Background: an optimization exercise with open tools, aiming at small area. Do not read the settings as production practice. RTL that was checked went through simulation tests only; none was proved equivalent to the original. Not every run is shown, and edits may drop behaviour that the tests do not exercise. No functional check of the RTL was part of runs 3 to 8.

<file path="design.v">
module cordic_iter_16bit(
    input clk,
    input rst_n,
    input mode,           
    input signed [15:0] rot_z,
    input [3:0] rot_num,
    input signed [15:0] xi,
    input signed [15:0] yi,
    input signed [15:0] zi,
    output reg signed [15:0] xo,
    output reg signed [15:0] yo,
    output reg signed [15:0] zo
);
wire signed [15:0] xs,ys;
assign xs = xi >>> rot_num;
assign ys = yi >>> rot_num;
always @ (posedge clk or negedge rst_n)
begin
    if(!rst_n)
    begin
        xo <= 16'b0;                         
        yo <= 16'b0;
        zo <= 16'b0;
    end
    else if(mode == 1'b0) begin
        if(zi >= 0)   begin       
            xo <= xi - ys;
            yo <= yi + xs;
            zo <= zi - rot_z;
        end
        else   begin                   
            xo <= xi + ys;
            yo <= yi - xs;
            zo <= zi + rot_z;
        end
    end
    else begin
        if(yi >= 0)   begin       
            xo <= xi + ys;
            yo <= yi - xs;
            zo <= zi + rot_z;
        end
        else   begin                   
            xo <= xi - ys;
            yo <= yi + xs;
            zo <= zi - rot_z;
        end
    end
end
endmodule  
module cordic_pipeline_top(
    input clk,
    input rst_n,
    input en,
    input mode,
    input [15:0] xi,
    input [15:0] yi,
    input [15:0] zi,
    output [15:0] xo,
    output [15:0] yo,
    output [15:0] zo,
    output valid
);
wire [15:0] x[15:0],y[15:0],z[15:0];
reg [15:0] valid_r;
assign x[0] = xi;
assign y[0] = yi;
assign z[0] = zi;
assign valid = valid_r[14];
always @(posedge clk or negedge rst_n) begin
    if(!rst_n)
        valid_r <= 16'b0;
    else
        valid_r <= {valid_r,en};
end
reg [14:0] mode_r;
always @(posedge clk or negedge rst_n) begin
    if(!rst_n)
        mode_r <= 15'b0;
    else
        mode_r <= {mode_r[13:0],mode};
end
cordic_iter_16bit cordic_rotator_16bit_00(
    .clk(clk),
    .rst_n(rst_n),
    .mode(mode),
    .rot_z(16'h3244),
    .rot_num(4'd0),
    .xi(x[0]),
    .yi(y[0]),
    .zi(z[0]),
    .xo(x[1]),
    .yo(y[1]),
    .zo(z[1])
);
cordic_iter_16bit cordic_rotator_16bit_01(
    .clk(clk),
    .rst_n(rst_n),
    .mode(mode_r[0]),
    .rot_z(16'h1DAC),
    .rot_num(4'd1),
    .xi(x[1]),
    .yi(y[1]),
    .zi(z[1]),
    .xo(x[2]),
    .yo(y[2]),
    .zo(z[2])
);
cordic_iter_16bit cordic_rotator_16bit_02(
    .clk(clk),
    .rst_n(rst_n),
    .mode(mode_r[1]),
    .rot_z(16'h0FAE),
    .rot_num(4'd2),
    .xi(x[2]),
    .yi(y[2]),
    .zi(z[2]),
    .xo(x[3]),
    .yo(y[3]),
    .zo(z[3])
);
cordic_iter_16bit cordic_rotator_16bit_03(
    .clk(clk),
    .rst_n(rst_n),
    .mode(mode_r[2]),
    .rot_z(16'h07F5),
    .rot_num(4'd3),
    .xi(x[3]),
    .yi(y[3]),
    .zi(z[3]),
    .xo(x[4]),
    .yo(y[4]),
    .zo(z[4])
);
cordic_iter_16bit cordic_rotator_16bit_04(
    .clk(clk),
    .rst_n(rst_n),
    .mode(mode_r[3]),
    .rot_z(16'h03FF),
    .rot_num(4'd4),
    .xi(x[4]),
    .yi(y[4]),
    .zi(z[4]),
    .xo(x[5]),
    .yo(y[5]),
    .zo(z[5])
);
cordic_iter_16bit cordic_rotator_16bit_05(
    .clk(clk),
    .rst_n(rst_n),
    .mode(mode_r[4]),
    .rot_z(16'h0200),
    .rot_num(4'd5),
    .xi(x[5]),
    .yi(y[5]),
    .zi(z[5]),
    .xo(x[6]),
    .yo(y[6]),
    .zo(z[6])
);
cordic_iter_16bit cordic_rotator_16bit_06(
    .clk(clk),
    .rst_n(rst_n),
    .mode(mode_r[5]),
    .rot_z(16'h0100),
    .rot_num(4'd6),
    .xi(x[6]),
    .yi(y[6]),
    .zi(z[6]),
    .xo(x[7]),
    .yo(y[7]),
    .zo(z[7])
);
cordic_iter_16bit cordic_rotator_16bit_07(
    .clk(clk),
    .rst_n(rst_n),
    .mode(mode_r[6]),
    .rot_z(16'h0080),
    .rot_num(4'd7),
    .xi(x[7]),
    .yi(y[7]),
    .zi(z[7]),
    .xo(x[8]),
    .yo(y[8]),
    .zo(z[8])
);
cordic_iter_16bit cordic_rotator_16bit_08(
    .clk(clk),
    .rst_n(rst_n),
    .mode(mode_r[7]),
    .rot_z(16'h0040),
    .rot_num(4'd8),
    .xi(x[8]),
    .yi(y[8]),
    .zi(z[8]),
    .xo(x[9]),
    .yo(y[9]),
    .zo(z[9])
);
cordic_iter_16bit cordic_rotator_16bit_09(
    .clk(clk),
    .rst_n(rst_n),
    .mode(mode_r[8]),
    .rot_z(16'h0020),
    .rot_num(4'd9),
    .xi(x[9]),
    .yi(y[9]),
    .zi(z[9]),
    .xo(x[10]),
    .yo(y[10]),
    .zo(z[10])
);
cordic_iter_16bit cordic_rotator_16bit_10(
    .clk(clk),
    .rst_n(rst_n),
    .mode(mode_r[9]),
    .rot_z(16'h0010),
    .rot_num(4'd10),
    .xi(x[10]),
    .yi(y[10]),
    .zi(z[10]),
    .xo(x[11]),
    .yo(y[11]),
    .zo(z[11])
);
cordic_iter_16bit cordic_rotator_16bit_11(
    .clk(clk),
    .rst_n(rst_n),
    .mode(mode_r[10]),
    .rot_z(16'h0008),
    .rot_num(4'd11),
    .xi(x[11]),
    .yi(y[11]),
    .zi(z[11]),
    .xo(x[12]),
    .yo(y[12]),
    .zo(z[12])
);
cordic_iter_16bit cordic_rotator_16bit_12(
    .clk(clk),
    .rst_n(rst_n),
    .mode(mode_r[11]),
    .rot_z(16'h0004),
    .rot_num(4'd12),
    .xi(x[12]),
    .yi(y[12]),
    .zi(z[12]),
    .xo(x[13]),
    .yo(y[13]),
    .zo(z[13])
);
cordic_iter_16bit cordic_rotator_16bit_13(
    .clk(clk),
    .rst_n(rst_n),
    .mode(mode_r[12]),
    .rot_z(16'h0002),
    .rot_num(4'd13),
    .xi(x[13]),
    .yi(y[13]),
    .zi(z[13]),
    .xo(x[14]),
    .yo(y[14]),
    .zo(z[14])
);
cordic_iter_16bit cordic_rotator_16bit_14(
    .clk(clk),
    .rst_n(rst_n),
    .mode(mode_r[13]),
    .rot_z(16'h0001),
    .rot_num(4'd14),
    .xi(x[14]),
    .yi(y[14]),
    .zi(z[14]),
    .xo(x[15]),
    .yo(y[15]),
    .zo(z[15])
);
assign xo = x[15];
assign yo = y[15];
assign zo = z[15];
endmodule  
</file>
<file path="run.sh">
#!/bin/bash
# synth_recipe.tcl (not shown) runs the flow's synth.tcl, then flattens the netlist and writes it again
# the make line also repeats each setting of config.mk as NAME=value (left out here)
make -C /OpenROAD-flow-scripts/flow DESIGN_CONFIG=/design/flow/config.mk WORK_HOME=/design/flow/orfs CLKGATE_MAP_FILE= SYNTH_SCRIPT=/design/flow/synth_recipe.tcl finish
</file>
<file path="config.mk">
export PLATFORM = sky130hd
export DESIGN_NAME = cordic_pipeline_top
export DESIGN_NICKNAME = cordic_pipeline_top
export VERILOG_FILES = /design/flow/design.v
export SDC_FILE = /design/flow/constraint.sdc
export NUM_CORES = 4
export LEC_CHECK = 0
export CAP_MARGIN = 20
export CORE_MARGIN = 2
export CORE_UTILIZATION = 40
export SLEW_MARGIN = 20
</file>
<file path="constraint.sdc">
create_clock -name core_clock -period 8.0 [get_ports {clk}]
set_input_delay 1.6000 -clock core_clock [delete_from_list [all_inputs] [get_ports {clk}]]
set_output_delay 1.6000 -clock core_clock [all_outputs]
set_load 0.01 [all_outputs]
</file>
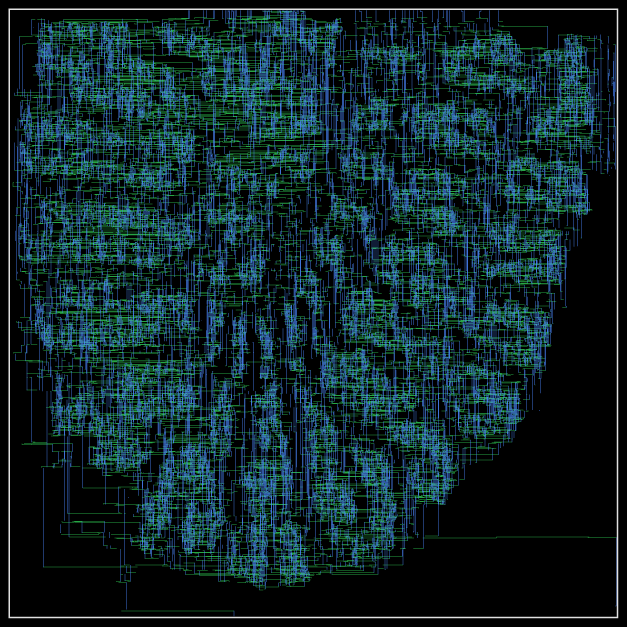
Run 1: metal layers overlaid
Scale: 1.5 px per um. Two of the layers only.
M2: in blue, wire length 77.7 mm. M1: in green, wire length 76.3 mm.
Total Routing Usage GR: 0.197
routed len/inst: 17.2 um
via count: 52,700
final wirelength: 164 mm

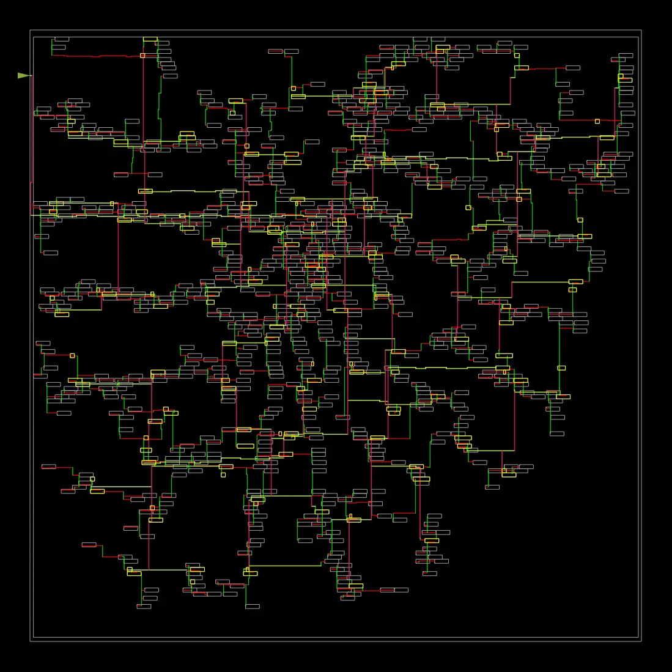
Run 1: clock nets
Skew-Pair Late Insertion Delay: 0.72 ns
Seq Cell Count: 748
total CTS buffers: 93

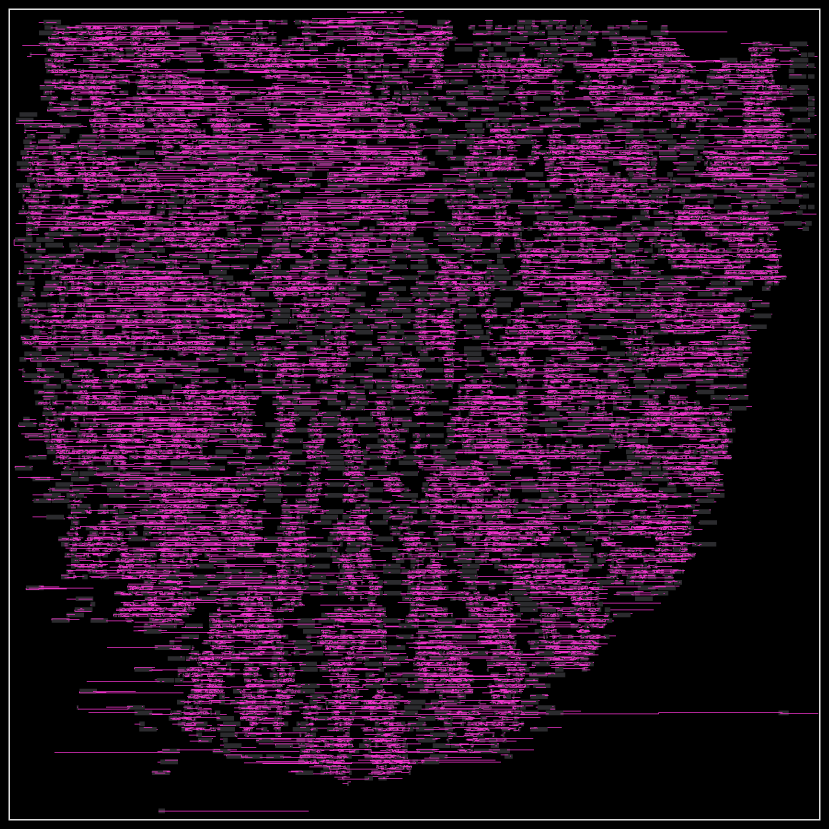
Run 1: met1 routing
Scale: 2 px per um.
7,608 nets have wire on it. The longest straight run is 75.0 um.

==> impl_results.md, run 1 <==
* Status: finished clean
* Synth Area in Compound Gates at 0.215
* Die area at 164,000 um2
* First-pass GRT wire length at 270 mm
* Post-CTS sizing at 0
* Simple-Gate Fraction of Synth Area at 0.142
* CP bufs+invs at 2
* Skew final at 0.0388 ns
* Setup TNS Final at 0 ns
* Cell family with most CP delay: compound AO/OA/AOI/OAI gates
* Hold Path Class: flop to flop
* Layout cells sized above 1 at 0.0392
* Yosys warns at 2
* Tmin final at 4.24 ns
* Critical Path AT at 4.82 ns
* CTS root buffer: clkbuf_16
* Gr ovfl total at 0
* Post CTS Setup Buffer Count at 0
* Pins Over Slew Limit at 0
* Mapped Cells at 7,396
* Critical path class: input pin to flop
* Site Rows at about 150
* I/O pin count at 101
* Distinct cells, synth at between 90 and 100
* Hold-fix buffers, CTS at 0
* CP Capture Type: flop
* Top_reg_cell synth: dfrtp_1
* Clock slew at reported path FFs at ~0.06 ns
* Max Cap Viol at 0
* Mapped Nets at 8,431
* Die W at 405 um
* TritonRoute pass-1 iters at 8
* XOR/XNOR Fraction of Synth Area at 0.0805
* Max incr delay on CP at 0.65 ns
* Final setup fails at 0
* Maximum clock rate at 236 MHz
* Synthesized cell area at 64,200 um2
* Most common cell in the netlist: ha_1
* Avg Synthesized Cell Area at 8.68 um2
* Yosys top cell by area: dfrtp_1
* Antenna Nets Post-Route at 0
* Critical-path top delay cell: clkdlybuf4s50_1
* Post-synthesis mux area share at 0.0156
* Crit-path cells: clkdlybuf4s50_1 > inv_1 > ha_1 > nand2b_1 > a221oi_1 > nor3b_1 > o21ai_1 > o22ai_1 > o41ai_1 > a32oi_1 > xnor2_1
* Initial antenna violation count at 0
* Register bit total from synthesis at 748
* Vias in the first global route at a little over 50,000
* Via/cell ratio at 5.54
* Leading cell type in the layout, fill and taps excluded: ha_1
* Sequential share of the synthesized area at 0.292
* CTS Sinks at roughly 750
* Largest family of logic cells by synthesized area: compound AO/OA/AOI/OAI gates
* Synth Area in Adders at 0.199
* Number of synthesized flops with an enable pin at 0
* # port buffers at 100
* Synth-to-Final Area Change at 9.74%
* Share of the synthesized area in the top cell type at 0.292
* H-tree depth at 3
* Die H at 405 um
* CTS tree: built
* Clk buf depth at 3
* Commonest cells after routing, fill and taps aside: ha_1, dfrtp_1, inv_1
* Initial Util at 0.404
* Nets at 8,401
* Drc violations at 0
* Ant diodes at 0
* RD Place Congestion at 0.894
* Final period utilization at 0.530
* Core area at 159,000 um2
* Worst slew pin tran at 0.966 ns
* Worst rel slew slack at 0.356
* DP HPWL at 124 mm
* Critical Path Fanout Max at 5
* Synth area leaders: dfrtp_1, ha_1, xnor2_1, a21oi_1, inv_1
* Iteration-0 DRC Markers at 3,552
* CP startpoint kind: input pin
## run 1: final timing paths
| path | from | to | slack [ns] | cells past startpoint |
|---|---|---|---|---|
| setup / recovery | xi[1] | cordic_rotator_16bit_00.xo[15]$_DFF_PN0_ | 3.76 | 11 |
| hold / removal | cordic_rotator_16bit_04.zo[1]$_DFF_PN0_ | cordic_rotator_16bit_05.zo[1]$_DFF_PN0_ | 0.34 | 0 |
| setup reg to reg | cordic_rotator_16bit_13.xo[15]$_DFF_PN0_ | cordic_rotator_16bit_14.yo[13]$_DFF_PN0_ | 4.22 | 10 |
| hold reg to reg | cordic_rotator_16bit_04.zo[1]$_DFF_PN0_ | cordic_rotator_16bit_05.zo[1]$_DFF_PN0_ | 0.34 | 0 |
| max in group asynchronous | rst_n | valid_r[14]$_DFF_PN0_ | 5.74 | 2 |
| min in group asynchronous | rst_n | cordic_rotator_16bit_08.yo[5]$_DFF_PN0_ | 0.89 | 1 |
## run 1: cell type report
type                       count  area (um2)
clock buffer                 124        2650
sequential                   748       18700
inverter                     700        2630
timing repair buffer         133        1320
multi-input combinational   5690       41900
tap                         2072        2590
fill                       15400       88500
clock inverter                46         557
## run 1: stage by stage
step / cells / hold WS (ns) / setup slack [ns] / util / instance area [um2]
finish: 9513 / 0.340 / 3.76 / 0.443 / 70400
global route: 9513 / 0.333 / 3.69 / 0.443 / 70400
CTS: 9513 / 0.335 / 3.89 / 0.443 / 70400
detailed placement: 9343 / 0.335 / 3.11 / 0.423 / 67200
global placement: 9343 / 0.335 / 3.16 / 0.423 / 67200
floorplan: 7396 / 0.331 / 4.44 / - / 64200
## run 1: per-layer routing
| layer | vias to the layer above | track usage | share of wire |
|---|---|---|---|
| met5 | - | 0 | 0 |
| met1 | 25300 | 0.269 | 0.47 |
| met2 | 1031 | 0.334 | 0.47 |
| met4 | 0 | 0.0455 | 0.020 |
| li1 | 26100 | - | - |
| met3 | 207 | 0.0227 | 0.039 |
## run 1: worst register-to-register path, delay by kind of cell (launching register included)
family                     cells  cell delay [ns]
adders and majority gates      1             0.49
buffers and inverters          2             0.63
AOI/OAI and AO/OA              4             1.08
DFF                            1             0.85
xor gates and xnor gates       1             0.13
and+or+nand+nor                2             0.47
Run 1, the metal 2 layer:
Scale: 1 px per um.
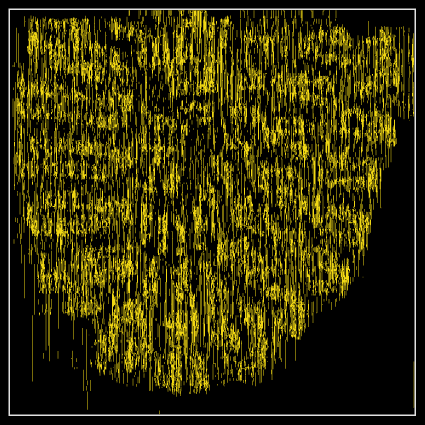

--- run 2 (changed files replaced; the others as in run 1) ---
==> design.v <==
module rca16(
    input [15:0] a,
    input [15:0] b,
    input ci,
    output [15:0] s
);
wire [16:0] c;
assign c[0] = ci;
genvar k;
generate for (k = 0; k < 16; k = k + 1) begin : g
    assign s[k] = a[k] ^ b[k] ^ c[k];
    assign c[k+1] = (a[k] & b[k]) | (a[k] & c[k]) | (b[k] & c[k]);
end endgenerate
endmodule
module cordic_pipeline_top(
    input clk,
    input rst_n,
    input en,
    input mode,
    input [15:0] xi,
    input [15:0] yi,
    input [15:0] zi,
    output [15:0] xo,
    output [15:0] yo,
    output [15:0] zo,
    output valid
);
reg [6:0] valid_r;
always @(posedge clk or negedge rst_n)
    if (!rst_n) valid_r <= 7'b0;
    else valid_r <= {valid_r, en};
assign valid = valid_r[6];
wire [15:0] x0 = xi, y0 = yi, z0 = zi;
wire m0 = mode;
wire d0 = m0 ? y0[15] : ~z0[15];
wire [15:0] xs0 = x0;
wire [15:0] ys0 = y0;
wire [15:0] xn0 = d0 ? x0 - ys0 : x0 + ys0;
wire [15:0] yn0 = d0 ? y0 + xs0 : y0 - xs0;
wire [15:0] zn0 = d0 ? z0 - 16'h3244 : z0 + 16'h3244;
wire d1 = m0 ? yn0[15] : ~zn0[15];
wire [15:0] xs1 = {{1{xn0[15]}}, xn0[15:1]};
wire [15:0] ys1 = {{1{yn0[15]}}, yn0[15:1]};
wire [15:0] xn1 = d1 ? xn0 - ys1 : xn0 + ys1;
wire [15:0] yn1 = d1 ? yn0 + xs1 : yn0 - xs1;
wire [15:0] zn1 = d1 ? zn0 - 16'h1DAC : zn0 + 16'h1DAC;
reg [15:0] xr0, yr0, zr0;
reg mr0;
always @(posedge clk) begin
    xr0 <= xn1; yr0 <= yn1; zr0 <= zn1; mr0 <= m0;
end
wire d2 = mr0 ? yr0[15] : ~zr0[15];
wire [15:0] xs2 = {{2{xr0[15]}}, xr0[15:2]};
wire [15:0] ys2 = {{2{yr0[15]}}, yr0[15:2]};
wire [15:0] xn2 = d2 ? xr0 - ys2 : xr0 + ys2;
wire [15:0] yn2 = d2 ? yr0 + xs2 : yr0 - xs2;
wire [15:0] zn2 = d2 ? zr0 - 16'h0FAE : zr0 + 16'h0FAE;
wire d3 = mr0 ? yn2[15] : ~zn2[15];
wire [15:0] xs3 = {{3{xn2[15]}}, xn2[15:3]};
wire [15:0] ys3 = {{3{yn2[15]}}, yn2[15:3]};
wire [15:0] xn3 = d3 ? xn2 - ys3 : xn2 + ys3;
wire [15:0] yn3 = d3 ? yn2 + xs3 : yn2 - xs3;
wire [15:0] zn3 = d3 ? zn2 - 16'h07F5 : zn2 + 16'h07F5;
reg [15:0] xr1, yr1, zr1;
reg mr1;
always @(posedge clk) begin
    xr1 <= xn3; yr1 <= yn3; zr1 <= zn3; mr1 <= mr0;
end
wire d4 = mr1 ? yr1[15] : ~zr1[15];
wire [15:0] xs4 = {{4{xr1[15]}}, xr1[15:4]};
wire [15:0] ys4 = {{4{yr1[15]}}, yr1[15:4]};
wire [15:0] xn4 = d4 ? xr1 - ys4 : xr1 + ys4;
wire [15:0] yn4 = d4 ? yr1 + xs4 : yr1 - xs4;
wire [15:0] zn4 = d4 ? zr1 - 16'h03FF : zr1 + 16'h03FF;
wire d5 = mr1 ? yn4[15] : ~zn4[15];
wire [15:0] xs5 = {{5{xn4[15]}}, xn4[15:5]};
wire [15:0] ys5 = {{5{yn4[15]}}, yn4[15:5]};
wire [15:0] xn5 = d5 ? xn4 - ys5 : xn4 + ys5;
wire [15:0] yn5 = d5 ? yn4 + xs5 : yn4 - xs5;
wire [15:0] zn5 = d5 ? zn4 - 16'h0200 : zn4 + 16'h0200;
reg [15:0] xr2, yr2, zr2;
reg mr2;
always @(posedge clk) begin
    xr2 <= xn5; yr2 <= yn5; zr2 <= zn5; mr2 <= mr1;
end
wire d6 = mr2 ? yr2[15] : ~zr2[15];
wire [15:0] xs6 = {{6{xr2[15]}}, xr2[15:6]};
wire [15:0] ys6 = {{6{yr2[15]}}, yr2[15:6]};
wire [15:0] xn6 = d6 ? xr2 - ys6 : xr2 + ys6;
wire [15:0] yn6 = d6 ? yr2 + xs6 : yr2 - xs6;
wire [15:0] zn6 = d6 ? zr2 - 16'h0100 : zr2 + 16'h0100;
wire d7 = mr2 ? yn6[15] : ~zn6[15];
wire [15:0] xs7 = {{7{xn6[15]}}, xn6[15:7]};
wire [15:0] ys7 = {{7{yn6[15]}}, yn6[15:7]};
wire [15:0] xn7 = d7 ? xn6 - ys7 : xn6 + ys7;
wire [15:0] yn7 = d7 ? yn6 + xs7 : yn6 - xs7;
wire [15:0] zn7 = d7 ? zn6 - 16'h0080 : zn6 + 16'h0080;
reg [15:0] xr3, yr3, zr3;
reg mr3;
always @(posedge clk) begin
    xr3 <= xn7; yr3 <= yn7; zr3 <= zn7; mr3 <= mr2;
end
wire d8 = mr3 ? yr3[15] : ~zr3[15];
wire [15:0] xs8 = {{8{xr3[15]}}, xr3[15:8]};
wire [15:0] ys8 = {{8{yr3[15]}}, yr3[15:8]};
wire [15:0] xn8 = d8 ? xr3 - ys8 : xr3 + ys8;
wire [15:0] yn8 = d8 ? yr3 + xs8 : yr3 - xs8;
wire [15:0] zn8 = d8 ? zr3 - 16'h0040 : zr3 + 16'h0040;
wire d9 = mr3 ? yn8[15] : ~zn8[15];
wire [15:0] xs9 = {{9{xn8[15]}}, xn8[15:9]};
wire [15:0] ys9 = {{9{yn8[15]}}, yn8[15:9]};
wire [15:0] xn9 = d9 ? xn8 - ys9 : xn8 + ys9;
wire [15:0] yn9 = d9 ? yn8 + xs9 : yn8 - xs9;
wire [15:0] zn9 = d9 ? zn8 - 16'h0020 : zn8 + 16'h0020;
reg [15:0] xr4, yr4, zr4;
reg mr4;
always @(posedge clk) begin
    xr4 <= xn9; yr4 <= yn9; zr4 <= zn9; mr4 <= mr3;
end
wire d10 = mr4 ? yr4[15] : ~zr4[15];
wire [15:0] xs10 = {{10{xr4[15]}}, xr4[15:10]};
wire [15:0] ys10 = {{10{yr4[15]}}, yr4[15:10]};
wire [15:0] xn10 = d10 ? xr4 - ys10 : xr4 + ys10;
wire [15:0] yn10 = d10 ? yr4 + xs10 : yr4 - xs10;
wire [15:0] zn10 = d10 ? zr4 - 16'h0010 : zr4 + 16'h0010;
wire d11 = mr4 ? yn10[15] : ~zn10[15];
wire [15:0] xs11 = {{11{xn10[15]}}, xn10[15:11]};
wire [15:0] ys11 = {{11{yn10[15]}}, yn10[15:11]};
wire [15:0] xn11 = d11 ? xn10 - ys11 : xn10 + ys11;
wire [15:0] yn11 = d11 ? yn10 + xs11 : yn10 - xs11;
wire [15:0] zn11 = d11 ? zn10 - 16'h0008 : zn10 + 16'h0008;
reg [15:0] xr5, yr5, zr5;
reg mr5;
always @(posedge clk) begin
    xr5 <= xn11; yr5 <= yn11; zr5 <= zn11; mr5 <= mr4;
end
wire d12 = mr5 ? yr5[15] : ~zr5[15];
wire [15:0] xs12 = {{12{xr5[15]}}, xr5[15:12]};
wire [15:0] ys12 = {{12{yr5[15]}}, yr5[15:12]};
wire [15:0] xn12 = d12 ? xr5 - ys12 : xr5 + ys12;
wire [15:0] yn12 = d12 ? yr5 + xs12 : yr5 - xs12;
wire [15:0] zn12 = d12 ? zr5 - 16'h0004 : zr5 + 16'h0004;
wire d13 = mr5 ? yn12[15] : ~zn12[15];
wire [15:0] xs13 = {{13{xn12[15]}}, xn12[15:13]};
wire [15:0] ys13 = {{13{yn12[15]}}, yn12[15:13]};
wire [15:0] xn13 = d13 ? xn12 - ys13 : xn12 + ys13;
wire [15:0] yn13 = d13 ? yn12 + xs13 : yn12 - xs13;
wire [15:0] zn13 = d13 ? zn12 - 16'h0002 : zn12 + 16'h0002;
reg [15:0] xr6, yr6, zr6;
reg mr6;
always @(posedge clk) begin
    xr6 <= xn13; yr6 <= yn13; zr6 <= zn13; mr6 <= mr5;
end
wire d14 = mr6 ? yr6[15] : ~zr6[15];
wire [15:0] xs14 = {{14{xr6[15]}}, xr6[15:14]};
wire [15:0] ys14 = {{14{yr6[15]}}, yr6[15:14]};
wire [15:0] xn14 = d14 ? xr6 - ys14 : xr6 + ys14;
wire [15:0] yn14 = d14 ? yr6 + xs14 : yr6 - xs14;
wire [15:0] zn14 = d14 ? zr6 - 16'h0001 : zr6 + 16'h0001;
assign xo = xn14;
assign yo = yn14;
assign zo = zn14;
endmodule
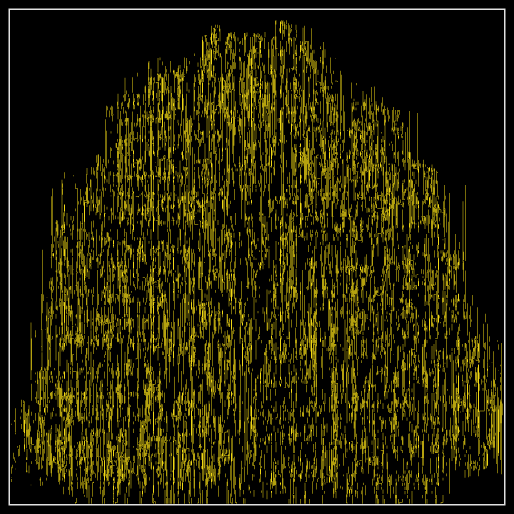
Run 2: the metal 2 layer
Scale: 1.5 px per um.
5,250 nets have wire on it. The layer carries 48.8 mm of wire. The layer holds 47% of the routed length.

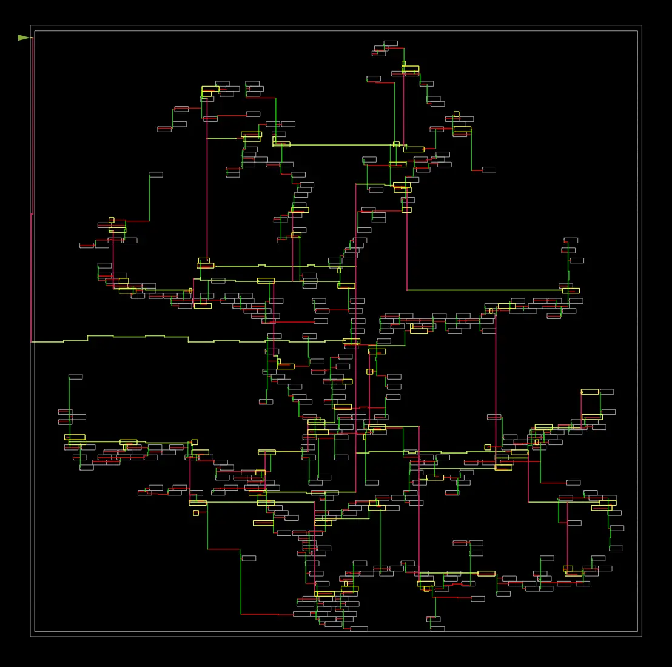
Run 2: clock nets
clock buffer count: 61
skew final: 0.0458 ns
total CTS buffers: 44
CTS Sinks: 350

==> impl_results.md, run 2 <==
* Reg2reg start: mr3$_DFF_P_ (was cordic_rotator_16bit_13.xo[15]$_DFF_PN0_)
* Final wirelength at 103 mm (was 164 mm)
* Commonest cells after routing, fill and taps aside: ha_1, nor2_1, xnor2_1 (was ha_1, dfrtp_1, inv_1)
* Clk buf depth at 3 (unchanged)
* Hold_sp: zr2[4]$_DFF_P_ (was cordic_rotator_16bit_04.zo[1]$_DFF_PN0_)
* Layout cells sized above 1 at 0.0361 (was 0.0392)
* CP Capture Type: flop (unchanged)
* Synth Area in Compound Gates at 0.231 (was 0.215)
* Synth area leaders: ha_1, dfxtp_1, xnor2_1, nor2_1, a21oi_1 (was dfrtp_1, ha_1, xnor2_1, a21oi_1, inv_1)
* Post-synthesis mux area share at 0.0103 (was 0.0156)
* Initial Util at 0.403 (was 0.404)
* XOR/XNOR Fraction of Synth Area at 0.140 (was 0.0805)
* Site Rows at 119 (was 146)
* Status: finished clean (unchanged)
* Avg Synthesized Cell Area at 7.88 um2 (was 8.68 um2)
* DP HPWL at 85.5 mm (was 124 mm)
* CTS root buffer: clkbuf_16 (unchanged)
* Largest family of logic cells by synthesized area: compound AO/OA/AOI/OAI gates (unchanged)
* Simple-Gate Fraction of Synth Area at 0.173 (was 0.142)
* Critical-path top delay cell: dfxtp_1 (was clkdlybuf4s50_1)
* Post CTS Setup Buffer Count at 0 (unchanged)
* Via/cell ratio at 5.36 (was 5.54)
* Ant diodes at 0 (unchanged)
* Critical Path AT at 7.74 ns (was 4.82 ns)
* Gr ovfl total at 0 (unchanged)
* Top_reg_cell synth: dfxtp_1 (was dfrtp_1)
* Die H at 329 um (was 405 um)
* Worst rel slew slack at 0.291 (was 0.356)
* Tmin final at 7.25 ns (was 4.24 ns)
* Leading cell type in the layout, fill and taps excluded: ha_1 (unchanged)
* Distinct cells, synth at 103 (was 94)
* Worst slew pin tran at 1.04 ns (was 0.966 ns)
* Yosys top cell by area: ha_1 (was dfrtp_1)
* Critical path class: flop to flop (was input pin to flop)
* CP bufs+invs at 2 (unchanged)
* Hold Path Class: flop to flop (unchanged)
* Die W at 329 um (was 405 um)
* Share of the synthesized area in the top cell type at 0.210 (was 0.292)
* Max incr delay on CP at 0.70 ns (was 0.65 ns)
* Final setup fails at 0 (unchanged)
* Maximum clock rate at 138 MHz (was 236 MHz)
* CP startpoint kind: flop (was input pin)
* Routed len/inst at 14.9 um (was 17.2 um)
* Mapped Cells at 5,373 (was 7,396)
[run 2: cell count changes in the layout (fill, tap and decap cells not counted), moves of 55 or more]
cell     before  now
xnor2_1     422  477
nor3_1      220  128
dfrtp_1     748    7
inv_1       698  450
mux2i_1      85   30
nand3_1     128   73
o21ai_0     517  321
a21oi_1     599  377
ha_1        924  709
dfxtp_1       0  343
[run 2: layout make-up]
| type | count | area [um2] |
|---|---|---|
| fill | 10600 | 58600 |
| multi-input combinational | 4488 | 33200 |
| sequential | 350 | 7040 |
| tap | 1391 | 1740 |
| inverter | 462 | 1730 |
| clock buffer | 61 | 1240 |
| timing repair buffer | 129 | 1220 |
| clock inverter | 19 | 307 |
[run 2: path summary, 6_finish.rpt]
kind	end	slack, ns	depth (start not counted)
max	yr4[15]$_DFF_P_	0.75	26
min	zr3[4]$_DFF_P_	0.29	0
max reg2reg	yr4[15]$_DFF_P_	0.75	26
min reg2reg	zr3[4]$_DFF_P_	0.29	0
max in group asynchronous	valid_r[6]$_DFF_PN0_	6.51	1
min in group asynchronous	valid_r[1]$_DFF_PN0_	1.24	1
[run 2: repair_timing]
| item | in CTS | in global routing |
|---|---|---|
| endpoints found under the setup margin | 0 | 2 |
| gates resized for setup | 0 | 1 |
| hold buffers | 0 | 0 |
[run 2: kinds of logic (layout without fill, tap and decap cells)]
| logic type | count (synthesis) | after routing |
|---|---|---|
| buffers and inverters | 535 | 671 |
| AOI/OAI and AO/OA | 1493 | 1493 |
| adders and majority gates | 754 | 754 |
| DFF | 350 | 350 |
| muxes | 41 | 41 |
| xor gates and xnor gates | 669 | 669 |
| and+or+nand+nor | 1531 | 1531 |
[run 2: per-stage QoR]
stage               utilization  area [um2]  worst slack (ns)  hold WS [ns]
floorplan                     -       42300             0.991         0.310
detailed placement        0.428       45000             0.565         0.312
CTS                       0.443       46500             0.615         0.285
global placement          0.428       45000             0.607         0.311
finish                    0.443       46500             0.752         0.293
global route              0.443       46500            0.0766         0.312
[run 2: per-layer routing]
metal / up-vias / global-route usage / part of all wire
li1: 19300 / - / -
met1: 17000 / 0.239 / 0.47
met2: 577 / 0.334 / 0.47
met3: 126 / 0.0216 / 0.036
met4: 2 / 0.0475 / 0.023
met5: - / 0 / 0.000097
Run 2, met1 routing:
Scale: 2 px per um.
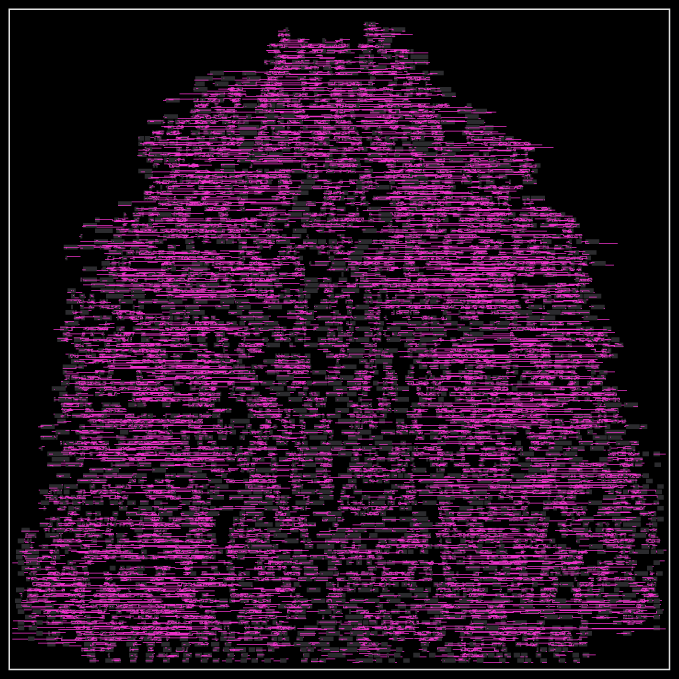

==> run 3: a larger rewrite; changed files in full <==
==> design.v <==
module add16_sk(
    input [15:0] a,
    input [15:0] b,
    input ci,
    output [15:0] s
);
wire [15:0] p = a ^ b;
wire [15:0] g = a & b;
wire G0_0 = g[0] | (p[0] & ci);
wire Gn1 = g[1] | (p[1] & G0_0);
wire Gn2 = g[3] | (p[3] & g[2]);
wire Pn2 = p[3] & p[2];
wire Gn3 = g[5] | (p[5] & g[4]);
wire Pn3 = p[5] & p[4];
wire Gn4 = g[7] | (p[7] & g[6]);
wire Pn4 = p[7] & p[6];
wire Gn5 = g[9] | (p[9] & g[8]);
wire Pn5 = p[9] & p[8];
wire Gn6 = g[11] | (p[11] & g[10]);
wire Pn6 = p[11] & p[10];
wire Gn7 = g[13] | (p[13] & g[12]);
wire Pn7 = p[13] & p[12];
wire Gn8 = g[15] | (p[15] & g[14]);
wire Pn8 = p[15] & p[14];
wire Gn9 = g[2] | (p[2] & Gn1);
wire Gn10 = Gn2 | (Pn2 & Gn1);
wire Gn11 = g[6] | (p[6] & Gn3);
wire Pn11 = p[6] & Pn3;
wire Gn12 = Gn4 | (Pn4 & Gn3);
wire Pn12 = Pn4 & Pn3;
wire Gn13 = g[10] | (p[10] & Gn5);
wire Pn13 = p[10] & Pn5;
wire Gn14 = Gn6 | (Pn6 & Gn5);
wire Pn14 = Pn6 & Pn5;
wire Gn15 = g[14] | (p[14] & Gn7);
wire Pn15 = p[14] & Pn7;
wire Gn16 = Gn8 | (Pn8 & Gn7);
wire Pn16 = Pn8 & Pn7;
wire Gn17 = g[4] | (p[4] & Gn10);
wire Gn18 = Gn3 | (Pn3 & Gn10);
wire Gn19 = Gn11 | (Pn11 & Gn10);
wire Gn20 = Gn12 | (Pn12 & Gn10);
wire Gn21 = g[12] | (p[12] & Gn14);
wire Pn21 = p[12] & Pn14;
wire Gn22 = Gn7 | (Pn7 & Gn14);
wire Pn22 = Pn7 & Pn14;
wire Gn23 = Gn15 | (Pn15 & Gn14);
wire Pn23 = Pn15 & Pn14;
wire Gn24 = Gn16 | (Pn16 & Gn14);
wire Pn24 = Pn16 & Pn14;
wire Gn25 = g[8] | (p[8] & Gn20);
wire Gn26 = Gn5 | (Pn5 & Gn20);
wire Gn27 = Gn13 | (Pn13 & Gn20);
wire Gn28 = Gn14 | (Pn14 & Gn20);
wire Gn29 = Gn21 | (Pn21 & Gn20);
wire Gn30 = Gn22 | (Pn22 & Gn20);
wire Gn31 = Gn23 | (Pn23 & Gn20);
wire Gn32 = Gn24 | (Pn24 & Gn20);
wire [15:0] c;
assign c[0] = ci;
assign c[1] = G0_0;
assign c[2] = Gn1;
assign c[3] = Gn9;
assign c[4] = Gn10;
assign c[5] = Gn17;
assign c[6] = Gn18;
assign c[7] = Gn19;
assign c[8] = Gn20;
assign c[9] = Gn25;
assign c[10] = Gn26;
assign c[11] = Gn27;
assign c[12] = Gn28;
assign c[13] = Gn29;
assign c[14] = Gn30;
assign c[15] = Gn31;
assign s = p ^ c;
endmodule
module cordic_pipeline_top(
    input clk,
    input rst_n,
    input en,
    input mode,
    input [15:0] xi,
    input [15:0] yi,
    input [15:0] zi,
    output [15:0] xo,
    output [15:0] yo,
    output [15:0] zo,
    output valid
);
reg [5:0] valid_r;
always @(posedge clk or negedge rst_n)
    if (!rst_n) valid_r <= 6'b0;
    else valid_r <= {valid_r[4:0], en};
assign valid = valid_r[5];
wire d0 = mode ? yi[15] : ~zi[15];
wire [15:0] x1, y1;
add16_sk ux0(.a(xi), .b(yi ^ {16{d0}}), .ci(d0), .s(x1));
add16_sk uy0(.a(yi), .b(xi ^ {16{~d0}}), .ci(~d0), .s(y1));
wire [15:0] z1;
add16_sk uz0(.a(zi), .b(16'h3244 ^ {16{d0}}), .ci(d0), .s(z1));
reg [15:0] xr0, yr0, zr0;
reg mr0;
always @(posedge clk) begin
    xr0 <= x1;
    yr0 <= y1;
    zr0 <= z1;
    mr0 <= mode;
end
wire d1 = mr0 ? yr0[15] : ~zr0[15];
wire [15:0] x2, y2;
add16_sk ux1(.a(xr0), .b({{1{yr0[15]}}, yr0[15:1]} ^ {16{d1}}), .ci(d1), .s(x2));
add16_sk uy1(.a(yr0), .b({{1{xr0[15]}}, xr0[15:1]} ^ {16{~d1}}), .ci(~d1), .s(y2));
wire [15:0] z2;
add16_sk uz1(.a(zr0), .b(16'h1DAC ^ {16{d1}}), .ci(d1), .s(z2));
wire d2 = mr0 ? y2[15] : ~z2[15];
wire [15:0] x3, y3;
add16_sk ux2(.a(x2), .b({{2{y2[15]}}, y2[15:2]} ^ {16{d2}}), .ci(d2), .s(x3));
add16_sk uy2(.a(y2), .b({{2{x2[15]}}, x2[15:2]} ^ {16{~d2}}), .ci(~d2), .s(y3));
wire [15:0] z3;
add16_sk uz2(.a(z2), .b(16'h0FAE ^ {16{d2}}), .ci(d2), .s(z3));
reg [15:0] xr1, yr1, zr1;
reg mr1;
always @(posedge clk) begin
    xr1 <= x3;
    yr1 <= y3;
    zr1 <= z3;
    mr1 <= mr0;
end
wire d3 = mr1 ? yr1[15] : ~zr1[15];
wire [15:0] x4, y4;
add16_sk ux3(.a(xr1), .b({{3{yr1[15]}}, yr1[15:3]} ^ {16{d3}}), .ci(d3), .s(x4));
add16_sk uy3(.a(yr1), .b({{3{xr1[15]}}, xr1[15:3]} ^ {16{~d3}}), .ci(~d3), .s(y4));
wire [15:0] z4;
add16_sk uz3(.a(zr1), .b(16'h07F5 ^ {16{d3}}), .ci(d3), .s(z4));
wire d4 = mr1 ? y4[15] : ~z4[15];
wire [15:0] x5, y5;
add16_sk ux4(.a(x4), .b({{4{y4[15]}}, y4[15:4]} ^ {16{d4}}), .ci(d4), .s(x5));
add16_sk uy4(.a(y4), .b({{4{x4[15]}}, x4[15:4]} ^ {16{~d4}}), .ci(~d4), .s(y5));
wire [15:0] z5;
add16_sk uz4(.a(z4), .b(16'h03FF ^ {16{d4}}), .ci(d4), .s(z5));
reg [15:0] xr2, yr2, zr2;
reg mr2;
always @(posedge clk) begin
    xr2 <= x5;
    yr2 <= y5;
    zr2 <= z5;
    mr2 <= mr1;
end
wire zin5 = (zr2[15:9] == {7{1'b0}}) | (zr2[15:9] == {7{1'b1}});   
wire d5 = mr2 ? yr2[15] : ~zr2[15];
wire [15:0] x6, y6;
add16_sk ux5(.a(xr2), .b({{5{yr2[15]}}, yr2[15:5]} ^ {16{d5}}), .ci(d5), .s(x6));
add16_sk uy5(.a(yr2), .b({{5{xr2[15]}}, xr2[15:5]} ^ {16{~d5}}), .ci(~d5), .s(y6));
wire d6 = mr2 ? y6[15] : (zin5 ? zr2[9] : ~zr2[15]);
wire [15:0] x7, y7;
add16_sk ux6(.a(x6), .b({{6{y6[15]}}, y6[15:6]} ^ {16{d6}}), .ci(d6), .s(x7));
add16_sk uy6(.a(y6), .b({{6{x6[15]}}, x6[15:6]} ^ {16{~d6}}), .ci(~d6), .s(y7));
wire d7 = mr2 ? y7[15] : (zin5 ? zr2[8] : ~zr2[15]);
wire [15:0] x8, y8;
add16_sk ux7(.a(x7), .b({{7{y7[15]}}, y7[15:7]} ^ {16{d7}}), .ci(d7), .s(x8));
add16_sk uy7(.a(y7), .b({{7{x7[15]}}, x7[15:7]} ^ {16{~d7}}), .ci(~d7), .s(y8));
wire [15:0] zk3 = 16'd896 - ({13'b0, {d5, d6, d7}} << 8);
wire [15:0] zs3;
add16_sk uzs3(.a(zr2), .b(zk3), .ci(1'b0), .s(zs3));
reg [15:0] xr3, yr3, zr3;
reg mr3;
always @(posedge clk) begin
    xr3 <= x8;
    yr3 <= y8;
    zr3 <= zs3;
    mr3 <= mr2;
end
wire zin8 = (zr3[15:6] == {10{1'b0}}) | (zr3[15:6] == {10{1'b1}});   
wire d8 = mr3 ? yr3[15] : ~zr3[15];
wire [15:0] x9, y9;
add16_sk ux8(.a(xr3), .b({{8{yr3[15]}}, yr3[15:8]} ^ {16{d8}}), .ci(d8), .s(x9));
add16_sk uy8(.a(yr3), .b({{8{xr3[15]}}, xr3[15:8]} ^ {16{~d8}}), .ci(~d8), .s(y9));
wire d9 = mr3 ? y9[15] : (zin8 ? zr3[6] : ~zr3[15]);
wire [15:0] x10, y10;
add16_sk ux9(.a(x9), .b({{9{y9[15]}}, y9[15:9]} ^ {16{d9}}), .ci(d9), .s(x10));
add16_sk uy9(.a(y9), .b({{9{x9[15]}}, x9[15:9]} ^ {16{~d9}}), .ci(~d9), .s(y10));
wire d10 = mr3 ? y10[15] : (zin8 ? zr3[5] : ~zr3[15]);
wire [15:0] x11, y11;
add16_sk ux10(.a(x10), .b({{10{y10[15]}}, y10[15:10]} ^ {16{d10}}), .ci(d10), .s(x11));
add16_sk uy10(.a(y10), .b({{10{x10[15]}}, x10[15:10]} ^ {16{~d10}}), .ci(~d10), .s(y11));
wire [15:0] zk4 = 16'd112 - ({13'b0, {d8, d9, d10}} << 5);
wire [15:0] zs4;
add16_sk uzs4(.a(zr3), .b(zk4), .ci(1'b0), .s(zs4));
reg [15:0] xr4, yr4, zr4;
reg mr4;
always @(posedge clk) begin
    xr4 <= x11;
    yr4 <= y11;
    zr4 <= zs4;
    mr4 <= mr3;
end
wire zin11 = (zr4[15:3] == {13{1'b0}}) | (zr4[15:3] == {13{1'b1}});   
wire d11 = mr4 ? yr4[15] : ~zr4[15];
wire [15:0] x12, y12;
add16_sk ux11(.a(xr4), .b({{11{yr4[15]}}, yr4[15:11]} ^ {16{d11}}), .ci(d11), .s(x12));
add16_sk uy11(.a(yr4), .b({{11{xr4[15]}}, xr4[15:11]} ^ {16{~d11}}), .ci(~d11), .s(y12));
wire d12 = mr4 ? y12[15] : (zin11 ? zr4[3] : ~zr4[15]);
wire [15:0] x13, y13;
add16_sk ux12(.a(x12), .b({{12{y12[15]}}, y12[15:12]} ^ {16{d12}}), .ci(d12), .s(x13));
add16_sk uy12(.a(y12), .b({{12{x12[15]}}, x12[15:12]} ^ {16{~d12}}), .ci(~d12), .s(y13));
wire d13 = mr4 ? y13[15] : (zin11 ? zr4[2] : ~zr4[15]);
wire [15:0] x14, y14;
add16_sk ux13(.a(x13), .b({{13{y13[15]}}, y13[15:13]} ^ {16{d13}}), .ci(d13), .s(x14));
add16_sk uy13(.a(y13), .b({{13{x13[15]}}, x13[15:13]} ^ {16{~d13}}), .ci(~d13), .s(y14));
wire [15:0] zk5 = 16'd14 - ({13'b0, {d11, d12, d13}} << 2);
wire [15:0] zs5;
add16_sk uzs5(.a(zr4), .b(zk5), .ci(1'b0), .s(zs5));
reg [15:0] xr5, yr5, zr5;
reg mr5;
always @(posedge clk) begin
    xr5 <= x14;
    yr5 <= y14;
    zr5 <= zs5;
    mr5 <= mr4;
end
wire zin14 = (zr5[15:0] == {16{1'b0}}) | (zr5[15:0] == {16{1'b1}});   
wire d14 = mr5 ? yr5[15] : ~zr5[15];
wire [15:0] x15, y15;
add16_sk ux14(.a(xr5), .b({{14{yr5[15]}}, yr5[15:14]} ^ {16{d14}}), .ci(d14), .s(x15));
add16_sk uy14(.a(yr5), .b({{14{xr5[15]}}, xr5[15:14]} ^ {16{~d14}}), .ci(~d14), .s(y15));
wire [15:0] zk6 = 16'd1 - ({15'b0, d14} << 1);
wire [15:0] zs6;
add16_sk uzs6(.a(zr5), .b(zk6), .ci(1'b0), .s(zs6));
assign xo = x15;
assign yo = y15;
assign zo = zs6;
endmodule
==> config.mk <==
export PLATFORM = sky130hd
export DESIGN_NAME = cordic_pipeline_top
export DESIGN_NICKNAME = cordic_pipeline_top
export VERILOG_FILES = /design/flow/design.v
export SDC_FILE = /design/flow/constraint.sdc
export NUM_CORES = 4
export LEC_CHECK = 0
export ABC_AREA = 1
export CAP_MARGIN = 20
export CORE_MARGIN = 2
export CORE_UTILIZATION = 40
export SLEW_MARGIN = 20
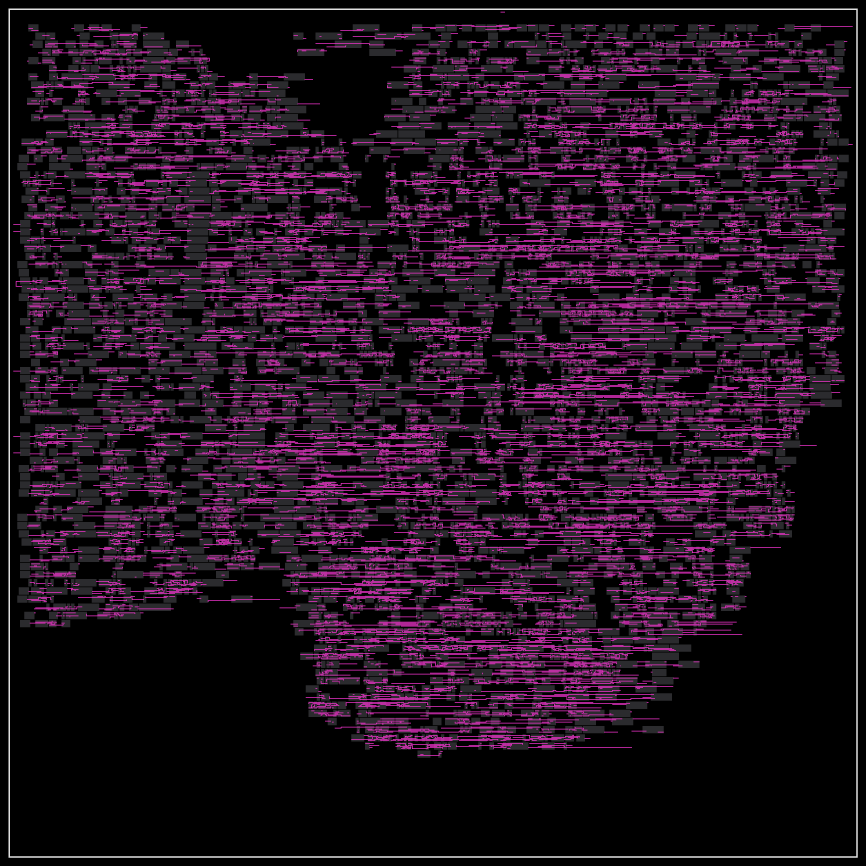
Run 3: met1 routing
Scale: 3 px per um.
The layer carries 29.9 mm of wire. The wires run mostly horizontal.

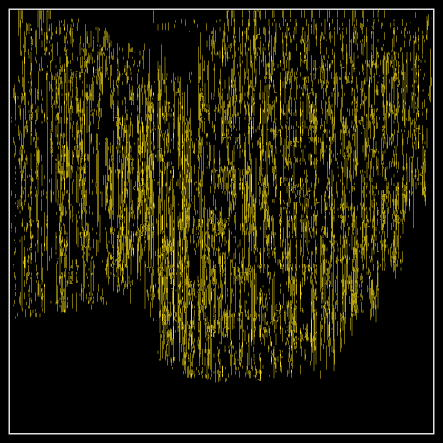
Run 3: the metal 2 layer
Scale: 1.5 px per um.
met2 usage: 0.312
final wirelength: 66.0 mm
via count: 24,100

==> impl_results.md, run 3 <==
* CTS tree: built (unchanged)
* Gr ovfl total at 0 (unchanged)
* Worst slew pin tran at 1.09 ns (was 1.04 ns)
* Share of the synthesized area in the top cell type at 0.190 (was 0.210)
* Drc violations at 0 (unchanged)
* Critical Path AT at 7.69 ns (was 7.74 ns)
* Via/cell ratio at 4.66 (was 5.36)
* Max incr delay on CP at 0.46 ns (was 0.70 ns)
* Maximum clock rate at 139 MHz (was 138 MHz)
* Hold_sp: zr2[6]$_DFF_P_ (was zr2[4]$_DFF_P_)
* Max Cap Viol at 0 (unchanged)
* CP Capture Type: flop (unchanged)
* Skew final at 0.0297 ns (was 0.0458 ns)
* Placed Instances at 5,114 (was 6,820)
* Synthesized cell area at 30,900 um2 (was 42,300 um2)
* Layout cells sized above 1 at 0.0523 (was 0.0361)
* Avg Synthesized Cell Area at 7.76 um2 (was 7.88 um2)
* Setup crit start: yr2[15]$_DFF_P_ (was mr3$_DFF_P_)
* RD Place Congestion at 0.884 (was 0.870)
* Synth-to-Final Area Change at 12.1% (was 9.91%)
* Die W at 282 um (was 329 um)
* Hold Path Class: flop to flop (unchanged)
* Final setup fails at 0 (unchanged)
* WHS at 0.325 ns (was 0.293 ns)
* Die area at 79,600 um2 (was 108,000 um2)
* Cell family with most CP delay: simple AND/OR/NAND/NOR gates (was compound AO/OA/AOI/OAI gates)
* Register bit total from synthesis at 299 (was 350)
* Critical-path top delay cell: fa_1 (was dfxtp_1)
* H-tree depth at 2 (unchanged)
* # port buffers at 100 (unchanged)
* TritonRoute pass-1 iters at 5 (unchanged)
* Ant diodes at 0 (unchanged)
* Fillers at 7,685 (was 10,600)
* Status: finished clean (unchanged)
* Top_reg_cell synth: dfxtp_1 (unchanged)
* Total Routing Usage GR at 0.170 (was 0.188)
* Sequential share of the synthesized area at 0.195 (was 0.166)
* Initial Util at 0.406 (was 0.403)
* Met1 WL at 29.9 mm (was 47.9 mm)
* Pins Over Slew Limit at 0 (unchanged)
* CTS root buffer: clkbuf_16 (unchanged)
* Nets at 4,769 (was 6,281)
* Leading cell type in the layout, fill and taps excluded: nand2_1 (was ha_1)
* Mapped Nets at 4,628 (was 6,179)
* Most common cell in the netlist: nand2_1 (was ha_1)
* Yosys top cell by area: dfxtp_1 (was ha_1)
* Layout Cells excl Fill at 5,181 (was 6,900)
* Setup TNS Final at 0 ns (unchanged)
* Site Rows at 101 (was 119)
* First-pass GRT wire length at 111 mm (was 171 mm)
* Antenna Nets Post-Route at 0 (unchanged)
* Yosys warns at 1 (unchanged)
* Die H at 282 um (was 329 um)
* CTS Sinks at 299 (was 350)
* Tmin final at 7.21 ns (was 7.25 ns)
* I/O pin count at 101 (unchanged)
* Synth area leaders: dfxtp_1, ha_1, xor2_1, nand2_1, fa_1 (was ha_1, dfxtp_1, xnor2_1, nor2_1, a21oi_1)
* Mapped Cells at 3,983 (was 5,373)
* Max Used Layer: met4 (was met5)
* Clock slew at reported path FFs at 0.06 ns (about the same)
* Commonest cells after routing, fill and taps aside: nand2_1, inv_1, ha_1 (was ha_1, nor2_1, xnor2_1)
* Vias in the first global route at 23,500 (was 35,300)
* DP HPWL at 56.8 mm (was 85.5 mm)
* Final period utilization at 0.901 (was 0.906)
* Worst rel slew slack at 0.265 (was 0.291)
* Total CTS buffers at 38 (was 44)
* Initial antenna violation count at 0 (was 2)
* CP bufs+invs at 6 (was 2)
* Critical path class: flop to flop (unchanged)
* CP startpoint kind: flop (unchanged)
* DR WL met3 at 1.79 mm (was 3.74 mm)
* Clk buf depth at 3 (unchanged)
* Routed len/inst at 12.7 um (was 14.9 um)
* Number of synthesized flops with an enable pin at 0 (unchanged)
* Post CTS Setup Buffer Count at 0 (unchanged)
[run 3: per-layer routing]
layer | GRT usage | vias to the layer above
met5 | 0 | -
met2 | 0.312 | 260
li1 | - | 12900
met1 | 0.206 | 10800
met3 | 0.0200 | 93
met4 | 0.0507 | 0
[run 3: worst register-to-register path, delay by kind of cell, from the launching register on]
| kind | cells | cell delay, ns |
|---|---|---|
| compound gates | 9 | 1.34 |
| xor+xnor | 4 | 0.87 |
| simple gates | 25 | 2.26 |
| buf+inv | 6 | 0.68 |
| fa+ha+maj | 4 | 1.61 |
| flops | 1 | 0.39 |
[run 3: path summary, 6_finish.rpt]
path	cells after the start	slack, ns	endpoint
min in group asynchronous	1	1.27	valid_r[4]$_DFF_PN0_
min	0	0.32	zr3[6]$_DFF_P_
max in group asynchronous	1	6.52	valid_r[2]$_DFF_PN0_
max reg2reg	48	0.79	xr3[15]$_DFF_P_
max	48	0.79	xr3[15]$_DFF_P_
min reg2reg	0	0.32	zr3[6]$_DFF_P_
[run 3: layout make-up]
class | count | area (um2) | share of cell area
Clock buffer | 49 | 1090 | 0.0315
Clock inverter | 18 | 254 | 0.00732
Inverter | 688 | 2590 | 0.0746
Multi-Input combinational cell | 2969 | 22200 | 0.641
Sequential cell | 299 | 6020 | 0.174
Tap cell | 1030 | 1290 | 0.0372
Timing Repair Buffer | 128 | 1210 | 0.0349
[run 3: kinds of logic after synthesis]
| family | count (synthesis) | synth area share |
|---|---|---|
| buffers and inverters | 715 | 0.0884 |
| flip-flops | 299 | 0.195 |
| AND/OR/NAND/NOR | 1264 | 0.175 |
| XOR/XNOR | 618 | 0.175 |
| adder cells (fa/ha/maj) | 593 | 0.272 |
| AO/OA/AOI/OAI | 488 | 0.0921 |
| multiplexers | 6 | 0.00202 |
[run 3: through the flow]
stage	instance area (um2)	util	setup WS, ns
after CTS	34600	0.455	0.404
after detailed placement	33300	0.437	0.438
final	34700	0.455	0.794
after global placement	33300	0.437	0.606
after global routing	34700	0.455	0.0104
after floorplan	30900	-	0.379
[run 3: repair_timing]
item                                    4_1_cts  5_1_grt
resized for setup                             0        9
endpoints found under the setup margin        0        3
hold buffers                                  0        0
Run 3, clock nets:
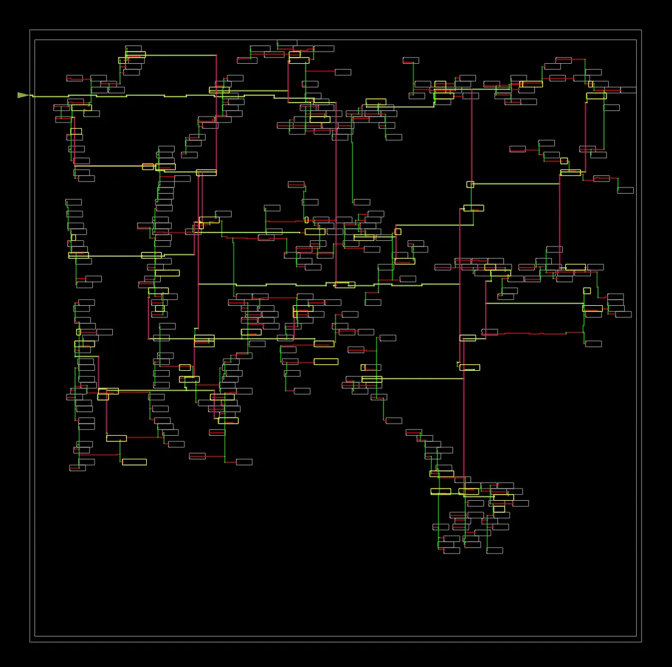

==> run 4, diff against run 3 <==
--- a/config.mk
+++ b/config.mk
@@ -9,4 +9,5 @@
 export CAP_MARGIN = 20
 export CORE_MARGIN = 2
 export CORE_UTILIZATION = 40
+export CTS_BUF_LIST = sky130_fd_sc_hd__clkbuf_2 sky130_fd_sc_hd__clkbuf_4
 export SLEW_MARGIN = 20
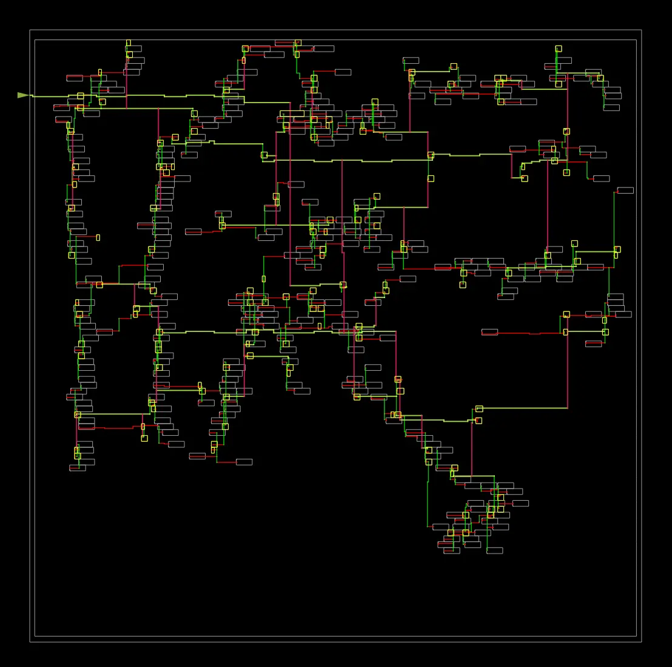
Run 4: clock nets
CTS Sinks: 299
total CTS buffers: 82
skew final: 0.0897 ns

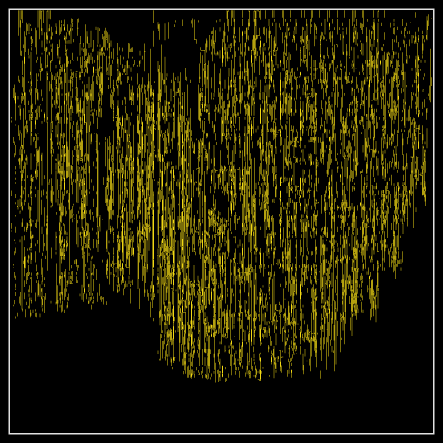
Run 4: the metal 2 layer
Scale: 1.5 px per um.
3,847 nets have wire on it. The layer holds 49% of the routed length. The layer carries 32.7 mm of wire.

==> impl_results.md, run 4 <==
* Synth area leaders: dfxtp_1, ha_1, xor2_1, nand2_1, fa_1 (unchanged)
* Critical-path top delay cell: fa_1 (unchanged)
* Synthesized cell area at 30,900 um2 (unchanged)
* Seq area share at 0.175 (was 0.174)
* Met1 Use GR at 0.205 (was 0.206)
* Met2 wire len at 32.7 mm (was 32.5 mm)
* Multi-Input Combinational at 2,969 (unchanged)
* Ant diodes at 6 (was 0)
* CTS tree: built (unchanged)
* Final wirelength at 66.4 mm (was 66.0 mm)
* Gr ovfl total at 0 (unchanged)
* Clk buf depth at 3 (unchanged)
* Core area at 76,200 um2 (unchanged)
* Vias in the first global route at 23,900 (was 23,500)
* Max Used Layer: met4 (unchanged)
* Number of synthesized flops with an enable pin at 0 (unchanged)
* Post-CTS sizing at 0 (unchanged)
* Status: finished clean (unchanged)
* Share of the synthesized area in the top cell type at 0.190 (unchanged)
* Die W at 282 um (unchanged)
* Largest net degree at the start of global routing at 33 (unchanged)
* Iteration-0 DRC Markers at 916 (was 913)
* Skew-Pair Late Insertion Delay at 0.85 ns (was 0.57 ns)
* DR WL met3 at 1.87 mm (was 1.79 mm)
* Reg2reg path depth at 48 (unchanged)
* FF/Latch Area at 6020 um2 (unchanged)
* Critical Path AT at 7.90 ns (was 7.69 ns)
* Worst Hold Depth at 0 (unchanged)
* Via/cell ratio at 4.63 (was 4.66)
* # port buffers at 100 (unchanged)
* Critical path class: flop to flop (unchanged)
* Clock buffer count at 109 (was 49)
* Pins Over Slew Limit at 0 (unchanged)
* Avg Synthesized Cell Area at 7.76 um2 (unchanged)
* Routed len/inst at 12.6 um (was 12.7 um)
* Top class by area: multi-input gates (unchanged)
* Initial antenna violation count at 2 (was 0)
* Dpl cell area at 33,300 um2 (unchanged)
* Synth-to-Final Area Change at 11.2% (was 12.1%)
* Max incr delay on CP at 0.46 ns (about the same)
* Nets at 4,813 (was 4,769)
* Setup TNS Final at 0 ns (unchanged)
* TritonRoute pass-1 iters at 6 (was 5)
* I/O pin count at 101 (unchanged)
* Mapped Nets at 4,628 (unchanged)
* Hold-fix buffers, CTS at 0 (unchanged)
* Register bit total from synthesis at 299 (unchanged)
* Worst EP required at 8.71 ns (was 8.48 ns)
* NonClk Buf Share at 0.0352 (was 0.0349)
* Final period utilization at 0.899 (was 0.901)
* Final setup fails at 0 (unchanged)
* Clock-cell share at 0.0301 (was 0.0389)
* Hold Path Class: flop to flop (unchanged)
* Invs w/o clock at 688 (unchanged)
* Design Area, Final at 34,400 um2 (was 34,700 um2)
* Die area at 79,600 um2 (unchanged)
* Post CTS Setup Buffer Count at 0 (unchanged)
* First-pass GRT wire length at 112 mm (was 111 mm)
* Cell family with most CP delay: simple AND/OR/NAND/NOR gates (unchanged)
* CP startpoint kind: flop (unchanged)
* Maximum clock rate at 139 MHz (about the same)
* Seq Cell Count at 299 (unchanged)
* Distinct cells, synth at 54 (unchanged)
* Worst slew pin tran at 1.09 ns (about the same)
* Die H at 282 um (unchanged)
* Tmin final at 7.20 ns (was 7.21 ns)
* Yosys top cell by area: dfxtp_1 (unchanged)
* Layout cells sized above 1 at 0.0666 (was 0.0523)
* Drc violations at 0 (unchanged)
* Total Routing Usage GR at 0.171 (was 0.170)
* Clock slew at reported path FFs at 0.07 ns (was 0.06 ns)
* Synth top cells by count: nand2_1, inv_1, ha_1, xor2_1, dfxtp_1 (unchanged)
* CTS root buffer: clkbuf_4 (was clkbuf_16)
* Bufs w/o clock at 128 (unchanged)
* CP Capture Type: flop (unchanged)
* Via count at 24,400 (was 24,100)
* Met2 usage at 0.311 (was 0.312)
* Met1 WL at 29.8 mm (was 29.9 mm)
* Leading cell type in the layout, fill and taps excluded: nand2_1 (unchanged)
* Multi-input combinational cell area at 22,200 um2 (unchanged)
* Worst rel slew slack at 0.266 (was 0.265)
* CP bufs+invs at 6 (unchanged)
* Critical Path Fanout Max at 27 (unchanged)
* Fillers at 7,784 (was 7,685)
* Yosys warns at 1 (unchanged)
* GRT met3 Usage at 0.0258 (was 0.0200)
* H-tree depth at 3 (was 2)
* Initial Util at 0.406 (unchanged)
* Busiest grt layer: met2 (unchanged)
* Max Cap Viol at 0 (unchanged)
* RSZ-0062 raised after global routing: no (unchanged)
* Antenna Nets Post-Route at 0 (unchanged)
* Mapped Cells at 3,983 (unchanged)
* RD Place Congestion at 0.884 (unchanged)
* Site Rows at 101 (unchanged)
* DP HPWL at 56.8 mm (unchanged)
* Multi-input combinational area share at 0.647 (was 0.641)
* Sequential share of the synthesized area at 0.195 (unchanged)
* Commonest cells after routing, fill and taps aside: nand2_1, inv_1, ha_1 (unchanged)
* Most common cell in the netlist: nand2_1 (unchanged)
* CP Depth at 48 (unchanged)
* Tap cells at 1,030 (unchanged)
* Top_reg_cell synth: dfxtp_1 (unchanged)
==> run 4: changes by cell type in the layout (fill, tap and decap cells not counted) <==
cell	previous run	this run
clkbuf_4	0	109
clkbuf_16	39	0
clkinv_1	2	23
clkbuf_8	8	0
clkinv_2	6	14
diode_2	0	6
bufinv_16	5	1
inv_2	13	16
clkbuf_1	2	0
clkinv_4	3	1
inv_16	1	0
inv_8	1	0
==> run 4: final timing paths <==
path                            slack, ns              endpoint             from
worst min register to register       0.31        zr3[0]$_DFF_P_   zr2[0]$_DFF_P_
worst max register to register       0.80       xr3[15]$_DFF_P_  yr2[15]$_DFF_P_
worst min-delay path                 0.31        zr3[0]$_DFF_P_   zr2[0]$_DFF_P_
min in group asynchronous            1.01  valid_r[0]$_DFF_PN0_            rst_n
max in group asynchronous            6.78  valid_r[3]$_DFF_PN0_            rst_n
worst max-delay path                 0.80       xr3[15]$_DFF_P_  yr2[15]$_DFF_P_
==> run 4: worst register-to-register path, delay by kind of cell, from the launching register on <==
kind	cells	cell delay (ns)
and+or+nand+nor	25	2.27
adders and majority gates	4	1.61
AOI/OAI and AO/OA	9	1.33
xor gates and xnor gates	4	0.87
buffers and inverters	6	0.67
DFF	1	0.39
==> run 4: kinds of logic (layout without fill, tap and decap cells) <==
| logic type | count (synthesis) | count (layout) | share of synthesized area |
|---|---|---|---|
| buffers and inverters | 715 | 967 | 0.0884 |
| flip-flops | 299 | 299 | 0.195 |
| XOR/XNOR | 618 | 618 | 0.175 |
| AND/OR/NAND/NOR | 1264 | 1264 | 0.175 |
| AO/OA/AOI/OAI | 488 | 488 | 0.0921 |
| adder cells (fa/ha/maj) | 593 | 593 | 0.272 |
| multiplexers | 6 | 6 | 0.00202 |
| other | 0 | 6 | 0 |
==> run 4: per-stage QoR <==
stage / cells / utilization / hold WS [ns] / setup slack [ns]
after floorplan: 3983 / - / 0.310 / 0.379
after global placement: 5114 / 0.437 / 0.311 / 0.606
after detailed placement: 5114 / 0.437 / 0.313 / 0.438
after CTS: 5265 / 0.451 / 0.315 / 0.418
after global routing: 5267 / 0.451 / 0.324 / 0.00191
final: 5271 / 0.451 / 0.313 / 0.804
Run 4, metal layers overlaid:
Scale: 2 px per um. Two of the layers only.
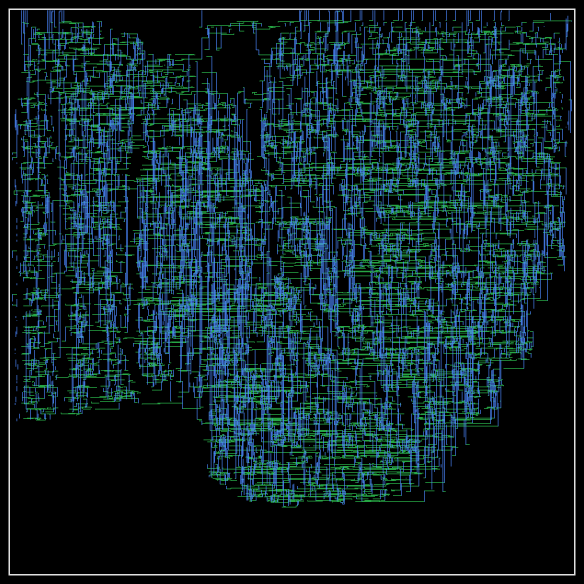

==> run 5, diff against run 4 <==
--- a/config.mk
+++ b/config.mk
@@ -9,5 +9,5 @@
 export CAP_MARGIN = 20
 export CORE_MARGIN = 2
 export CORE_UTILIZATION = 40
-export CTS_BUF_LIST = sky130_fd_sc_hd__clkbuf_2 sky130_fd_sc_hd__clkbuf_4
+export CTS_BUF_LIST = sky130_fd_sc_hd__clkbuf_4 sky130_fd_sc_hd__clkbuf_8
 export SLEW_MARGIN = 20
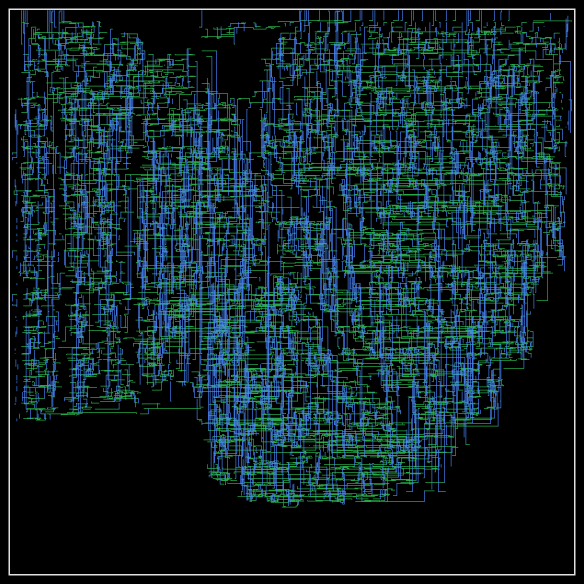
Run 5: metal layers overlaid
Scale: 2 px per um. Two of the layers only.
M2: in blue, wire length 32.5 mm. M1: in green, wire length 29.9 mm.

==> impl_results.md, run 5 <==
* Status: finished clean (unchanged)
* Sequential share of the synthesized area at 0.195 (unchanged)
* Clk buf depth at 3 (unchanged)
* Routed len/inst at 12.7 um (was 12.6 um)
* Largest net degree at the start of global routing at 33 (unchanged)
* Number of synthesized flops with an enable pin at 0 (unchanged)
* RSZ-0062 raised after global routing: no (unchanged)
* DP HPWL at 56.8 mm (unchanged)
* XOR/XNOR Fraction of Synth Area at 0.175 (unchanged)
* Hold Path Class: flop to flop (unchanged)
* Util after Layout at 0.454 (was 0.451)
* Critical Path AT at 7.78 ns (was 7.90 ns)
* Pins Over Slew Limit at 0 (unchanged)
* Share of the synthesized area in the top cell type at 0.190 (unchanged)
* Setup TNS Final at 0 ns (unchanged)
* Max incr delay on CP at 0.46 ns (about the same)
* Total Routing Usage GR at 0.170 (was 0.171)
* Synth Area in Adders at 0.272 (unchanged)
* Worst setup margin at 0.792 ns (was 0.804 ns)
* Register bit total from synthesis at 299 (unchanged)
* I/O pin count at 101 (unchanged)
* Vias in the first global route at 23,500 (was 23,900)
* Reg2reg setup slack at 0.79 ns (was 0.80 ns)
* Final wirelength at 66.3 mm (was 66.4 mm)
* Worst rel slew slack at 0.268 (was 0.266)
* Initial antenna violation count at 0 (was 2)
* Top_reg_cell synth: dfxtp_1 (unchanged)
* Reg2reg start: yr2[15]$_DFF_P_ (unchanged)
* Design Area, Final at 34,600 um2 (was 34,400 um2)
* Nets at 4,784 (was 4,813)
* Drc violations at 0 (unchanged)
* Via/cell ratio at 4.64 (was 4.63)
* Simple-Gate Fraction of Synth Area at 0.175 (unchanged)
* Worst slew pin tran at 1.09 ns (about the same)
* TritonRoute pass-1 iters at 5 (was 6)
* CP Capture Type: flop (unchanged)
* Most common cell in the netlist: nand2_1 (unchanged)
* Initial Util at 0.406 (unchanged)
* Pre-CTS setup slack at 0.438 ns (unchanged)
* Die area at 79,600 um2 (unchanged)
* Synth top cells by count: nand2_1, inv_1, ha_1, xor2_1, dfxtp_1 (unchanged)
* Total CTS buffers at 53 (was 82)
* Synth Area in Compound Gates at 0.0921 (unchanged)
* Synth area leaders: dfxtp_1, ha_1, xor2_1, nand2_1, fa_1 (unchanged)
* CP startpoint kind: flop (unchanged)
* CTS root buffer: clkbuf_8 (was clkbuf_4)
* CTS Sinks at 299 (unchanged)
* Avg Synthesized Cell Area at 7.76 um2 (unchanged)
* Critical-path top delay cell: fa_1 (unchanged)
* Hold-fix buffers, CTS at 0 (unchanged)
* First-pass GRT wire length at 111 mm (was 112 mm)
* Post-synthesis mux area share at 0.00202 (unchanged)
* Clock slew at reported path FFs at 0.06 ns (was 0.07 ns)
* Antenna Nets Post-Route at 0 (unchanged)
* RD Place Congestion at 0.884 (unchanged)
* Skew final at 0.0477 ns (was 0.0897 ns)
* Tmin final at 7.21 ns (was 7.20 ns)
* Dpl cell area at 33,300 um2 (unchanged)
* Final setup fails at 0 (unchanged)
* Fillers at 7,703 (was 7,784)
* Core area at 76,200 um2 (unchanged)
* Layout cells sized above 1 at 0.0598 (was 0.0666)
* Synth-to-Final Area Change at 11.9% (was 11.2%)
* Mapped Nets at 4,628 (unchanged)
* Largest family of logic cells by synthesized area: adder cells (unchanged)
* CTS tree: built (unchanged)
* Maximum clock rate at 139 MHz (about the same)
* Yosys top cell by area: dfxtp_1 (unchanged)
* Site Rows at 101 (unchanged)
* Iteration-0 DRC Markers at 905 (was 916)
* Hold_sp: zr2[1]$_DFF_P_ (was zr2[0]$_DFF_P_)
* Yosys warns at 1 (unchanged)
* Critical Path Fanout Max at 27 (unchanged)
* Gr ovfl total at 0 (unchanged)
* Skew-Pair Late Insertion Delay at 0.67 ns (was 0.85 ns)
* Critical path class: flop to flop (unchanged)
* Final period utilization at 0.901 (was 0.899)
* Worst EP required at 8.57 ns (was 8.71 ns)
* Leading cell type in the layout, fill and taps excluded: nand2_1 (unchanged)
* Max Cap Viol at 0 (unchanged)
* Via count at 24,200 (was 24,400)
* H-tree depth at 2 (was 3)
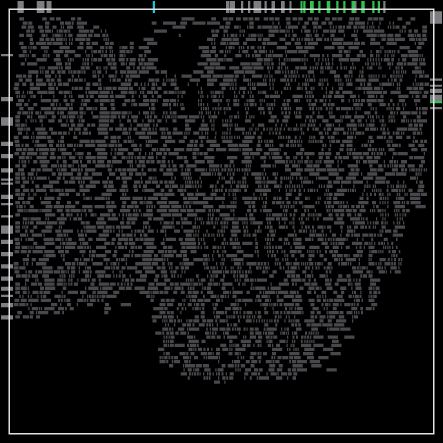
Run 5: ports around the boundary
Scale: 1.5 px per um. Pins as bars across the die edge, other pins in gray.
en: in cyan, pins 1, direction input, edge top. yo: in green, pins 16, direction output, edge 15 top, 1 right.
All pins by edge: 48 top, 38 left, 15 right.
# port buffers: 100
Die W: 282 um
Die H: 282 um

-- run 5: changes by cell type in the layout (fill, tap and decap cells not counted) --
cell / previous run / this run
bufinv_16: 1 / 5
clkinvlp_4: 2 / 4
clkinv_4: 1 / 2
inv_12: 0 / 1
inv_6: 1 / 2
inv_2: 16 / 13
clkbuf_4: 109 / 7
clkinv_1: 23 / 2
diode_2: 6 / 0
clkinv_2: 14 / 8
clkbuf_8: 0 / 70
-- run 5: routing by layer --
layer	vias up	track usage	share of wire	wire length (um)
met3	100	0.0211	0.028	1860
li1	13000	-	-	-
met5	-	0	0	0
met1	10900	0.205	0.45	29900
met4	0	0.0555	0.030	2010
met2	272	0.310	0.49	32500
-- run 5: worst paths after layout --
path,to,cells after the start
worst max-delay path,xr3[15]$_DFF_P_,48
worst max register to register,xr3[15]$_DFF_P_,48
min in group asynchronous,valid_r[5]$_DFF_PN0_,1
worst min register to register,zr3[1]$_DFF_P_,0
worst min-delay path,zr3[1]$_DFF_P_,0
max in group asynchronous,valid_r[2]$_DFF_PN0_,1
-- run 5: layout make-up --
cell class | count | area [um2] | area share
Clock buffer | 77 | 1020 | 0.0294
Clock inverter | 21 | 264 | 0.00763
Inverter | 688 | 2590 | 0.0747
Multi-Input combinational cell | 2969 | 22200 | 0.642
Sequential cell | 299 | 6020 | 0.174
Tap cell | 1030 | 1290 | 0.0372
Timing Repair Buffer | 128 | 1210 | 0.0350
-- run 5: worst max-delay path, delay by kind of cell (launching register included) --
family	cells	cell delay, ns
AND/OR/NAND/NOR	25	2.27
adder cells (fa/ha/maj)	4	1.61
AO/OA/AOI/OAI	9	1.34
XOR/XNOR	4	0.87
buffers and inverters	6	0.67
flip-flops	1	0.39
-- run 5: metrics by stage --
stage / std cells / hold slack [ns]
floorplan: 3983 / 0.310
global placement: 5114 / 0.311
detailed placement: 5114 / 0.313
CTS: 5212 / 0.326
global route: 5212 / 0.331
finish: 5212 / 0.325
-- run 5: timing repair --
action,4_1_cts,5_1_grt
resized for setup,0,9
endpoints found under the setup margin,0,3
setup buffers,0,0
-- run 5: cells by family (layout without fill, tap and decap cells) --
kind of cell	after synthesis	count (layout)
mux	6	6
compound gates	488	488
buf+inv	715	914
flops	299	299
fa+ha+maj	593	593
simple gates	1264	1264
xor+xnor	618	618
Run 5, clock nets:
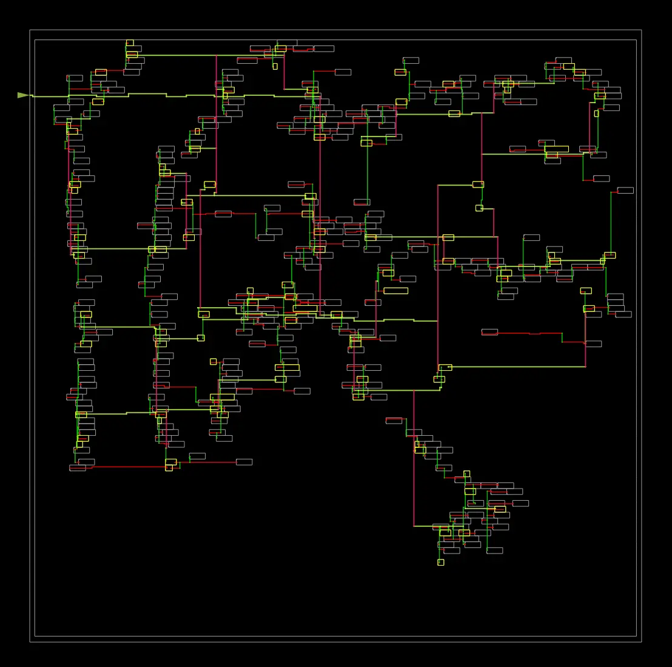

==> run 6, diff against run 5 <==
--- a/config.mk
+++ b/config.mk
@@ -9,5 +9,7 @@
 export CAP_MARGIN = 20
 export CORE_MARGIN = 2
 export CORE_UTILIZATION = 40
-export CTS_BUF_LIST = sky130_fd_sc_hd__clkbuf_4 sky130_fd_sc_hd__clkbuf_8
+export CTS_BUF_LIST = sky130_fd_sc_hd__clkbuf_8 sky130_fd_sc_hd__clkbuf_16
+export CTS_CLUSTER_DIAMETER = 100
+export CTS_CLUSTER_SIZE = 30
 export SLEW_MARGIN = 20
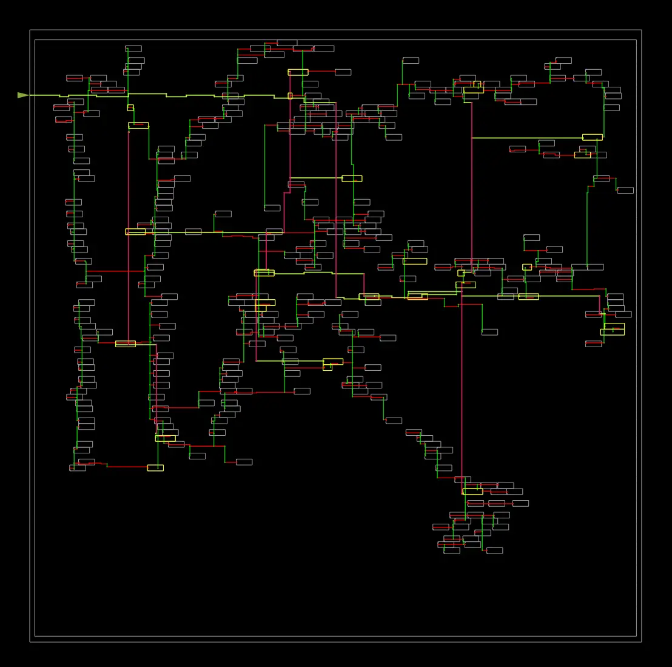
Run 6: clock nets
skew final: 0.0466 ns
Skew-Pair Late Insertion Delay: 0.56 ns
Seq Cell Count: 299

==> impl_results.md, run 6 <==
* Critical Path Fanout Max at 14 (was 27)
* Layout cells sized above 1 at 0.0457 (was 0.0598)
* Synth area leaders: dfxtp_1, ha_1, xor2_1, nand2_1, fa_1 (unchanged)
* Leading cell type in the layout, fill and taps excluded: nand2_1 (unchanged)
* Top_reg_cell synth: dfxtp_1 (unchanged)
* Worst rel slew slack at 0.257 (was 0.268)
* Mapped Nets at 4,628 (unchanged)
* TritonRoute pass-1 iters at 5 (unchanged)
* Avg Synthesized Cell Area at 7.76 um2 (unchanged)
* Max Cap Viol at 0 (unchanged)
* Max Used Layer: met4 (unchanged)
* Synth Area in Compound Gates at 0.0921 (unchanged)
* Core area at 76,200 um2 (unchanged)
* Met2 wire len at 32.5 mm (about the same)
* Site Rows at 101 (unchanged)
* Post-synthesis mux area share at 0.00202 (unchanged)
* RD Place Congestion at 0.884 (unchanged)
* Status: finished clean (unchanged)
* Antenna Nets Post-Route at 0 (unchanged)
* Fillers at 7,751 (was 7,703)
* Maximum clock rate at 139 MHz (about the same)
* CP startpoint kind: flop (unchanged)
* Tmin final at 7.22 ns (was 7.21 ns)
* Die area at 79,600 um2 (unchanged)
* Via/cell ratio at 4.66 (was 4.64)
* Drc violations at 0 (unchanged)
* Gr ovfl total at 0 (unchanged)
* WHS at 0.338 ns (was 0.325 ns)
* Ant diodes at 0 (unchanged)
* I/O pin count at 101 (unchanged)
* CTS Sinks at 299 (unchanged)
* Nets at 4,750 (was 4,784)
* Simple-Gate Fraction of Synth Area at 0.175 (unchanged)
* Commonest cells after routing, fill and taps aside: nand2_1, inv_1, ha_1 (unchanged)
* Met1 Use GR at 0.206 (was 0.205)
* Total Routing Usage GR at 0.167 (was 0.170)
* Final wirelength at 65.5 mm (was 66.3 mm)
* Pins Over Slew Limit at 0 (unchanged)
* # port buffers at 100 (unchanged)
* Iteration-0 DRC Markers at 884 (was 905)
* Yosys warns at 1 (unchanged)
* Synthesized cell area at 30,900 um2 (unchanged)
* Worst slew pin tran at 1.10 ns (was 1.09 ns)
* Max incr delay on CP at 0.53 ns (was 0.46 ns)
* Hold Path Class: flop to flop (unchanged)
* DP HPWL at 56.8 mm (unchanged)
* Initial Util at 0.406 (unchanged)
* CP Capture Type: flop (unchanged)
* Total CTS buffers at 17 (was 53)
* Most common cell in the netlist: nand2_1 (unchanged)
* GRT met3 Usage at 0.0141 (was 0.0211)
* CTS root buffer: clkbuf_16 (was clkbuf_8)
* Die H at 282 um (unchanged)
* Sequential share of the synthesized area at 0.195 (unchanged)
* DR WL met3 at 1.30 mm (was 1.86 mm)
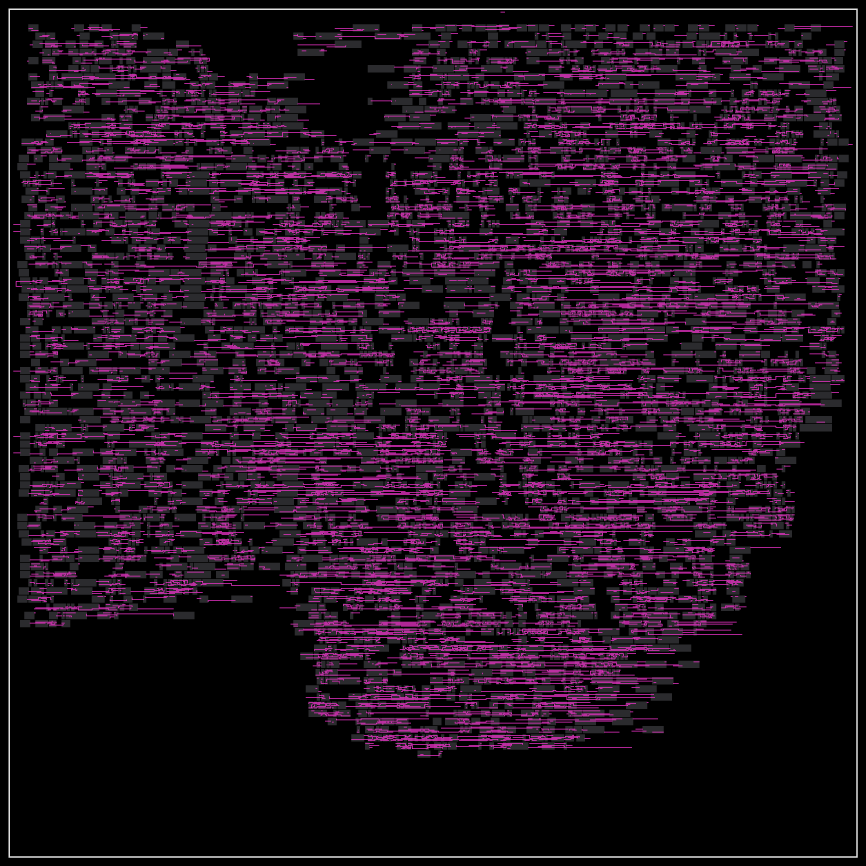
Run 6: met1 routing
Scale: 3 px per um.
The longest straight run is 65.8 um. The wires run mostly horizontal. The layer carries 30.0 mm of wire. The layer holds 46% of the routed length.

run 6: cell counts after synthesis:
No cell type changed its count.
run 6: final timing paths:
kind / depth (start not counted) / end / slack (ns) / startpoint
worst max-delay path: 47 / xr3[15]$_DFF_P_ / 0.78 / mr2$_DFF_P_
max in group asynchronous: 1 / valid_r[2]$_DFF_PN0_ / 6.52 / rst_n
worst min-delay path: 0 / zr4[1]$_DFF_P_ / 0.34 / zr3[1]$_DFF_P_
worst min register to register: 0 / zr4[1]$_DFF_P_ / 0.34 / zr3[1]$_DFF_P_
min in group asynchronous: 1 / valid_r[1]$_DFF_PN0_ / 1.27 / rst_n
worst max register to register: 47 / xr3[15]$_DFF_P_ / 0.78 / mr2$_DFF_P_
run 6: layout make-up:
type                       count  area (um2)  share of cell area
inverter                     688        2590              0.0762
sequential                   299        6020               0.177
clock inverter                10         153             0.00449
timing repair buffer         129        1220              0.0359
tap                         1030        1290              0.0379
multi-input combinational   2970       22300               0.655
clock buffer                  18         439              0.0129
run 6: logic make-up after synthesis:
| logic type | count (synthesis) |
|---|---|
| adders and majority gates | 593 |
| buffers and inverters | 715 |
| AOI/OAI and AO/OA | 488 |
| muxes | 6 |
| and+or+nand+nor | 1264 |
| xor gates and xnor gates | 618 |
| DFF | 299 |
run 6: what timing repair did:
action,4_1_cts,5_1_grt
hold endpoints to repair,0,0
setup buffers,0,1
gates resized for setup,0,16
hold buffers,0,0
endpoints found under the setup margin,0,6
run 6: metrics by stage:
step	area (um2)	instances	setup slack (ns)
floorplan	30900	3983	0.379
global placement	33300	5114	0.606
detailed placement	33300	5114	0.438
CTS	33900	5142	0.374
global route	34000	5144	0.0289
finish	34000	5144	0.783
run 6: critical path, delay by kind of cell, from the launching register on:
kind | cells | cell delay (ns)
and+or+nand+nor | 25 | 2.24
adders and majority gates | 4 | 1.87
AOI/OAI and AO/OA | 9 | 1.35
buffers and inverters | 6 | 0.70
xor gates and xnor gates | 3 | 0.54
DFF | 1 | 0.43
Run 6, ports around the boundary:
Scale: 1.5 px per um. Pins as bars across the die edge, other pins in gray.
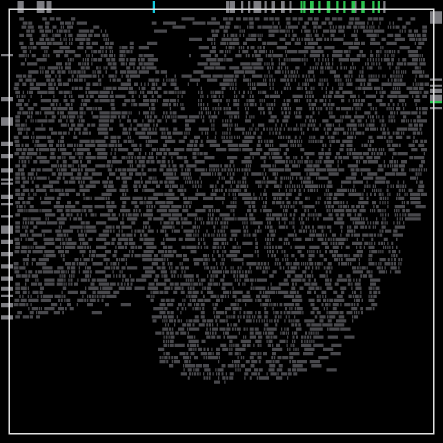

==> run 7, diff against run 6 <==
--- a/config.mk
+++ b/config.mk
@@ -8,7 +8,7 @@
 export ABC_AREA = 1
 export CAP_MARGIN = 20
 export CORE_MARGIN = 2
-export CORE_UTILIZATION = 40
+export CORE_UTILIZATION = 55
 export CTS_BUF_LIST = sky130_fd_sc_hd__clkbuf_8 sky130_fd_sc_hd__clkbuf_16
 export CTS_CLUSTER_DIAMETER = 100
 export CTS_CLUSTER_SIZE = 30
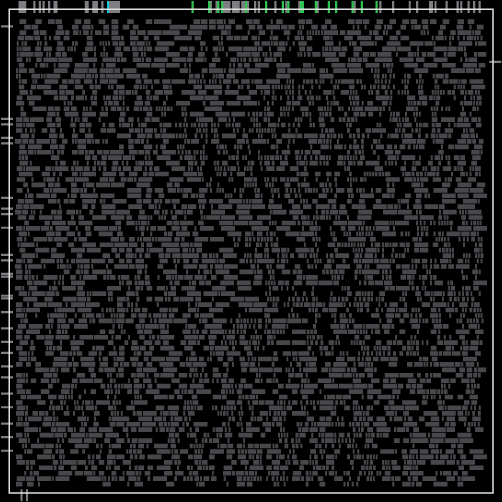
Run 7: ports around the boundary
Scale: 2 px per um. Pins as bars across the die edge, other pins in gray.
en: in cyan, pins 1, direction input, edge top. yo: in green, pins 16, direction output, edge top.
All pins by edge: 72 top, 26 left, 2 bottom, 1 right.
Die W: 241 um
Die H: 241 um

==> impl_results.md, run 7 <==
* Reg2reg start: mr2$_DFF_P_ (unchanged)
* Top_reg_cell synth: dfxtp_1 (unchanged)
* Register bit total from synthesis at 299 (unchanged)
* Synth top cells by count: nand2_1, inv_1, ha_1, xor2_1, dfxtp_1 (unchanged)
* Initial antenna violation count at 0 (unchanged)
* CP Capture Type: flop (unchanged)
* Yosys top cell by area: dfxtp_1 (unchanged)
* Most common cell in the netlist: nand2_1 (unchanged)
* Synthesized cell area at 30,900 um2 (unchanged)
* Site Rows at 86 (was 101)
* TritonRoute pass-1 iters at 5 (unchanged)
* Skew-Pair Late Insertion Delay at 0.56 ns (about the same)
* Largest net degree at the start of global routing at 33 (unchanged)
* Pre-CTS setup slack at 0.313 ns (was 0.438 ns)
* Nets at 4,750 (unchanged)
* Sequential share of the synthesized area at 0.195 (unchanged)
* Tmin final at 7.28 ns (was 7.22 ns)
* Hold-fix buffers, CTS at 0 (unchanged)
* Status: finished clean (unchanged)
* Worst EP required at 8.47 ns (was 8.48 ns)
* Die area at 58,100 um2 (was 79,600 um2)
* Setup TNS Final at 0 ns (unchanged)
* Final setup fails at 0 (unchanged)
* Total CTS buffers at 16 (was 17)
* Met1 Use GR at 0.299 (was 0.206)
* RD Place Congestion at 0.886 (was 0.884)
* Worst rel slew slack at 0.491 (was 0.257)
* Vias in the first global route at 22,700 (was 23,100)
* Core area at 55,300 um2 (was 76,200 um2)
* Pins Over Slew Limit at 0 (unchanged)
* Final period utilization at 0.910 (was 0.902)
* First-pass GRT wire length at 110 mm (about the same)
* Clock slew at reported path FFs at 0.11 ns (about the same)
* Skew final at 0.0464 ns (was 0.0466 ns)
* Worst slew pin tran at 0.758 ns (was 1.10 ns)
* GRT met3 Usage at 0.0212 (was 0.0141)
* Iteration-0 DRC Markers at 908 (was 884)
* Leading cell type in the layout, fill and taps excluded: nand2_1 (unchanged)
* Busiest grt layer: met2 (unchanged)
* Critical Path Fanout Max at 18 (was 14)
* Met2 usage at 0.426 (was 0.310)
* Reg2reg setup slack at 0.72 ns (was 0.78 ns)
* Via/cell ratio at 4.93 (was 4.66)
* # port buffers at 100 (unchanged)
* Drc violations at 0 (unchanged)
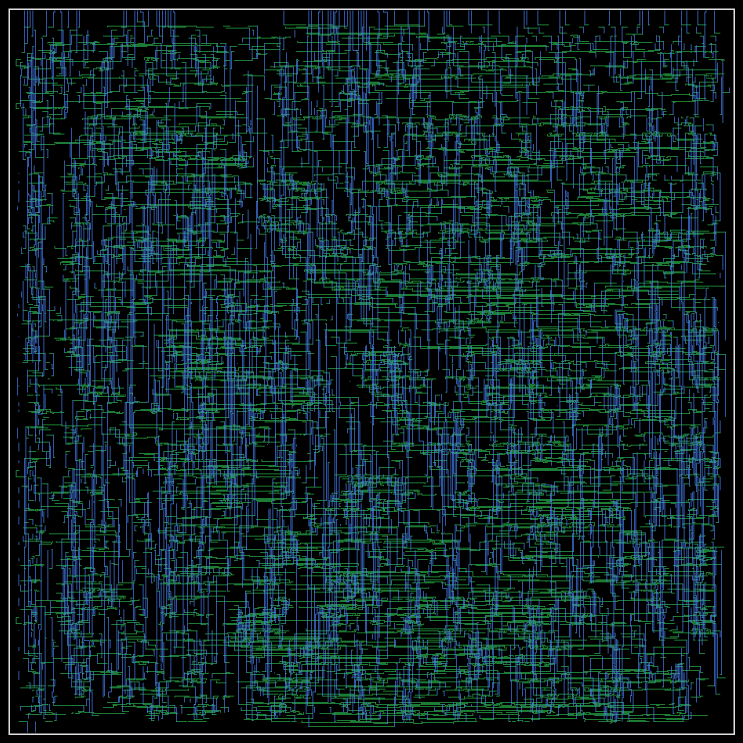
Run 7: metal layers overlaid
Scale: 3 px per um. Two of the layers only.
M2: in blue, wire length 32.5 mm. M1: in green, wire length 30.7 mm.
routed len/inst: 13.6 um
final wirelength: 66.2 mm
Total Routing Usage GR: 0.233
via count: 24,000

## run 7: worst min path at each step
stage                   startpoint        endpoint  depth (start not counted)
floorplan           zr2[0]$_DFF_P_  zr3[0]$_DFF_P_                          0
global placement    zr2[3]$_DFF_P_  zr3[3]$_DFF_P_                          0
detailed placement  zr2[0]$_DFF_P_  zr3[0]$_DFF_P_                          0
CTS                 zr2[0]$_DFF_P_  zr3[0]$_DFF_P_                          0
global route        zr2[4]$_DFF_P_  zr3[4]$_DFF_P_                          0
finish              zr2[2]$_DFF_P_  zr3[2]$_DFF_P_                          0
## run 7: final cells by class
class                           instances  area (um2)
Timing Repair Buffer                  131        1240
Fill cell                            5306       21800
Sequential cell                       299        6020
Tap cell                              748         936
Clock inverter                          8        97.6
Clock buffer                           19         453
Inverter                              688        2590
Multi-Input combinational cell       2969       22200
## run 7: cell families after synthesis
group / share of synthesized area
compound gates: 0.0921
xor+xnor: 0.175
fa+ha+maj: 0.272
buf+inv: 0.0884
flops: 0.195
mux: 0.00202
simple gates: 0.175
## run 7: per-layer routing
layer  wire, um  vias up
li1           -    12900
met1      30700    10800
met2      32500      223
met3       1650       61
met4       1400        0
met5          0        -
## run 7: metrics by stage
stage | hold WS, ns | instances | utilization
2_1_floorplan | 0.310 | 3983 | -
3_3_place_gp | 0.310 | 4835 | 0.596
3_5_place_dp | 0.312 | 4835 | 0.596
4_1_cts | 0.336 | 4862 | 0.606
5_1_grt | 0.342 | 4862 | 0.607
6_report | 0.335 | 4862 | 0.607
## run 7: repair_timing
item / CTS / global route
endpoints found under the hold margin: 0 / 0
setup endpoints to repair: 0 / 6
gates resized for setup: 0 / 11
Run 7, the metal 2 layer:
Scale: 2 px per um.
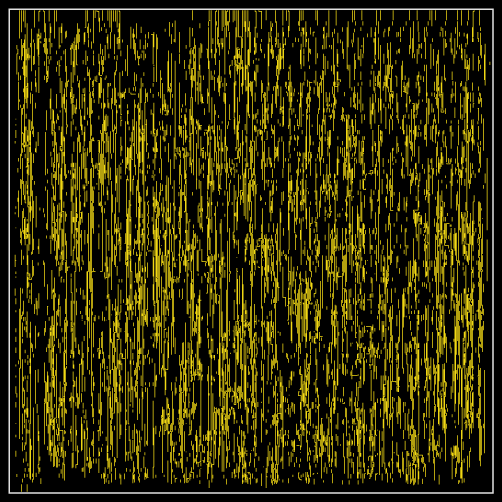

==> run 8, diff against run 7 <==
==> flow/run.sh (new file) <==
#!/bin/bash
# The standard layout, except that the port buffers use the smallest buffer cell.
set -euo pipefail
export BUFFER_PORTS_ARGS="-buffer_cell sky130_fd_sc_hd__buf_1"
bash standard.sh > standard_flow.log 2>&1
==> standard.sh (new file) <==
#!/bin/bash
# synth_recipe.tcl (not shown) runs the flow's synth.tcl, then flattens the netlist and writes it again
# the make line also repeats each setting of config.mk as NAME=value (left out here)
make -C /OpenROAD-flow-scripts/flow DESIGN_CONFIG=/design/flow/config.mk WORK_HOME=/design/flow/orfs CLKGATE_MAP_FILE= SYNTH_SCRIPT=/design/flow/synth_recipe.tcl "${@:-finish}"
--- a/config.mk
+++ b/config.mk
@@ -8,7 +8,7 @@
 export ABC_AREA = 1
 export CAP_MARGIN = 20
 export CORE_MARGIN = 2
-export CORE_UTILIZATION = 55
+export CORE_UTILIZATION = 40
 export CTS_BUF_LIST = sky130_fd_sc_hd__clkbuf_8 sky130_fd_sc_hd__clkbuf_16
 export CTS_CLUSTER_DIAMETER = 100
 export CTS_CLUSTER_SIZE = 30
removed: run.sh
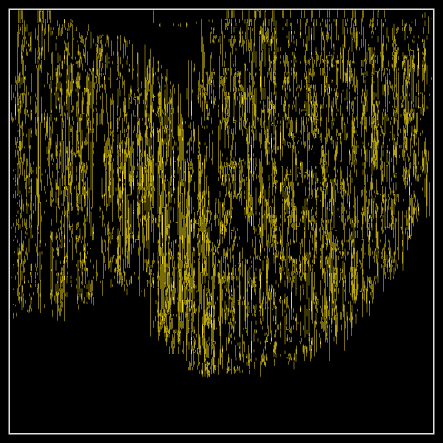
Run 8: the metal 2 layer
Scale: 1.5 px per um.
The layer holds 50% of the routed length. The layer carries 32.7 mm of wire. 3,772 nets have wire on it. The wires run mostly vertical. The longest straight run is 108 um.
via count: 23,800
met2 usage: 0.319
final wirelength: 64.8 mm

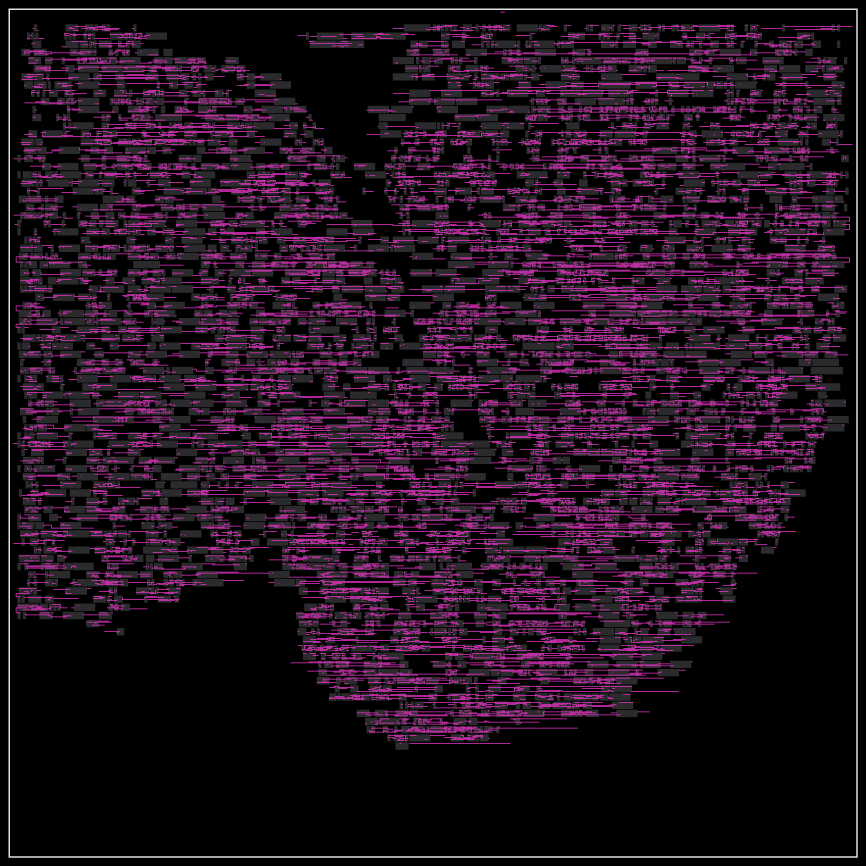
Run 8: met1 routing
Scale: 3 px per um.
met1 Use GR: 0.200

==> impl_results.md, run 8 <==
* Site Rows at 101 (was 86)
* Yosys warns at 1 (unchanged)
* Pins Over Slew Limit at 0 (unchanged)
* Die H at 282 um (was 241 um)
* Commonest cells after routing, fill and taps aside: nand2_1, inv_1, ha_1 (unchanged)
* Number of synthesized flops with an enable pin at 0 (unchanged)
* Nets at 4,749 (was 4,750)
* Status: finished clean (unchanged)
* RD Place Congestion at 0.866 (was 0.886)
* Worst slew pin tran at 0.729 ns (was 0.758 ns)
* Synth area leaders: dfxtp_1, ha_1, xor2_1, nand2_1, fa_1 (unchanged)
* # port buffers at 100 (unchanged)
* Critical path class: flop to flop (unchanged)
* Leading cell type in the layout, fill and taps excluded: nand2_1 (unchanged)
* Drc violations at 0 (unchanged)
* Via/cell ratio at 4.62 (was 4.93)
* Critical-path top delay cell: fa_1 (unchanged)
* Critical Path AT at 7.84 ns (was 7.75 ns)
* Fillers at 7,782 (was 5,306)
* DP HPWL at 56.7 mm (was 57.4 mm)
* Worst rel slew slack at 0.511 (was 0.491)
* Multi-input combinational cell area at 22,200 um2 (about the same)
* Busiest grt layer: met2 (unchanged)
* Clk buf depth at 3 (unchanged)
* Max incr delay on CP at 0.47 ns (about the same)
* Tmin final at 7.42 ns (was 7.28 ns)
* Skew final at 0.0293 ns (was 0.0464 ns)
* CTS tree: built (unchanged)
* Initial antenna violation count at 0 (unchanged)
* Iteration-0 DRC Markers at 767 (was 908)
* Mapped Nets at 4,628 (unchanged)
* Most common cell in the netlist: nand2_1 (unchanged)
* Util after Layout at 0.438 (was 0.607)
* Final period utilization at 0.927 (was 0.910)
* Largest net degree at the start of global routing at 42 (was 33)
* GRT met3 Usage at 0.0155 (was 0.0212)
* Hold Path Class: flop to flop (unchanged)
* Max Cap Viol at 0 (unchanged)
* Mapped Cells at 3,983 (unchanged)
* CP Capture Type: flop (unchanged)
* Hold_sp: zr3[0]$_DFF_P_ (was zr2[2]$_DFF_P_)
* H-tree depth at 1 (unchanged)
* Avg Synthesized Cell Area at 7.76 um2 (unchanged)
* Antenna Nets Post-Route at 0 (unchanged)
* Die W at 282 um (was 241 um)
* CP startpoint kind: flop (unchanged)
==> run 8: cell counts after synthesis <==
Identical to the previous run, type by type.
==> run 8: repair_timing <==
item,in CTS,in global routing
endpoints found under the setup margin,0,17
endpoints found under the hold margin,0,0
hold buffers,0,0
resized for setup,0,12
==> run 8: area by class of cell <==
type | instances | share of cell area
well taps | 1030 | 0.0386
clock buffers | 17 | 0.0128
inverters | 688 | 0.0777
multi-input cells | 2970 | 0.667
flip-flops and latches | 299 | 0.180
repair buffers | 128 | 0.0176
clock inverters | 12 | 0.00567
==> run 8: critical path: cells and delay by family (launching register included) <==
family                     cells  cell delay (ns)
and+or+nand+nor               19             1.95
AOI/OAI and AO/OA             11             1.80
adders and majority gates      4             1.59
xor gates and xnor gates       5             1.09
DFF                            1             0.44
buffers and inverters          3             0.41
==> run 8: logic make-up after synthesis <==
kind of cell               share of synthesized area
and+or+nand+nor                                0.175
DFF                                            0.195
AOI/OAI and AO/OA                             0.0921
muxes                                        0.00202
adders and majority gates                      0.272
buffers and inverters                         0.0884
xor gates and xnor gates                       0.175
==> run 8: final timing paths <==
path	endpoint	slack [ns]	depth (start not counted)
worst max register to register	xr3[15]$_DFF_P_	0.58	42
worst max-delay path	xr3[15]$_DFF_P_	0.58	42
max in group asynchronous	valid_r[4]$_DFF_PN0_	6.86	1
min in group asynchronous	valid_r[5]$_DFF_PN0_	0.91	1
worst min register to register	zr4[0]$_DFF_P_	0.34	0
worst min-delay path	zr4[0]$_DFF_P_	0.34	0
==> run 8: metal layers <==
metal / wire (um) / vias to the layer above / part of all wire
met2: 32700 / 187 / 0.50
met4: 1240 / 0 / 0.019
met5: 0 / - / 0
met1: 29600 / 10700 / 0.46
met3: 1310 / 62 / 0.020
li1: - / 12900 / -
==> run 8: metrics by stage <==
stage          setup TNS (ns)  area [um2]  worst slack (ns)
3_3_place_gp                0       32700             0.462
2_1_floorplan               0       30900             0.379
6_report                    0       33300             0.583
3_5_place_dp                0       32700             0.308
5_1_grt              -0.00399       33300          -0.00399
4_1_cts                     0       33300             0.293
Run 8, ports around the boundary:
Scale: 1.5 px per um. Pins as bars across the die edge, other pins in gray.
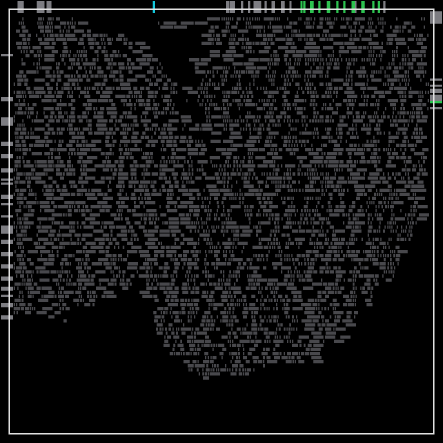

--- run 9 (changed files replaced; the others as in run 8) ---
removed: flow/run.sh
removed: standard.sh
==> design.v <==
module add16_sk(
    input [15:0] a,
    input [15:0] b,
    input ci,
    output [15:0] s
);
wire [15:0] p = a ^ b;
wire [15:0] g = a & b;
wire G0_0 = g[0] | (p[0] & ci);
wire Gn1 = g[1] | (p[1] & G0_0);
wire Gn2 = g[3] | (p[3] & g[2]);
wire Pn2 = p[3] & p[2];
wire Gn3 = g[5] | (p[5] & g[4]);
wire Pn3 = p[5] & p[4];
wire Gn4 = g[7] | (p[7] & g[6]);
wire Pn4 = p[7] & p[6];
wire Gn5 = g[9] | (p[9] & g[8]);
wire Pn5 = p[9] & p[8];
wire Gn6 = g[11] | (p[11] & g[10]);
wire Pn6 = p[11] & p[10];
wire Gn7 = g[13] | (p[13] & g[12]);
wire Pn7 = p[13] & p[12];
wire Gn8 = g[15] | (p[15] & g[14]);
wire Pn8 = p[15] & p[14];
wire Gn9 = g[2] | (p[2] & Gn1);
wire Gn10 = Gn2 | (Pn2 & Gn1);
wire Gn11 = g[6] | (p[6] & Gn3);
wire Pn11 = p[6] & Pn3;
wire Gn12 = Gn4 | (Pn4 & Gn3);
wire Pn12 = Pn4 & Pn3;
wire Gn13 = g[10] | (p[10] & Gn5);
wire Pn13 = p[10] & Pn5;
wire Gn14 = Gn6 | (Pn6 & Gn5);
wire Pn14 = Pn6 & Pn5;
wire Gn15 = g[14] | (p[14] & Gn7);
wire Pn15 = p[14] & Pn7;
wire Gn16 = Gn8 | (Pn8 & Gn7);
wire Pn16 = Pn8 & Pn7;
wire Gn17 = g[4] | (p[4] & Gn10);
wire Gn18 = Gn3 | (Pn3 & Gn10);
wire Gn19 = Gn11 | (Pn11 & Gn10);
wire Gn20 = Gn12 | (Pn12 & Gn10);
wire Gn21 = g[12] | (p[12] & Gn14);
wire Pn21 = p[12] & Pn14;
wire Gn22 = Gn7 | (Pn7 & Gn14);
wire Pn22 = Pn7 & Pn14;
wire Gn23 = Gn15 | (Pn15 & Gn14);
wire Pn23 = Pn15 & Pn14;
wire Gn24 = Gn16 | (Pn16 & Gn14);
wire Pn24 = Pn16 & Pn14;
wire Gn25 = g[8] | (p[8] & Gn20);
wire Gn26 = Gn5 | (Pn5 & Gn20);
wire Gn27 = Gn13 | (Pn13 & Gn20);
wire Gn28 = Gn14 | (Pn14 & Gn20);
wire Gn29 = Gn21 | (Pn21 & Gn20);
wire Gn30 = Gn22 | (Pn22 & Gn20);
wire Gn31 = Gn23 | (Pn23 & Gn20);
wire Gn32 = Gn24 | (Pn24 & Gn20);
wire [15:0] c;
assign c[0] = ci;
assign c[1] = G0_0;
assign c[2] = Gn1;
assign c[3] = Gn9;
assign c[4] = Gn10;
assign c[5] = Gn17;
assign c[6] = Gn18;
assign c[7] = Gn19;
assign c[8] = Gn20;
assign c[9] = Gn25;
assign c[10] = Gn26;
assign c[11] = Gn27;
assign c[12] = Gn28;
assign c[13] = Gn29;
assign c[14] = Gn30;
assign c[15] = Gn31;
assign s = p ^ c;
endmodule
module cordic_pipeline_top(
    input clk,
    input rst_n,
    input en,
    input mode,
    input [15:0] xi,
    input [15:0] yi,
    input [15:0] zi,
    output [15:0] xo,
    output [15:0] yo,
    output [15:0] zo,
    output valid
);
reg [6:0] valid_r;
always @(posedge clk or negedge rst_n)
    if (!rst_n) valid_r <= 7'b0;
    else valid_r <= {valid_r[5:0], en};
assign valid = valid_r[6];
wire d0 = mode ? yi[15] : ~zi[15];
wire [15:0] x1, y1;
add16_sk ux0(.a(xi), .b(yi ^ {16{d0}}), .ci(d0), .s(x1));
add16_sk uy0(.a(yi), .b(xi ^ {16{~d0}}), .ci(~d0), .s(y1));
wire [15:0] z1;
add16_sk uz0(.a(zi), .b(16'h3244 ^ {16{d0}}), .ci(d0), .s(z1));
reg [15:0] xr0, yr0, zr0;
reg mr0;
always @(posedge clk) begin
    xr0 <= x1;
    yr0 <= y1;
    zr0 <= z1;
    mr0 <= mode;
end
wire d1 = mr0 ? yr0[15] : ~zr0[15];
wire [15:0] x2, y2;
add16_sk ux1(.a(xr0), .b({{1{yr0[15]}}, yr0[15:1]} ^ {16{d1}}), .ci(d1), .s(x2));
add16_sk uy1(.a(yr0), .b({{1{xr0[15]}}, xr0[15:1]} ^ {16{~d1}}), .ci(~d1), .s(y2));
wire [15:0] z2;
add16_sk uz1(.a(zr0), .b(16'h1DAC ^ {16{d1}}), .ci(d1), .s(z2));
wire d2 = mr0 ? y2[15] : ~z2[15];
wire [15:0] x3, y3;
add16_sk ux2(.a(x2), .b({{2{y2[15]}}, y2[15:2]} ^ {16{d2}}), .ci(d2), .s(x3));
add16_sk uy2(.a(y2), .b({{2{x2[15]}}, x2[15:2]} ^ {16{~d2}}), .ci(~d2), .s(y3));
wire [15:0] z3;
add16_sk uz2(.a(z2), .b(16'h0FAE ^ {16{d2}}), .ci(d2), .s(z3));
reg [15:0] xr1, yr1, zr1;
reg mr1;
always @(posedge clk) begin
    xr1 <= x3;
    yr1 <= y3;
    zr1 <= z3;
    mr1 <= mr0;
end
wire d3 = mr1 ? yr1[15] : ~zr1[15];
wire [15:0] x4, y4;
add16_sk ux3(.a(xr1), .b({{3{yr1[15]}}, yr1[15:3]} ^ {16{d3}}), .ci(d3), .s(x4));
add16_sk uy3(.a(yr1), .b({{3{xr1[15]}}, xr1[15:3]} ^ {16{~d3}}), .ci(~d3), .s(y4));
wire [15:0] z4;
add16_sk uz3(.a(zr1), .b(16'h07F5 ^ {16{d3}}), .ci(d3), .s(z4));
wire d4 = mr1 ? y4[15] : ~z4[15];
wire [15:0] x5, y5;
add16_sk ux4(.a(x4), .b({{4{y4[15]}}, y4[15:4]} ^ {16{d4}}), .ci(d4), .s(x5));
add16_sk uy4(.a(y4), .b({{4{x4[15]}}, x4[15:4]} ^ {16{~d4}}), .ci(~d4), .s(y5));
wire [15:0] z5;
add16_sk uz4(.a(z4), .b(16'h03FF ^ {16{d4}}), .ci(d4), .s(z5));
reg [15:0] xr2, yr2, zr2;
reg mr2;
always @(posedge clk) begin
    xr2 <= x5;
    yr2 <= y5;
    zr2 <= z5;
    mr2 <= mr1;
end
wire zin5 = (zr2[15:9] == {7{1'b0}}) | (zr2[15:9] == {7{1'b1}});   
wire d5 = mr2 ? yr2[15] : ~zr2[15];
wire [15:0] x6, y6;
add16_sk ux5(.a(xr2), .b({{5{yr2[15]}}, yr2[15:5]} ^ {16{d5}}), .ci(d5), .s(x6));
add16_sk uy5(.a(yr2), .b({{5{xr2[15]}}, xr2[15:5]} ^ {16{~d5}}), .ci(~d5), .s(y6));
wire d6 = mr2 ? y6[15] : (zin5 ? zr2[9] : ~zr2[15]);
wire [15:0] x7, y7;
add16_sk ux6(.a(x6), .b({{6{y6[15]}}, y6[15:6]} ^ {16{d6}}), .ci(d6), .s(x7));
add16_sk uy6(.a(y6), .b({{6{x6[15]}}, x6[15:6]} ^ {16{~d6}}), .ci(~d6), .s(y7));
wire [15:0] zk3 = 16'd768 - ({14'b0, {d5, d6}} << 9);
wire [15:0] zs3;
add16_sk uzs3(.a(zr2), .b(zk3), .ci(1'b0), .s(zs3));
reg [15:0] xr3, yr3, zr3;
reg mr3;
always @(posedge clk) begin
    xr3 <= x7;
    yr3 <= y7;
    zr3 <= zs3;
    mr3 <= mr2;
end
wire zin7 = (zr3[15:7] == {9{1'b0}}) | (zr3[15:7] == {9{1'b1}});   
wire d7 = mr3 ? yr3[15] : ~zr3[15];
wire [15:0] x8, y8;
add16_sk ux7(.a(xr3), .b({{7{yr3[15]}}, yr3[15:7]} ^ {16{d7}}), .ci(d7), .s(x8));
add16_sk uy7(.a(yr3), .b({{7{xr3[15]}}, xr3[15:7]} ^ {16{~d7}}), .ci(~d7), .s(y8));
wire d8 = mr3 ? y8[15] : (zin7 ? zr3[7] : ~zr3[15]);
wire [15:0] x9, y9;
add16_sk ux8(.a(x8), .b({{8{y8[15]}}, y8[15:8]} ^ {16{d8}}), .ci(d8), .s(x9));
add16_sk uy8(.a(y8), .b({{8{x8[15]}}, x8[15:8]} ^ {16{~d8}}), .ci(~d8), .s(y9));
wire [15:0] zk4 = 16'd192 - ({14'b0, {d7, d8}} << 7);
wire [15:0] zs4;
add16_sk uzs4(.a(zr3), .b(zk4), .ci(1'b0), .s(zs4));
reg [15:0] xr4, yr4, zr4;
reg mr4;
always @(posedge clk) begin
    xr4 <= x9;
    yr4 <= y9;
    zr4 <= zs4;
    mr4 <= mr3;
end
wire zin9 = (zr4[15:5] == {11{1'b0}}) | (zr4[15:5] == {11{1'b1}});   
wire d9 = mr4 ? yr4[15] : ~zr4[15];
wire [15:0] x10, y10;
add16_sk ux9(.a(xr4), .b({{9{yr4[15]}}, yr4[15:9]} ^ {16{d9}}), .ci(d9), .s(x10));
add16_sk uy9(.a(yr4), .b({{9{xr4[15]}}, xr4[15:9]} ^ {16{~d9}}), .ci(~d9), .s(y10));
wire d10 = mr4 ? y10[15] : (zin9 ? zr4[5] : ~zr4[15]);
wire [15:0] x11, y11;
add16_sk ux10(.a(x10), .b({{10{y10[15]}}, y10[15:10]} ^ {16{d10}}), .ci(d10), .s(x11));
add16_sk uy10(.a(y10), .b({{10{x10[15]}}, x10[15:10]} ^ {16{~d10}}), .ci(~d10), .s(y11));
wire [15:0] zk5 = 16'd48 - ({14'b0, {d9, d10}} << 5);
wire [15:0] zs5;
add16_sk uzs5(.a(zr4), .b(zk5), .ci(1'b0), .s(zs5));
reg [15:0] xr5, yr5, zr5;
reg mr5;
always @(posedge clk) begin
    xr5 <= x11;
    yr5 <= y11;
    zr5 <= zs5;
    mr5 <= mr4;
end
wire zin11 = (zr5[15:3] == {13{1'b0}}) | (zr5[15:3] == {13{1'b1}});   
wire d11 = mr5 ? yr5[15] : ~zr5[15];
wire [15:0] x12, y12;
add16_sk ux11(.a(xr5), .b({{11{yr5[15]}}, yr5[15:11]} ^ {16{d11}}), .ci(d11), .s(x12));
add16_sk uy11(.a(yr5), .b({{11{xr5[15]}}, xr5[15:11]} ^ {16{~d11}}), .ci(~d11), .s(y12));
wire d12 = mr5 ? y12[15] : (zin11 ? zr5[3] : ~zr5[15]);
wire [15:0] x13, y13;
add16_sk ux12(.a(x12), .b({{12{y12[15]}}, y12[15:12]} ^ {16{d12}}), .ci(d12), .s(x13));
add16_sk uy12(.a(y12), .b({{12{x12[15]}}, x12[15:12]} ^ {16{~d12}}), .ci(~d12), .s(y13));
wire [15:0] zk6 = 16'd12 - ({14'b0, {d11, d12}} << 3);
wire [15:0] zs6;
add16_sk uzs6(.a(zr5), .b(zk6), .ci(1'b0), .s(zs6));
reg [15:0] xr6, yr6, zr6;
reg mr6;
always @(posedge clk) begin
    xr6 <= x13;
    yr6 <= y13;
    zr6 <= zs6;
    mr6 <= mr5;
end
wire zin13 = (zr6[15:1] == {15{1'b0}}) | (zr6[15:1] == {15{1'b1}});   
wire d13 = mr6 ? yr6[15] : ~zr6[15];
wire [15:0] x14, y14;
add16_sk ux13(.a(xr6), .b({{13{yr6[15]}}, yr6[15:13]} ^ {16{d13}}), .ci(d13), .s(x14));
add16_sk uy13(.a(yr6), .b({{13{xr6[15]}}, xr6[15:13]} ^ {16{~d13}}), .ci(~d13), .s(y14));
wire d14 = mr6 ? y14[15] : (zin13 ? zr6[1] : ~zr6[15]);
wire [15:0] x15, y15;
add16_sk ux14(.a(x14), .b({{14{y14[15]}}, y14[15:14]} ^ {16{d14}}), .ci(d14), .s(x15));
add16_sk uy14(.a(y14), .b({{14{x14[15]}}, x14[15:14]} ^ {16{~d14}}), .ci(~d14), .s(y15));
wire [15:0] zk7 = 16'd3 - ({14'b0, {d13, d14}} << 1);
wire [15:0] zs7;
add16_sk uzs7(.a(zr6), .b(zk7), .ci(1'b0), .s(zs7));
assign xo = x15;
assign yo = y15;
assign zo = zs7;
endmodule
==> run.sh <==
#!/bin/bash
# synth_recipe.tcl (not shown) runs the flow's synth.tcl, then flattens the netlist and writes it again
# the make line also repeats each setting of config.mk as NAME=value (left out here)
make -C /OpenROAD-flow-scripts/flow DESIGN_CONFIG=/design/flow/config.mk WORK_HOME=/design/flow/orfs CLKGATE_MAP_FILE= SYNTH_SCRIPT=/design/flow/synth_recipe.tcl finish
==> config.mk <==
export PLATFORM = sky130hd
export DESIGN_NAME = cordic_pipeline_top
export DESIGN_NICKNAME = cordic_pipeline_top
export VERILOG_FILES = /design/flow/design.v
export SDC_FILE = /design/flow/constraint.sdc
export NUM_CORES = 4
export LEC_CHECK = 0
export CAP_MARGIN = 20
export CORE_MARGIN = 2
export CORE_UTILIZATION = 40
export SLEW_MARGIN = 20
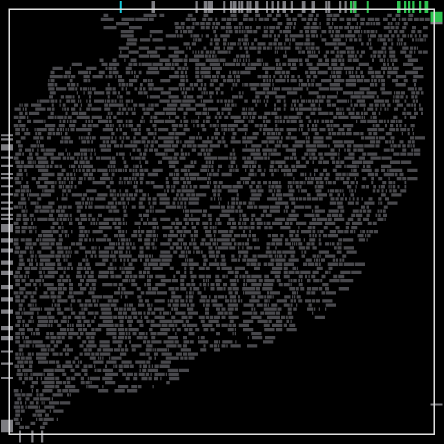
Run 9: ports around the boundary
Scale: 1.5 px per um. Pins as bars across the die edge, other pins in gray.
Die W: 282 um
Die H: 282 um

==> impl_results.md, run 9 <==
* Status: finished clean (unchanged)
* Drc violations at 0 (unchanged)
* Cell family with most CP delay: compound AO/OA/AOI/OAI gates (was simple AND/OR/NAND/NOR gates)
* Avg Synthesized Cell Area at 9.19 um2 (was 7.76 um2)
* First-pass GRT wire length at 108 mm (was 110 mm)
* Critical Path Fanout Max at 17 (was 14)
* Total Routing Usage GR at 0.162 (was 0.166)
* Synthesized cell area at 31,000 um2 (was 30,900 um2)
* Skew-Pair Late Insertion Delay at 0.57 ns (was 0.54 ns)
* Via/cell ratio at 5.02 (was 4.62)
* Util after Layout at 0.454 (was 0.438)
* Mapped Nets at 3,967 (was 4,628)
* Fillers at 7,528 (was 7,782)
* Worst EP required at 6.40 ns (was 8.42 ns)
* Top_reg_cell synth: dfxtp_1 (unchanged)
* Setup crit start: yr6[15]$_DFF_P_ (was mr2$_DFF_P_)
* CTS root buffer: clkbuf_16 (unchanged)
* Worst rel slew slack at 0.265 (was 0.511)
* Clk buf depth at 3 (unchanged)
* CP startpoint kind: flop (unchanged)
* Share of the synthesized area in the top cell type at 0.221 (was 0.190)
* CP bufs+invs at 2 (was 3)
* Synth top cells by count: xnor2_1, ha_1, dfxtp_1, xor2_1, nor2_1 (was nand2_1, inv_1, ha_1, xor2_1, dfxtp_1)
* Layout cells sized above 1 at 0.0609 (was 0.0445)
* Pins Over Slew Limit at 0 (unchanged)
* CP Capture Type: primary output (was flop)
* Die area at 79,700 um2 (was 79,600 um2)
* WHS at 0.321 ns (was 0.336 ns)
* # port buffers at 100 (unchanged)
* RD Place Congestion at 0.855 (was 0.866)
* Vias in the first global route at 22,700 (was 23,600)
* Max Cap Viol at 0 (unchanged)
* Nets at 4,080 (was 4,749)
* Mapped Cells at 3,373 (was 3,983)
* Clock slew at reported path FFs at 0.06 ns (was 0.10 ns)
* Leading cell type in the layout, fill and taps excluded: xnor2_1 (was nand2_1)
* Routed len/inst at 13.9 um (was 12.6 um)
* Placed Instances at 4,473 (was 5,114)
* Iteration-0 DRC Markers at 679 (was 767)
* Tmin final at 7.66 ns (was 7.42 ns)
* DP HPWL at 52.6 mm (was 56.7 mm)
* Max incr delay on CP at 0.58 ns (was 0.47 ns)
* Skew final at 0.0175 ns (was 0.0293 ns)
* Total CTS buffers at 43 (was 17)
* Yosys warns at 1 (unchanged)
* Synth-to-Final Area Change at 12.9% (was 7.82%)
* GRT met3 Usage at 0.0181 (was 0.0155)
* Largest net degree at the start of global routing at 41 (was 42)
* Hold_sp: zr2[3]$_DFF_P_ (was zr3[0]$_DFF_P_)
* Site Rows at 102 (was 101)
* Register bit total from synthesis at 349 (was 299)
* Ant diodes at 0 (unchanged)
* Reg2reg start: mr0$_DFF_P_ (was mr2$_DFF_P_)
* Final setup fails at 0 (unchanged)
* Gr ovfl total at 0 (unchanged)
* Worst slew pin tran at 1.09 ns (was 0.729 ns)
* Yosys top cell by area: dfxtp_1 (unchanged)
* Core area at 77,100 um2 (was 76,200 um2)
* Hold-fix buffers, CTS at 0 (unchanged)
* Maximum clock rate at 131 MHz (was 135 MHz)
* Multi-input combinational cell area at 23,200 um2 (was 22,200 um2)
* Distinct cells, synth at 102 (was 54)
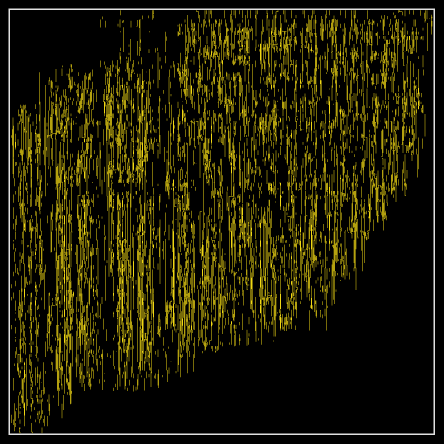
Run 9: the metal 2 layer
Scale: 1.5 px per um.
The layer carries 31.0 mm of wire. The longest straight run is 81.9 um. The wires run mostly vertical.
final wirelength: 63.4 mm
via count: 22,900
met2 usage: 0.296

[run 9: cell types whose count changed after synthesis, moves of 87 or more]
cell | previous run | this run
xnor2_1 | 213 | 485
nand2_1 | 766 | 121
inv_1 | 673 | 161
nand3_1 | 201 | 42
xor2_1 | 405 | 220
nor3_1 | 20 | 107
[run 9: area by class of cell]
class,count,area share
Clock buffer,53,0.0339
Timing Repair Buffer,153,0.0402
Multi-Input combinational cell,2768,0.662
Inverter,171,0.0185
Sequential cell,349,0.201
Clock inverter,22,0.00786
Tap cell,1040,0.0372
[run 9: through the flow]
step | instance area (um2)
finish | 35000
global route | 35000
CTS | 34800
detailed placement | 33300
global placement | 33300
floorplan | 31000
[run 9: repair_timing]
action                                  4_1_cts  5_1_grt
resized for setup                             9       24
pin swaps                                     3       12
endpoints found under the setup margin       10       23
buffers inserted                              2        6
[run 9: kinds of logic (layout without fill, tap and decap cells)]
logic type / count (synthesis) / count (layout) / synth area share
flip-flops: 349 / 349 / 0.227
AO/OA/AOI/OAI: 761 / 761 / 0.164
AND/OR/NAND/NOR: 708 / 708 / 0.113
multiplexers: 37 / 37 / 0.0125
XOR/XNOR: 707 / 707 / 0.200
adder cells (fa/ha/maj): 555 / 555 / 0.251
buffers and inverters: 256 / 399 / 0.0318
[run 9: path summary, 6_finish.rpt]
check                                       endpoint  slack, ns  cells past startpoint
worst max-delay path                          xo[15]       0.34                     22
worst min-delay path                  zr3[3]$_DFF_P_       0.32                      0
worst max register to register       xr1[15]$_DFF_P_       0.69                     31
worst min register to register        zr3[3]$_DFF_P_       0.32                      0
max in group asynchronous       valid_r[4]$_DFF_PN0_       6.47                      1
min in group asynchronous       valid_r[6]$_DFF_PN0_       1.29                      1
[run 9: layer usage]
layer  routed length (um)  vias to the layer above
li1                     -                    12100
met1                29000                    10500
met2                31000                      226
met3                 1560                       93
met4                 1840                        0
met5                    0                        -

[what the ideal ports hide]
How much do the figures lean on ideal ports? The routed layouts below were timed once more, with nothing changed but the port constraints. Step 1, drivers: a clkbuf_16 drives clk and a buf_2 each remaining input, both assumed. Step 2 adds t to the input delays and takes it off the output delays; t is the mean of the earliest and latest rising clock arrival at the registers after step 1. Input paths then give back, and output paths get back, about the clock's delay inside the block. Slacks: no drivers / after step 1 / after step 2; pairs: no drivers / after step 1.
run	shift t [ns]	setup slack, ns	worst setup path after step 2	clock arrival spread, ns	cell pins on the clock port's net
run 1	0.778	3.759 / 3.805 / 3.027	input to register	0.045 / 0.045	1
run 2	0.672	0.752 / 0.752 / 0.387	input to register	0.046 / 0.046	1
run 3	0.615	0.794 / 0.794 / 0.794	register to register	0.030 / 0.030	1
run 4	0.863	0.804 / 0.804 / 0.804	register to register	0.090 / 0.090	1
run 5	0.704	0.792 / 0.792 / 0.792	register to register	0.048 / 0.048	1
run 6	0.600	0.783 / 0.783 / 0.783	register to register	0.047 / 0.046	1
run 7	0.601	0.719 / 0.719 / 0.719	register to register	0.047 / 0.047	1
run 8	0.593	0.583 / 0.583 / 0.583	register to register	0.034 / 0.034	1
run 9	0.620	0.342 / 0.281 / 0.687	register to register	0.018 / 0.018	1
After both steps every run listed still meets setup and hold. For run 1, which loses most, drivers alone change the setup slack by +0.046 ns; drivers and shift together by -0.732 ns.
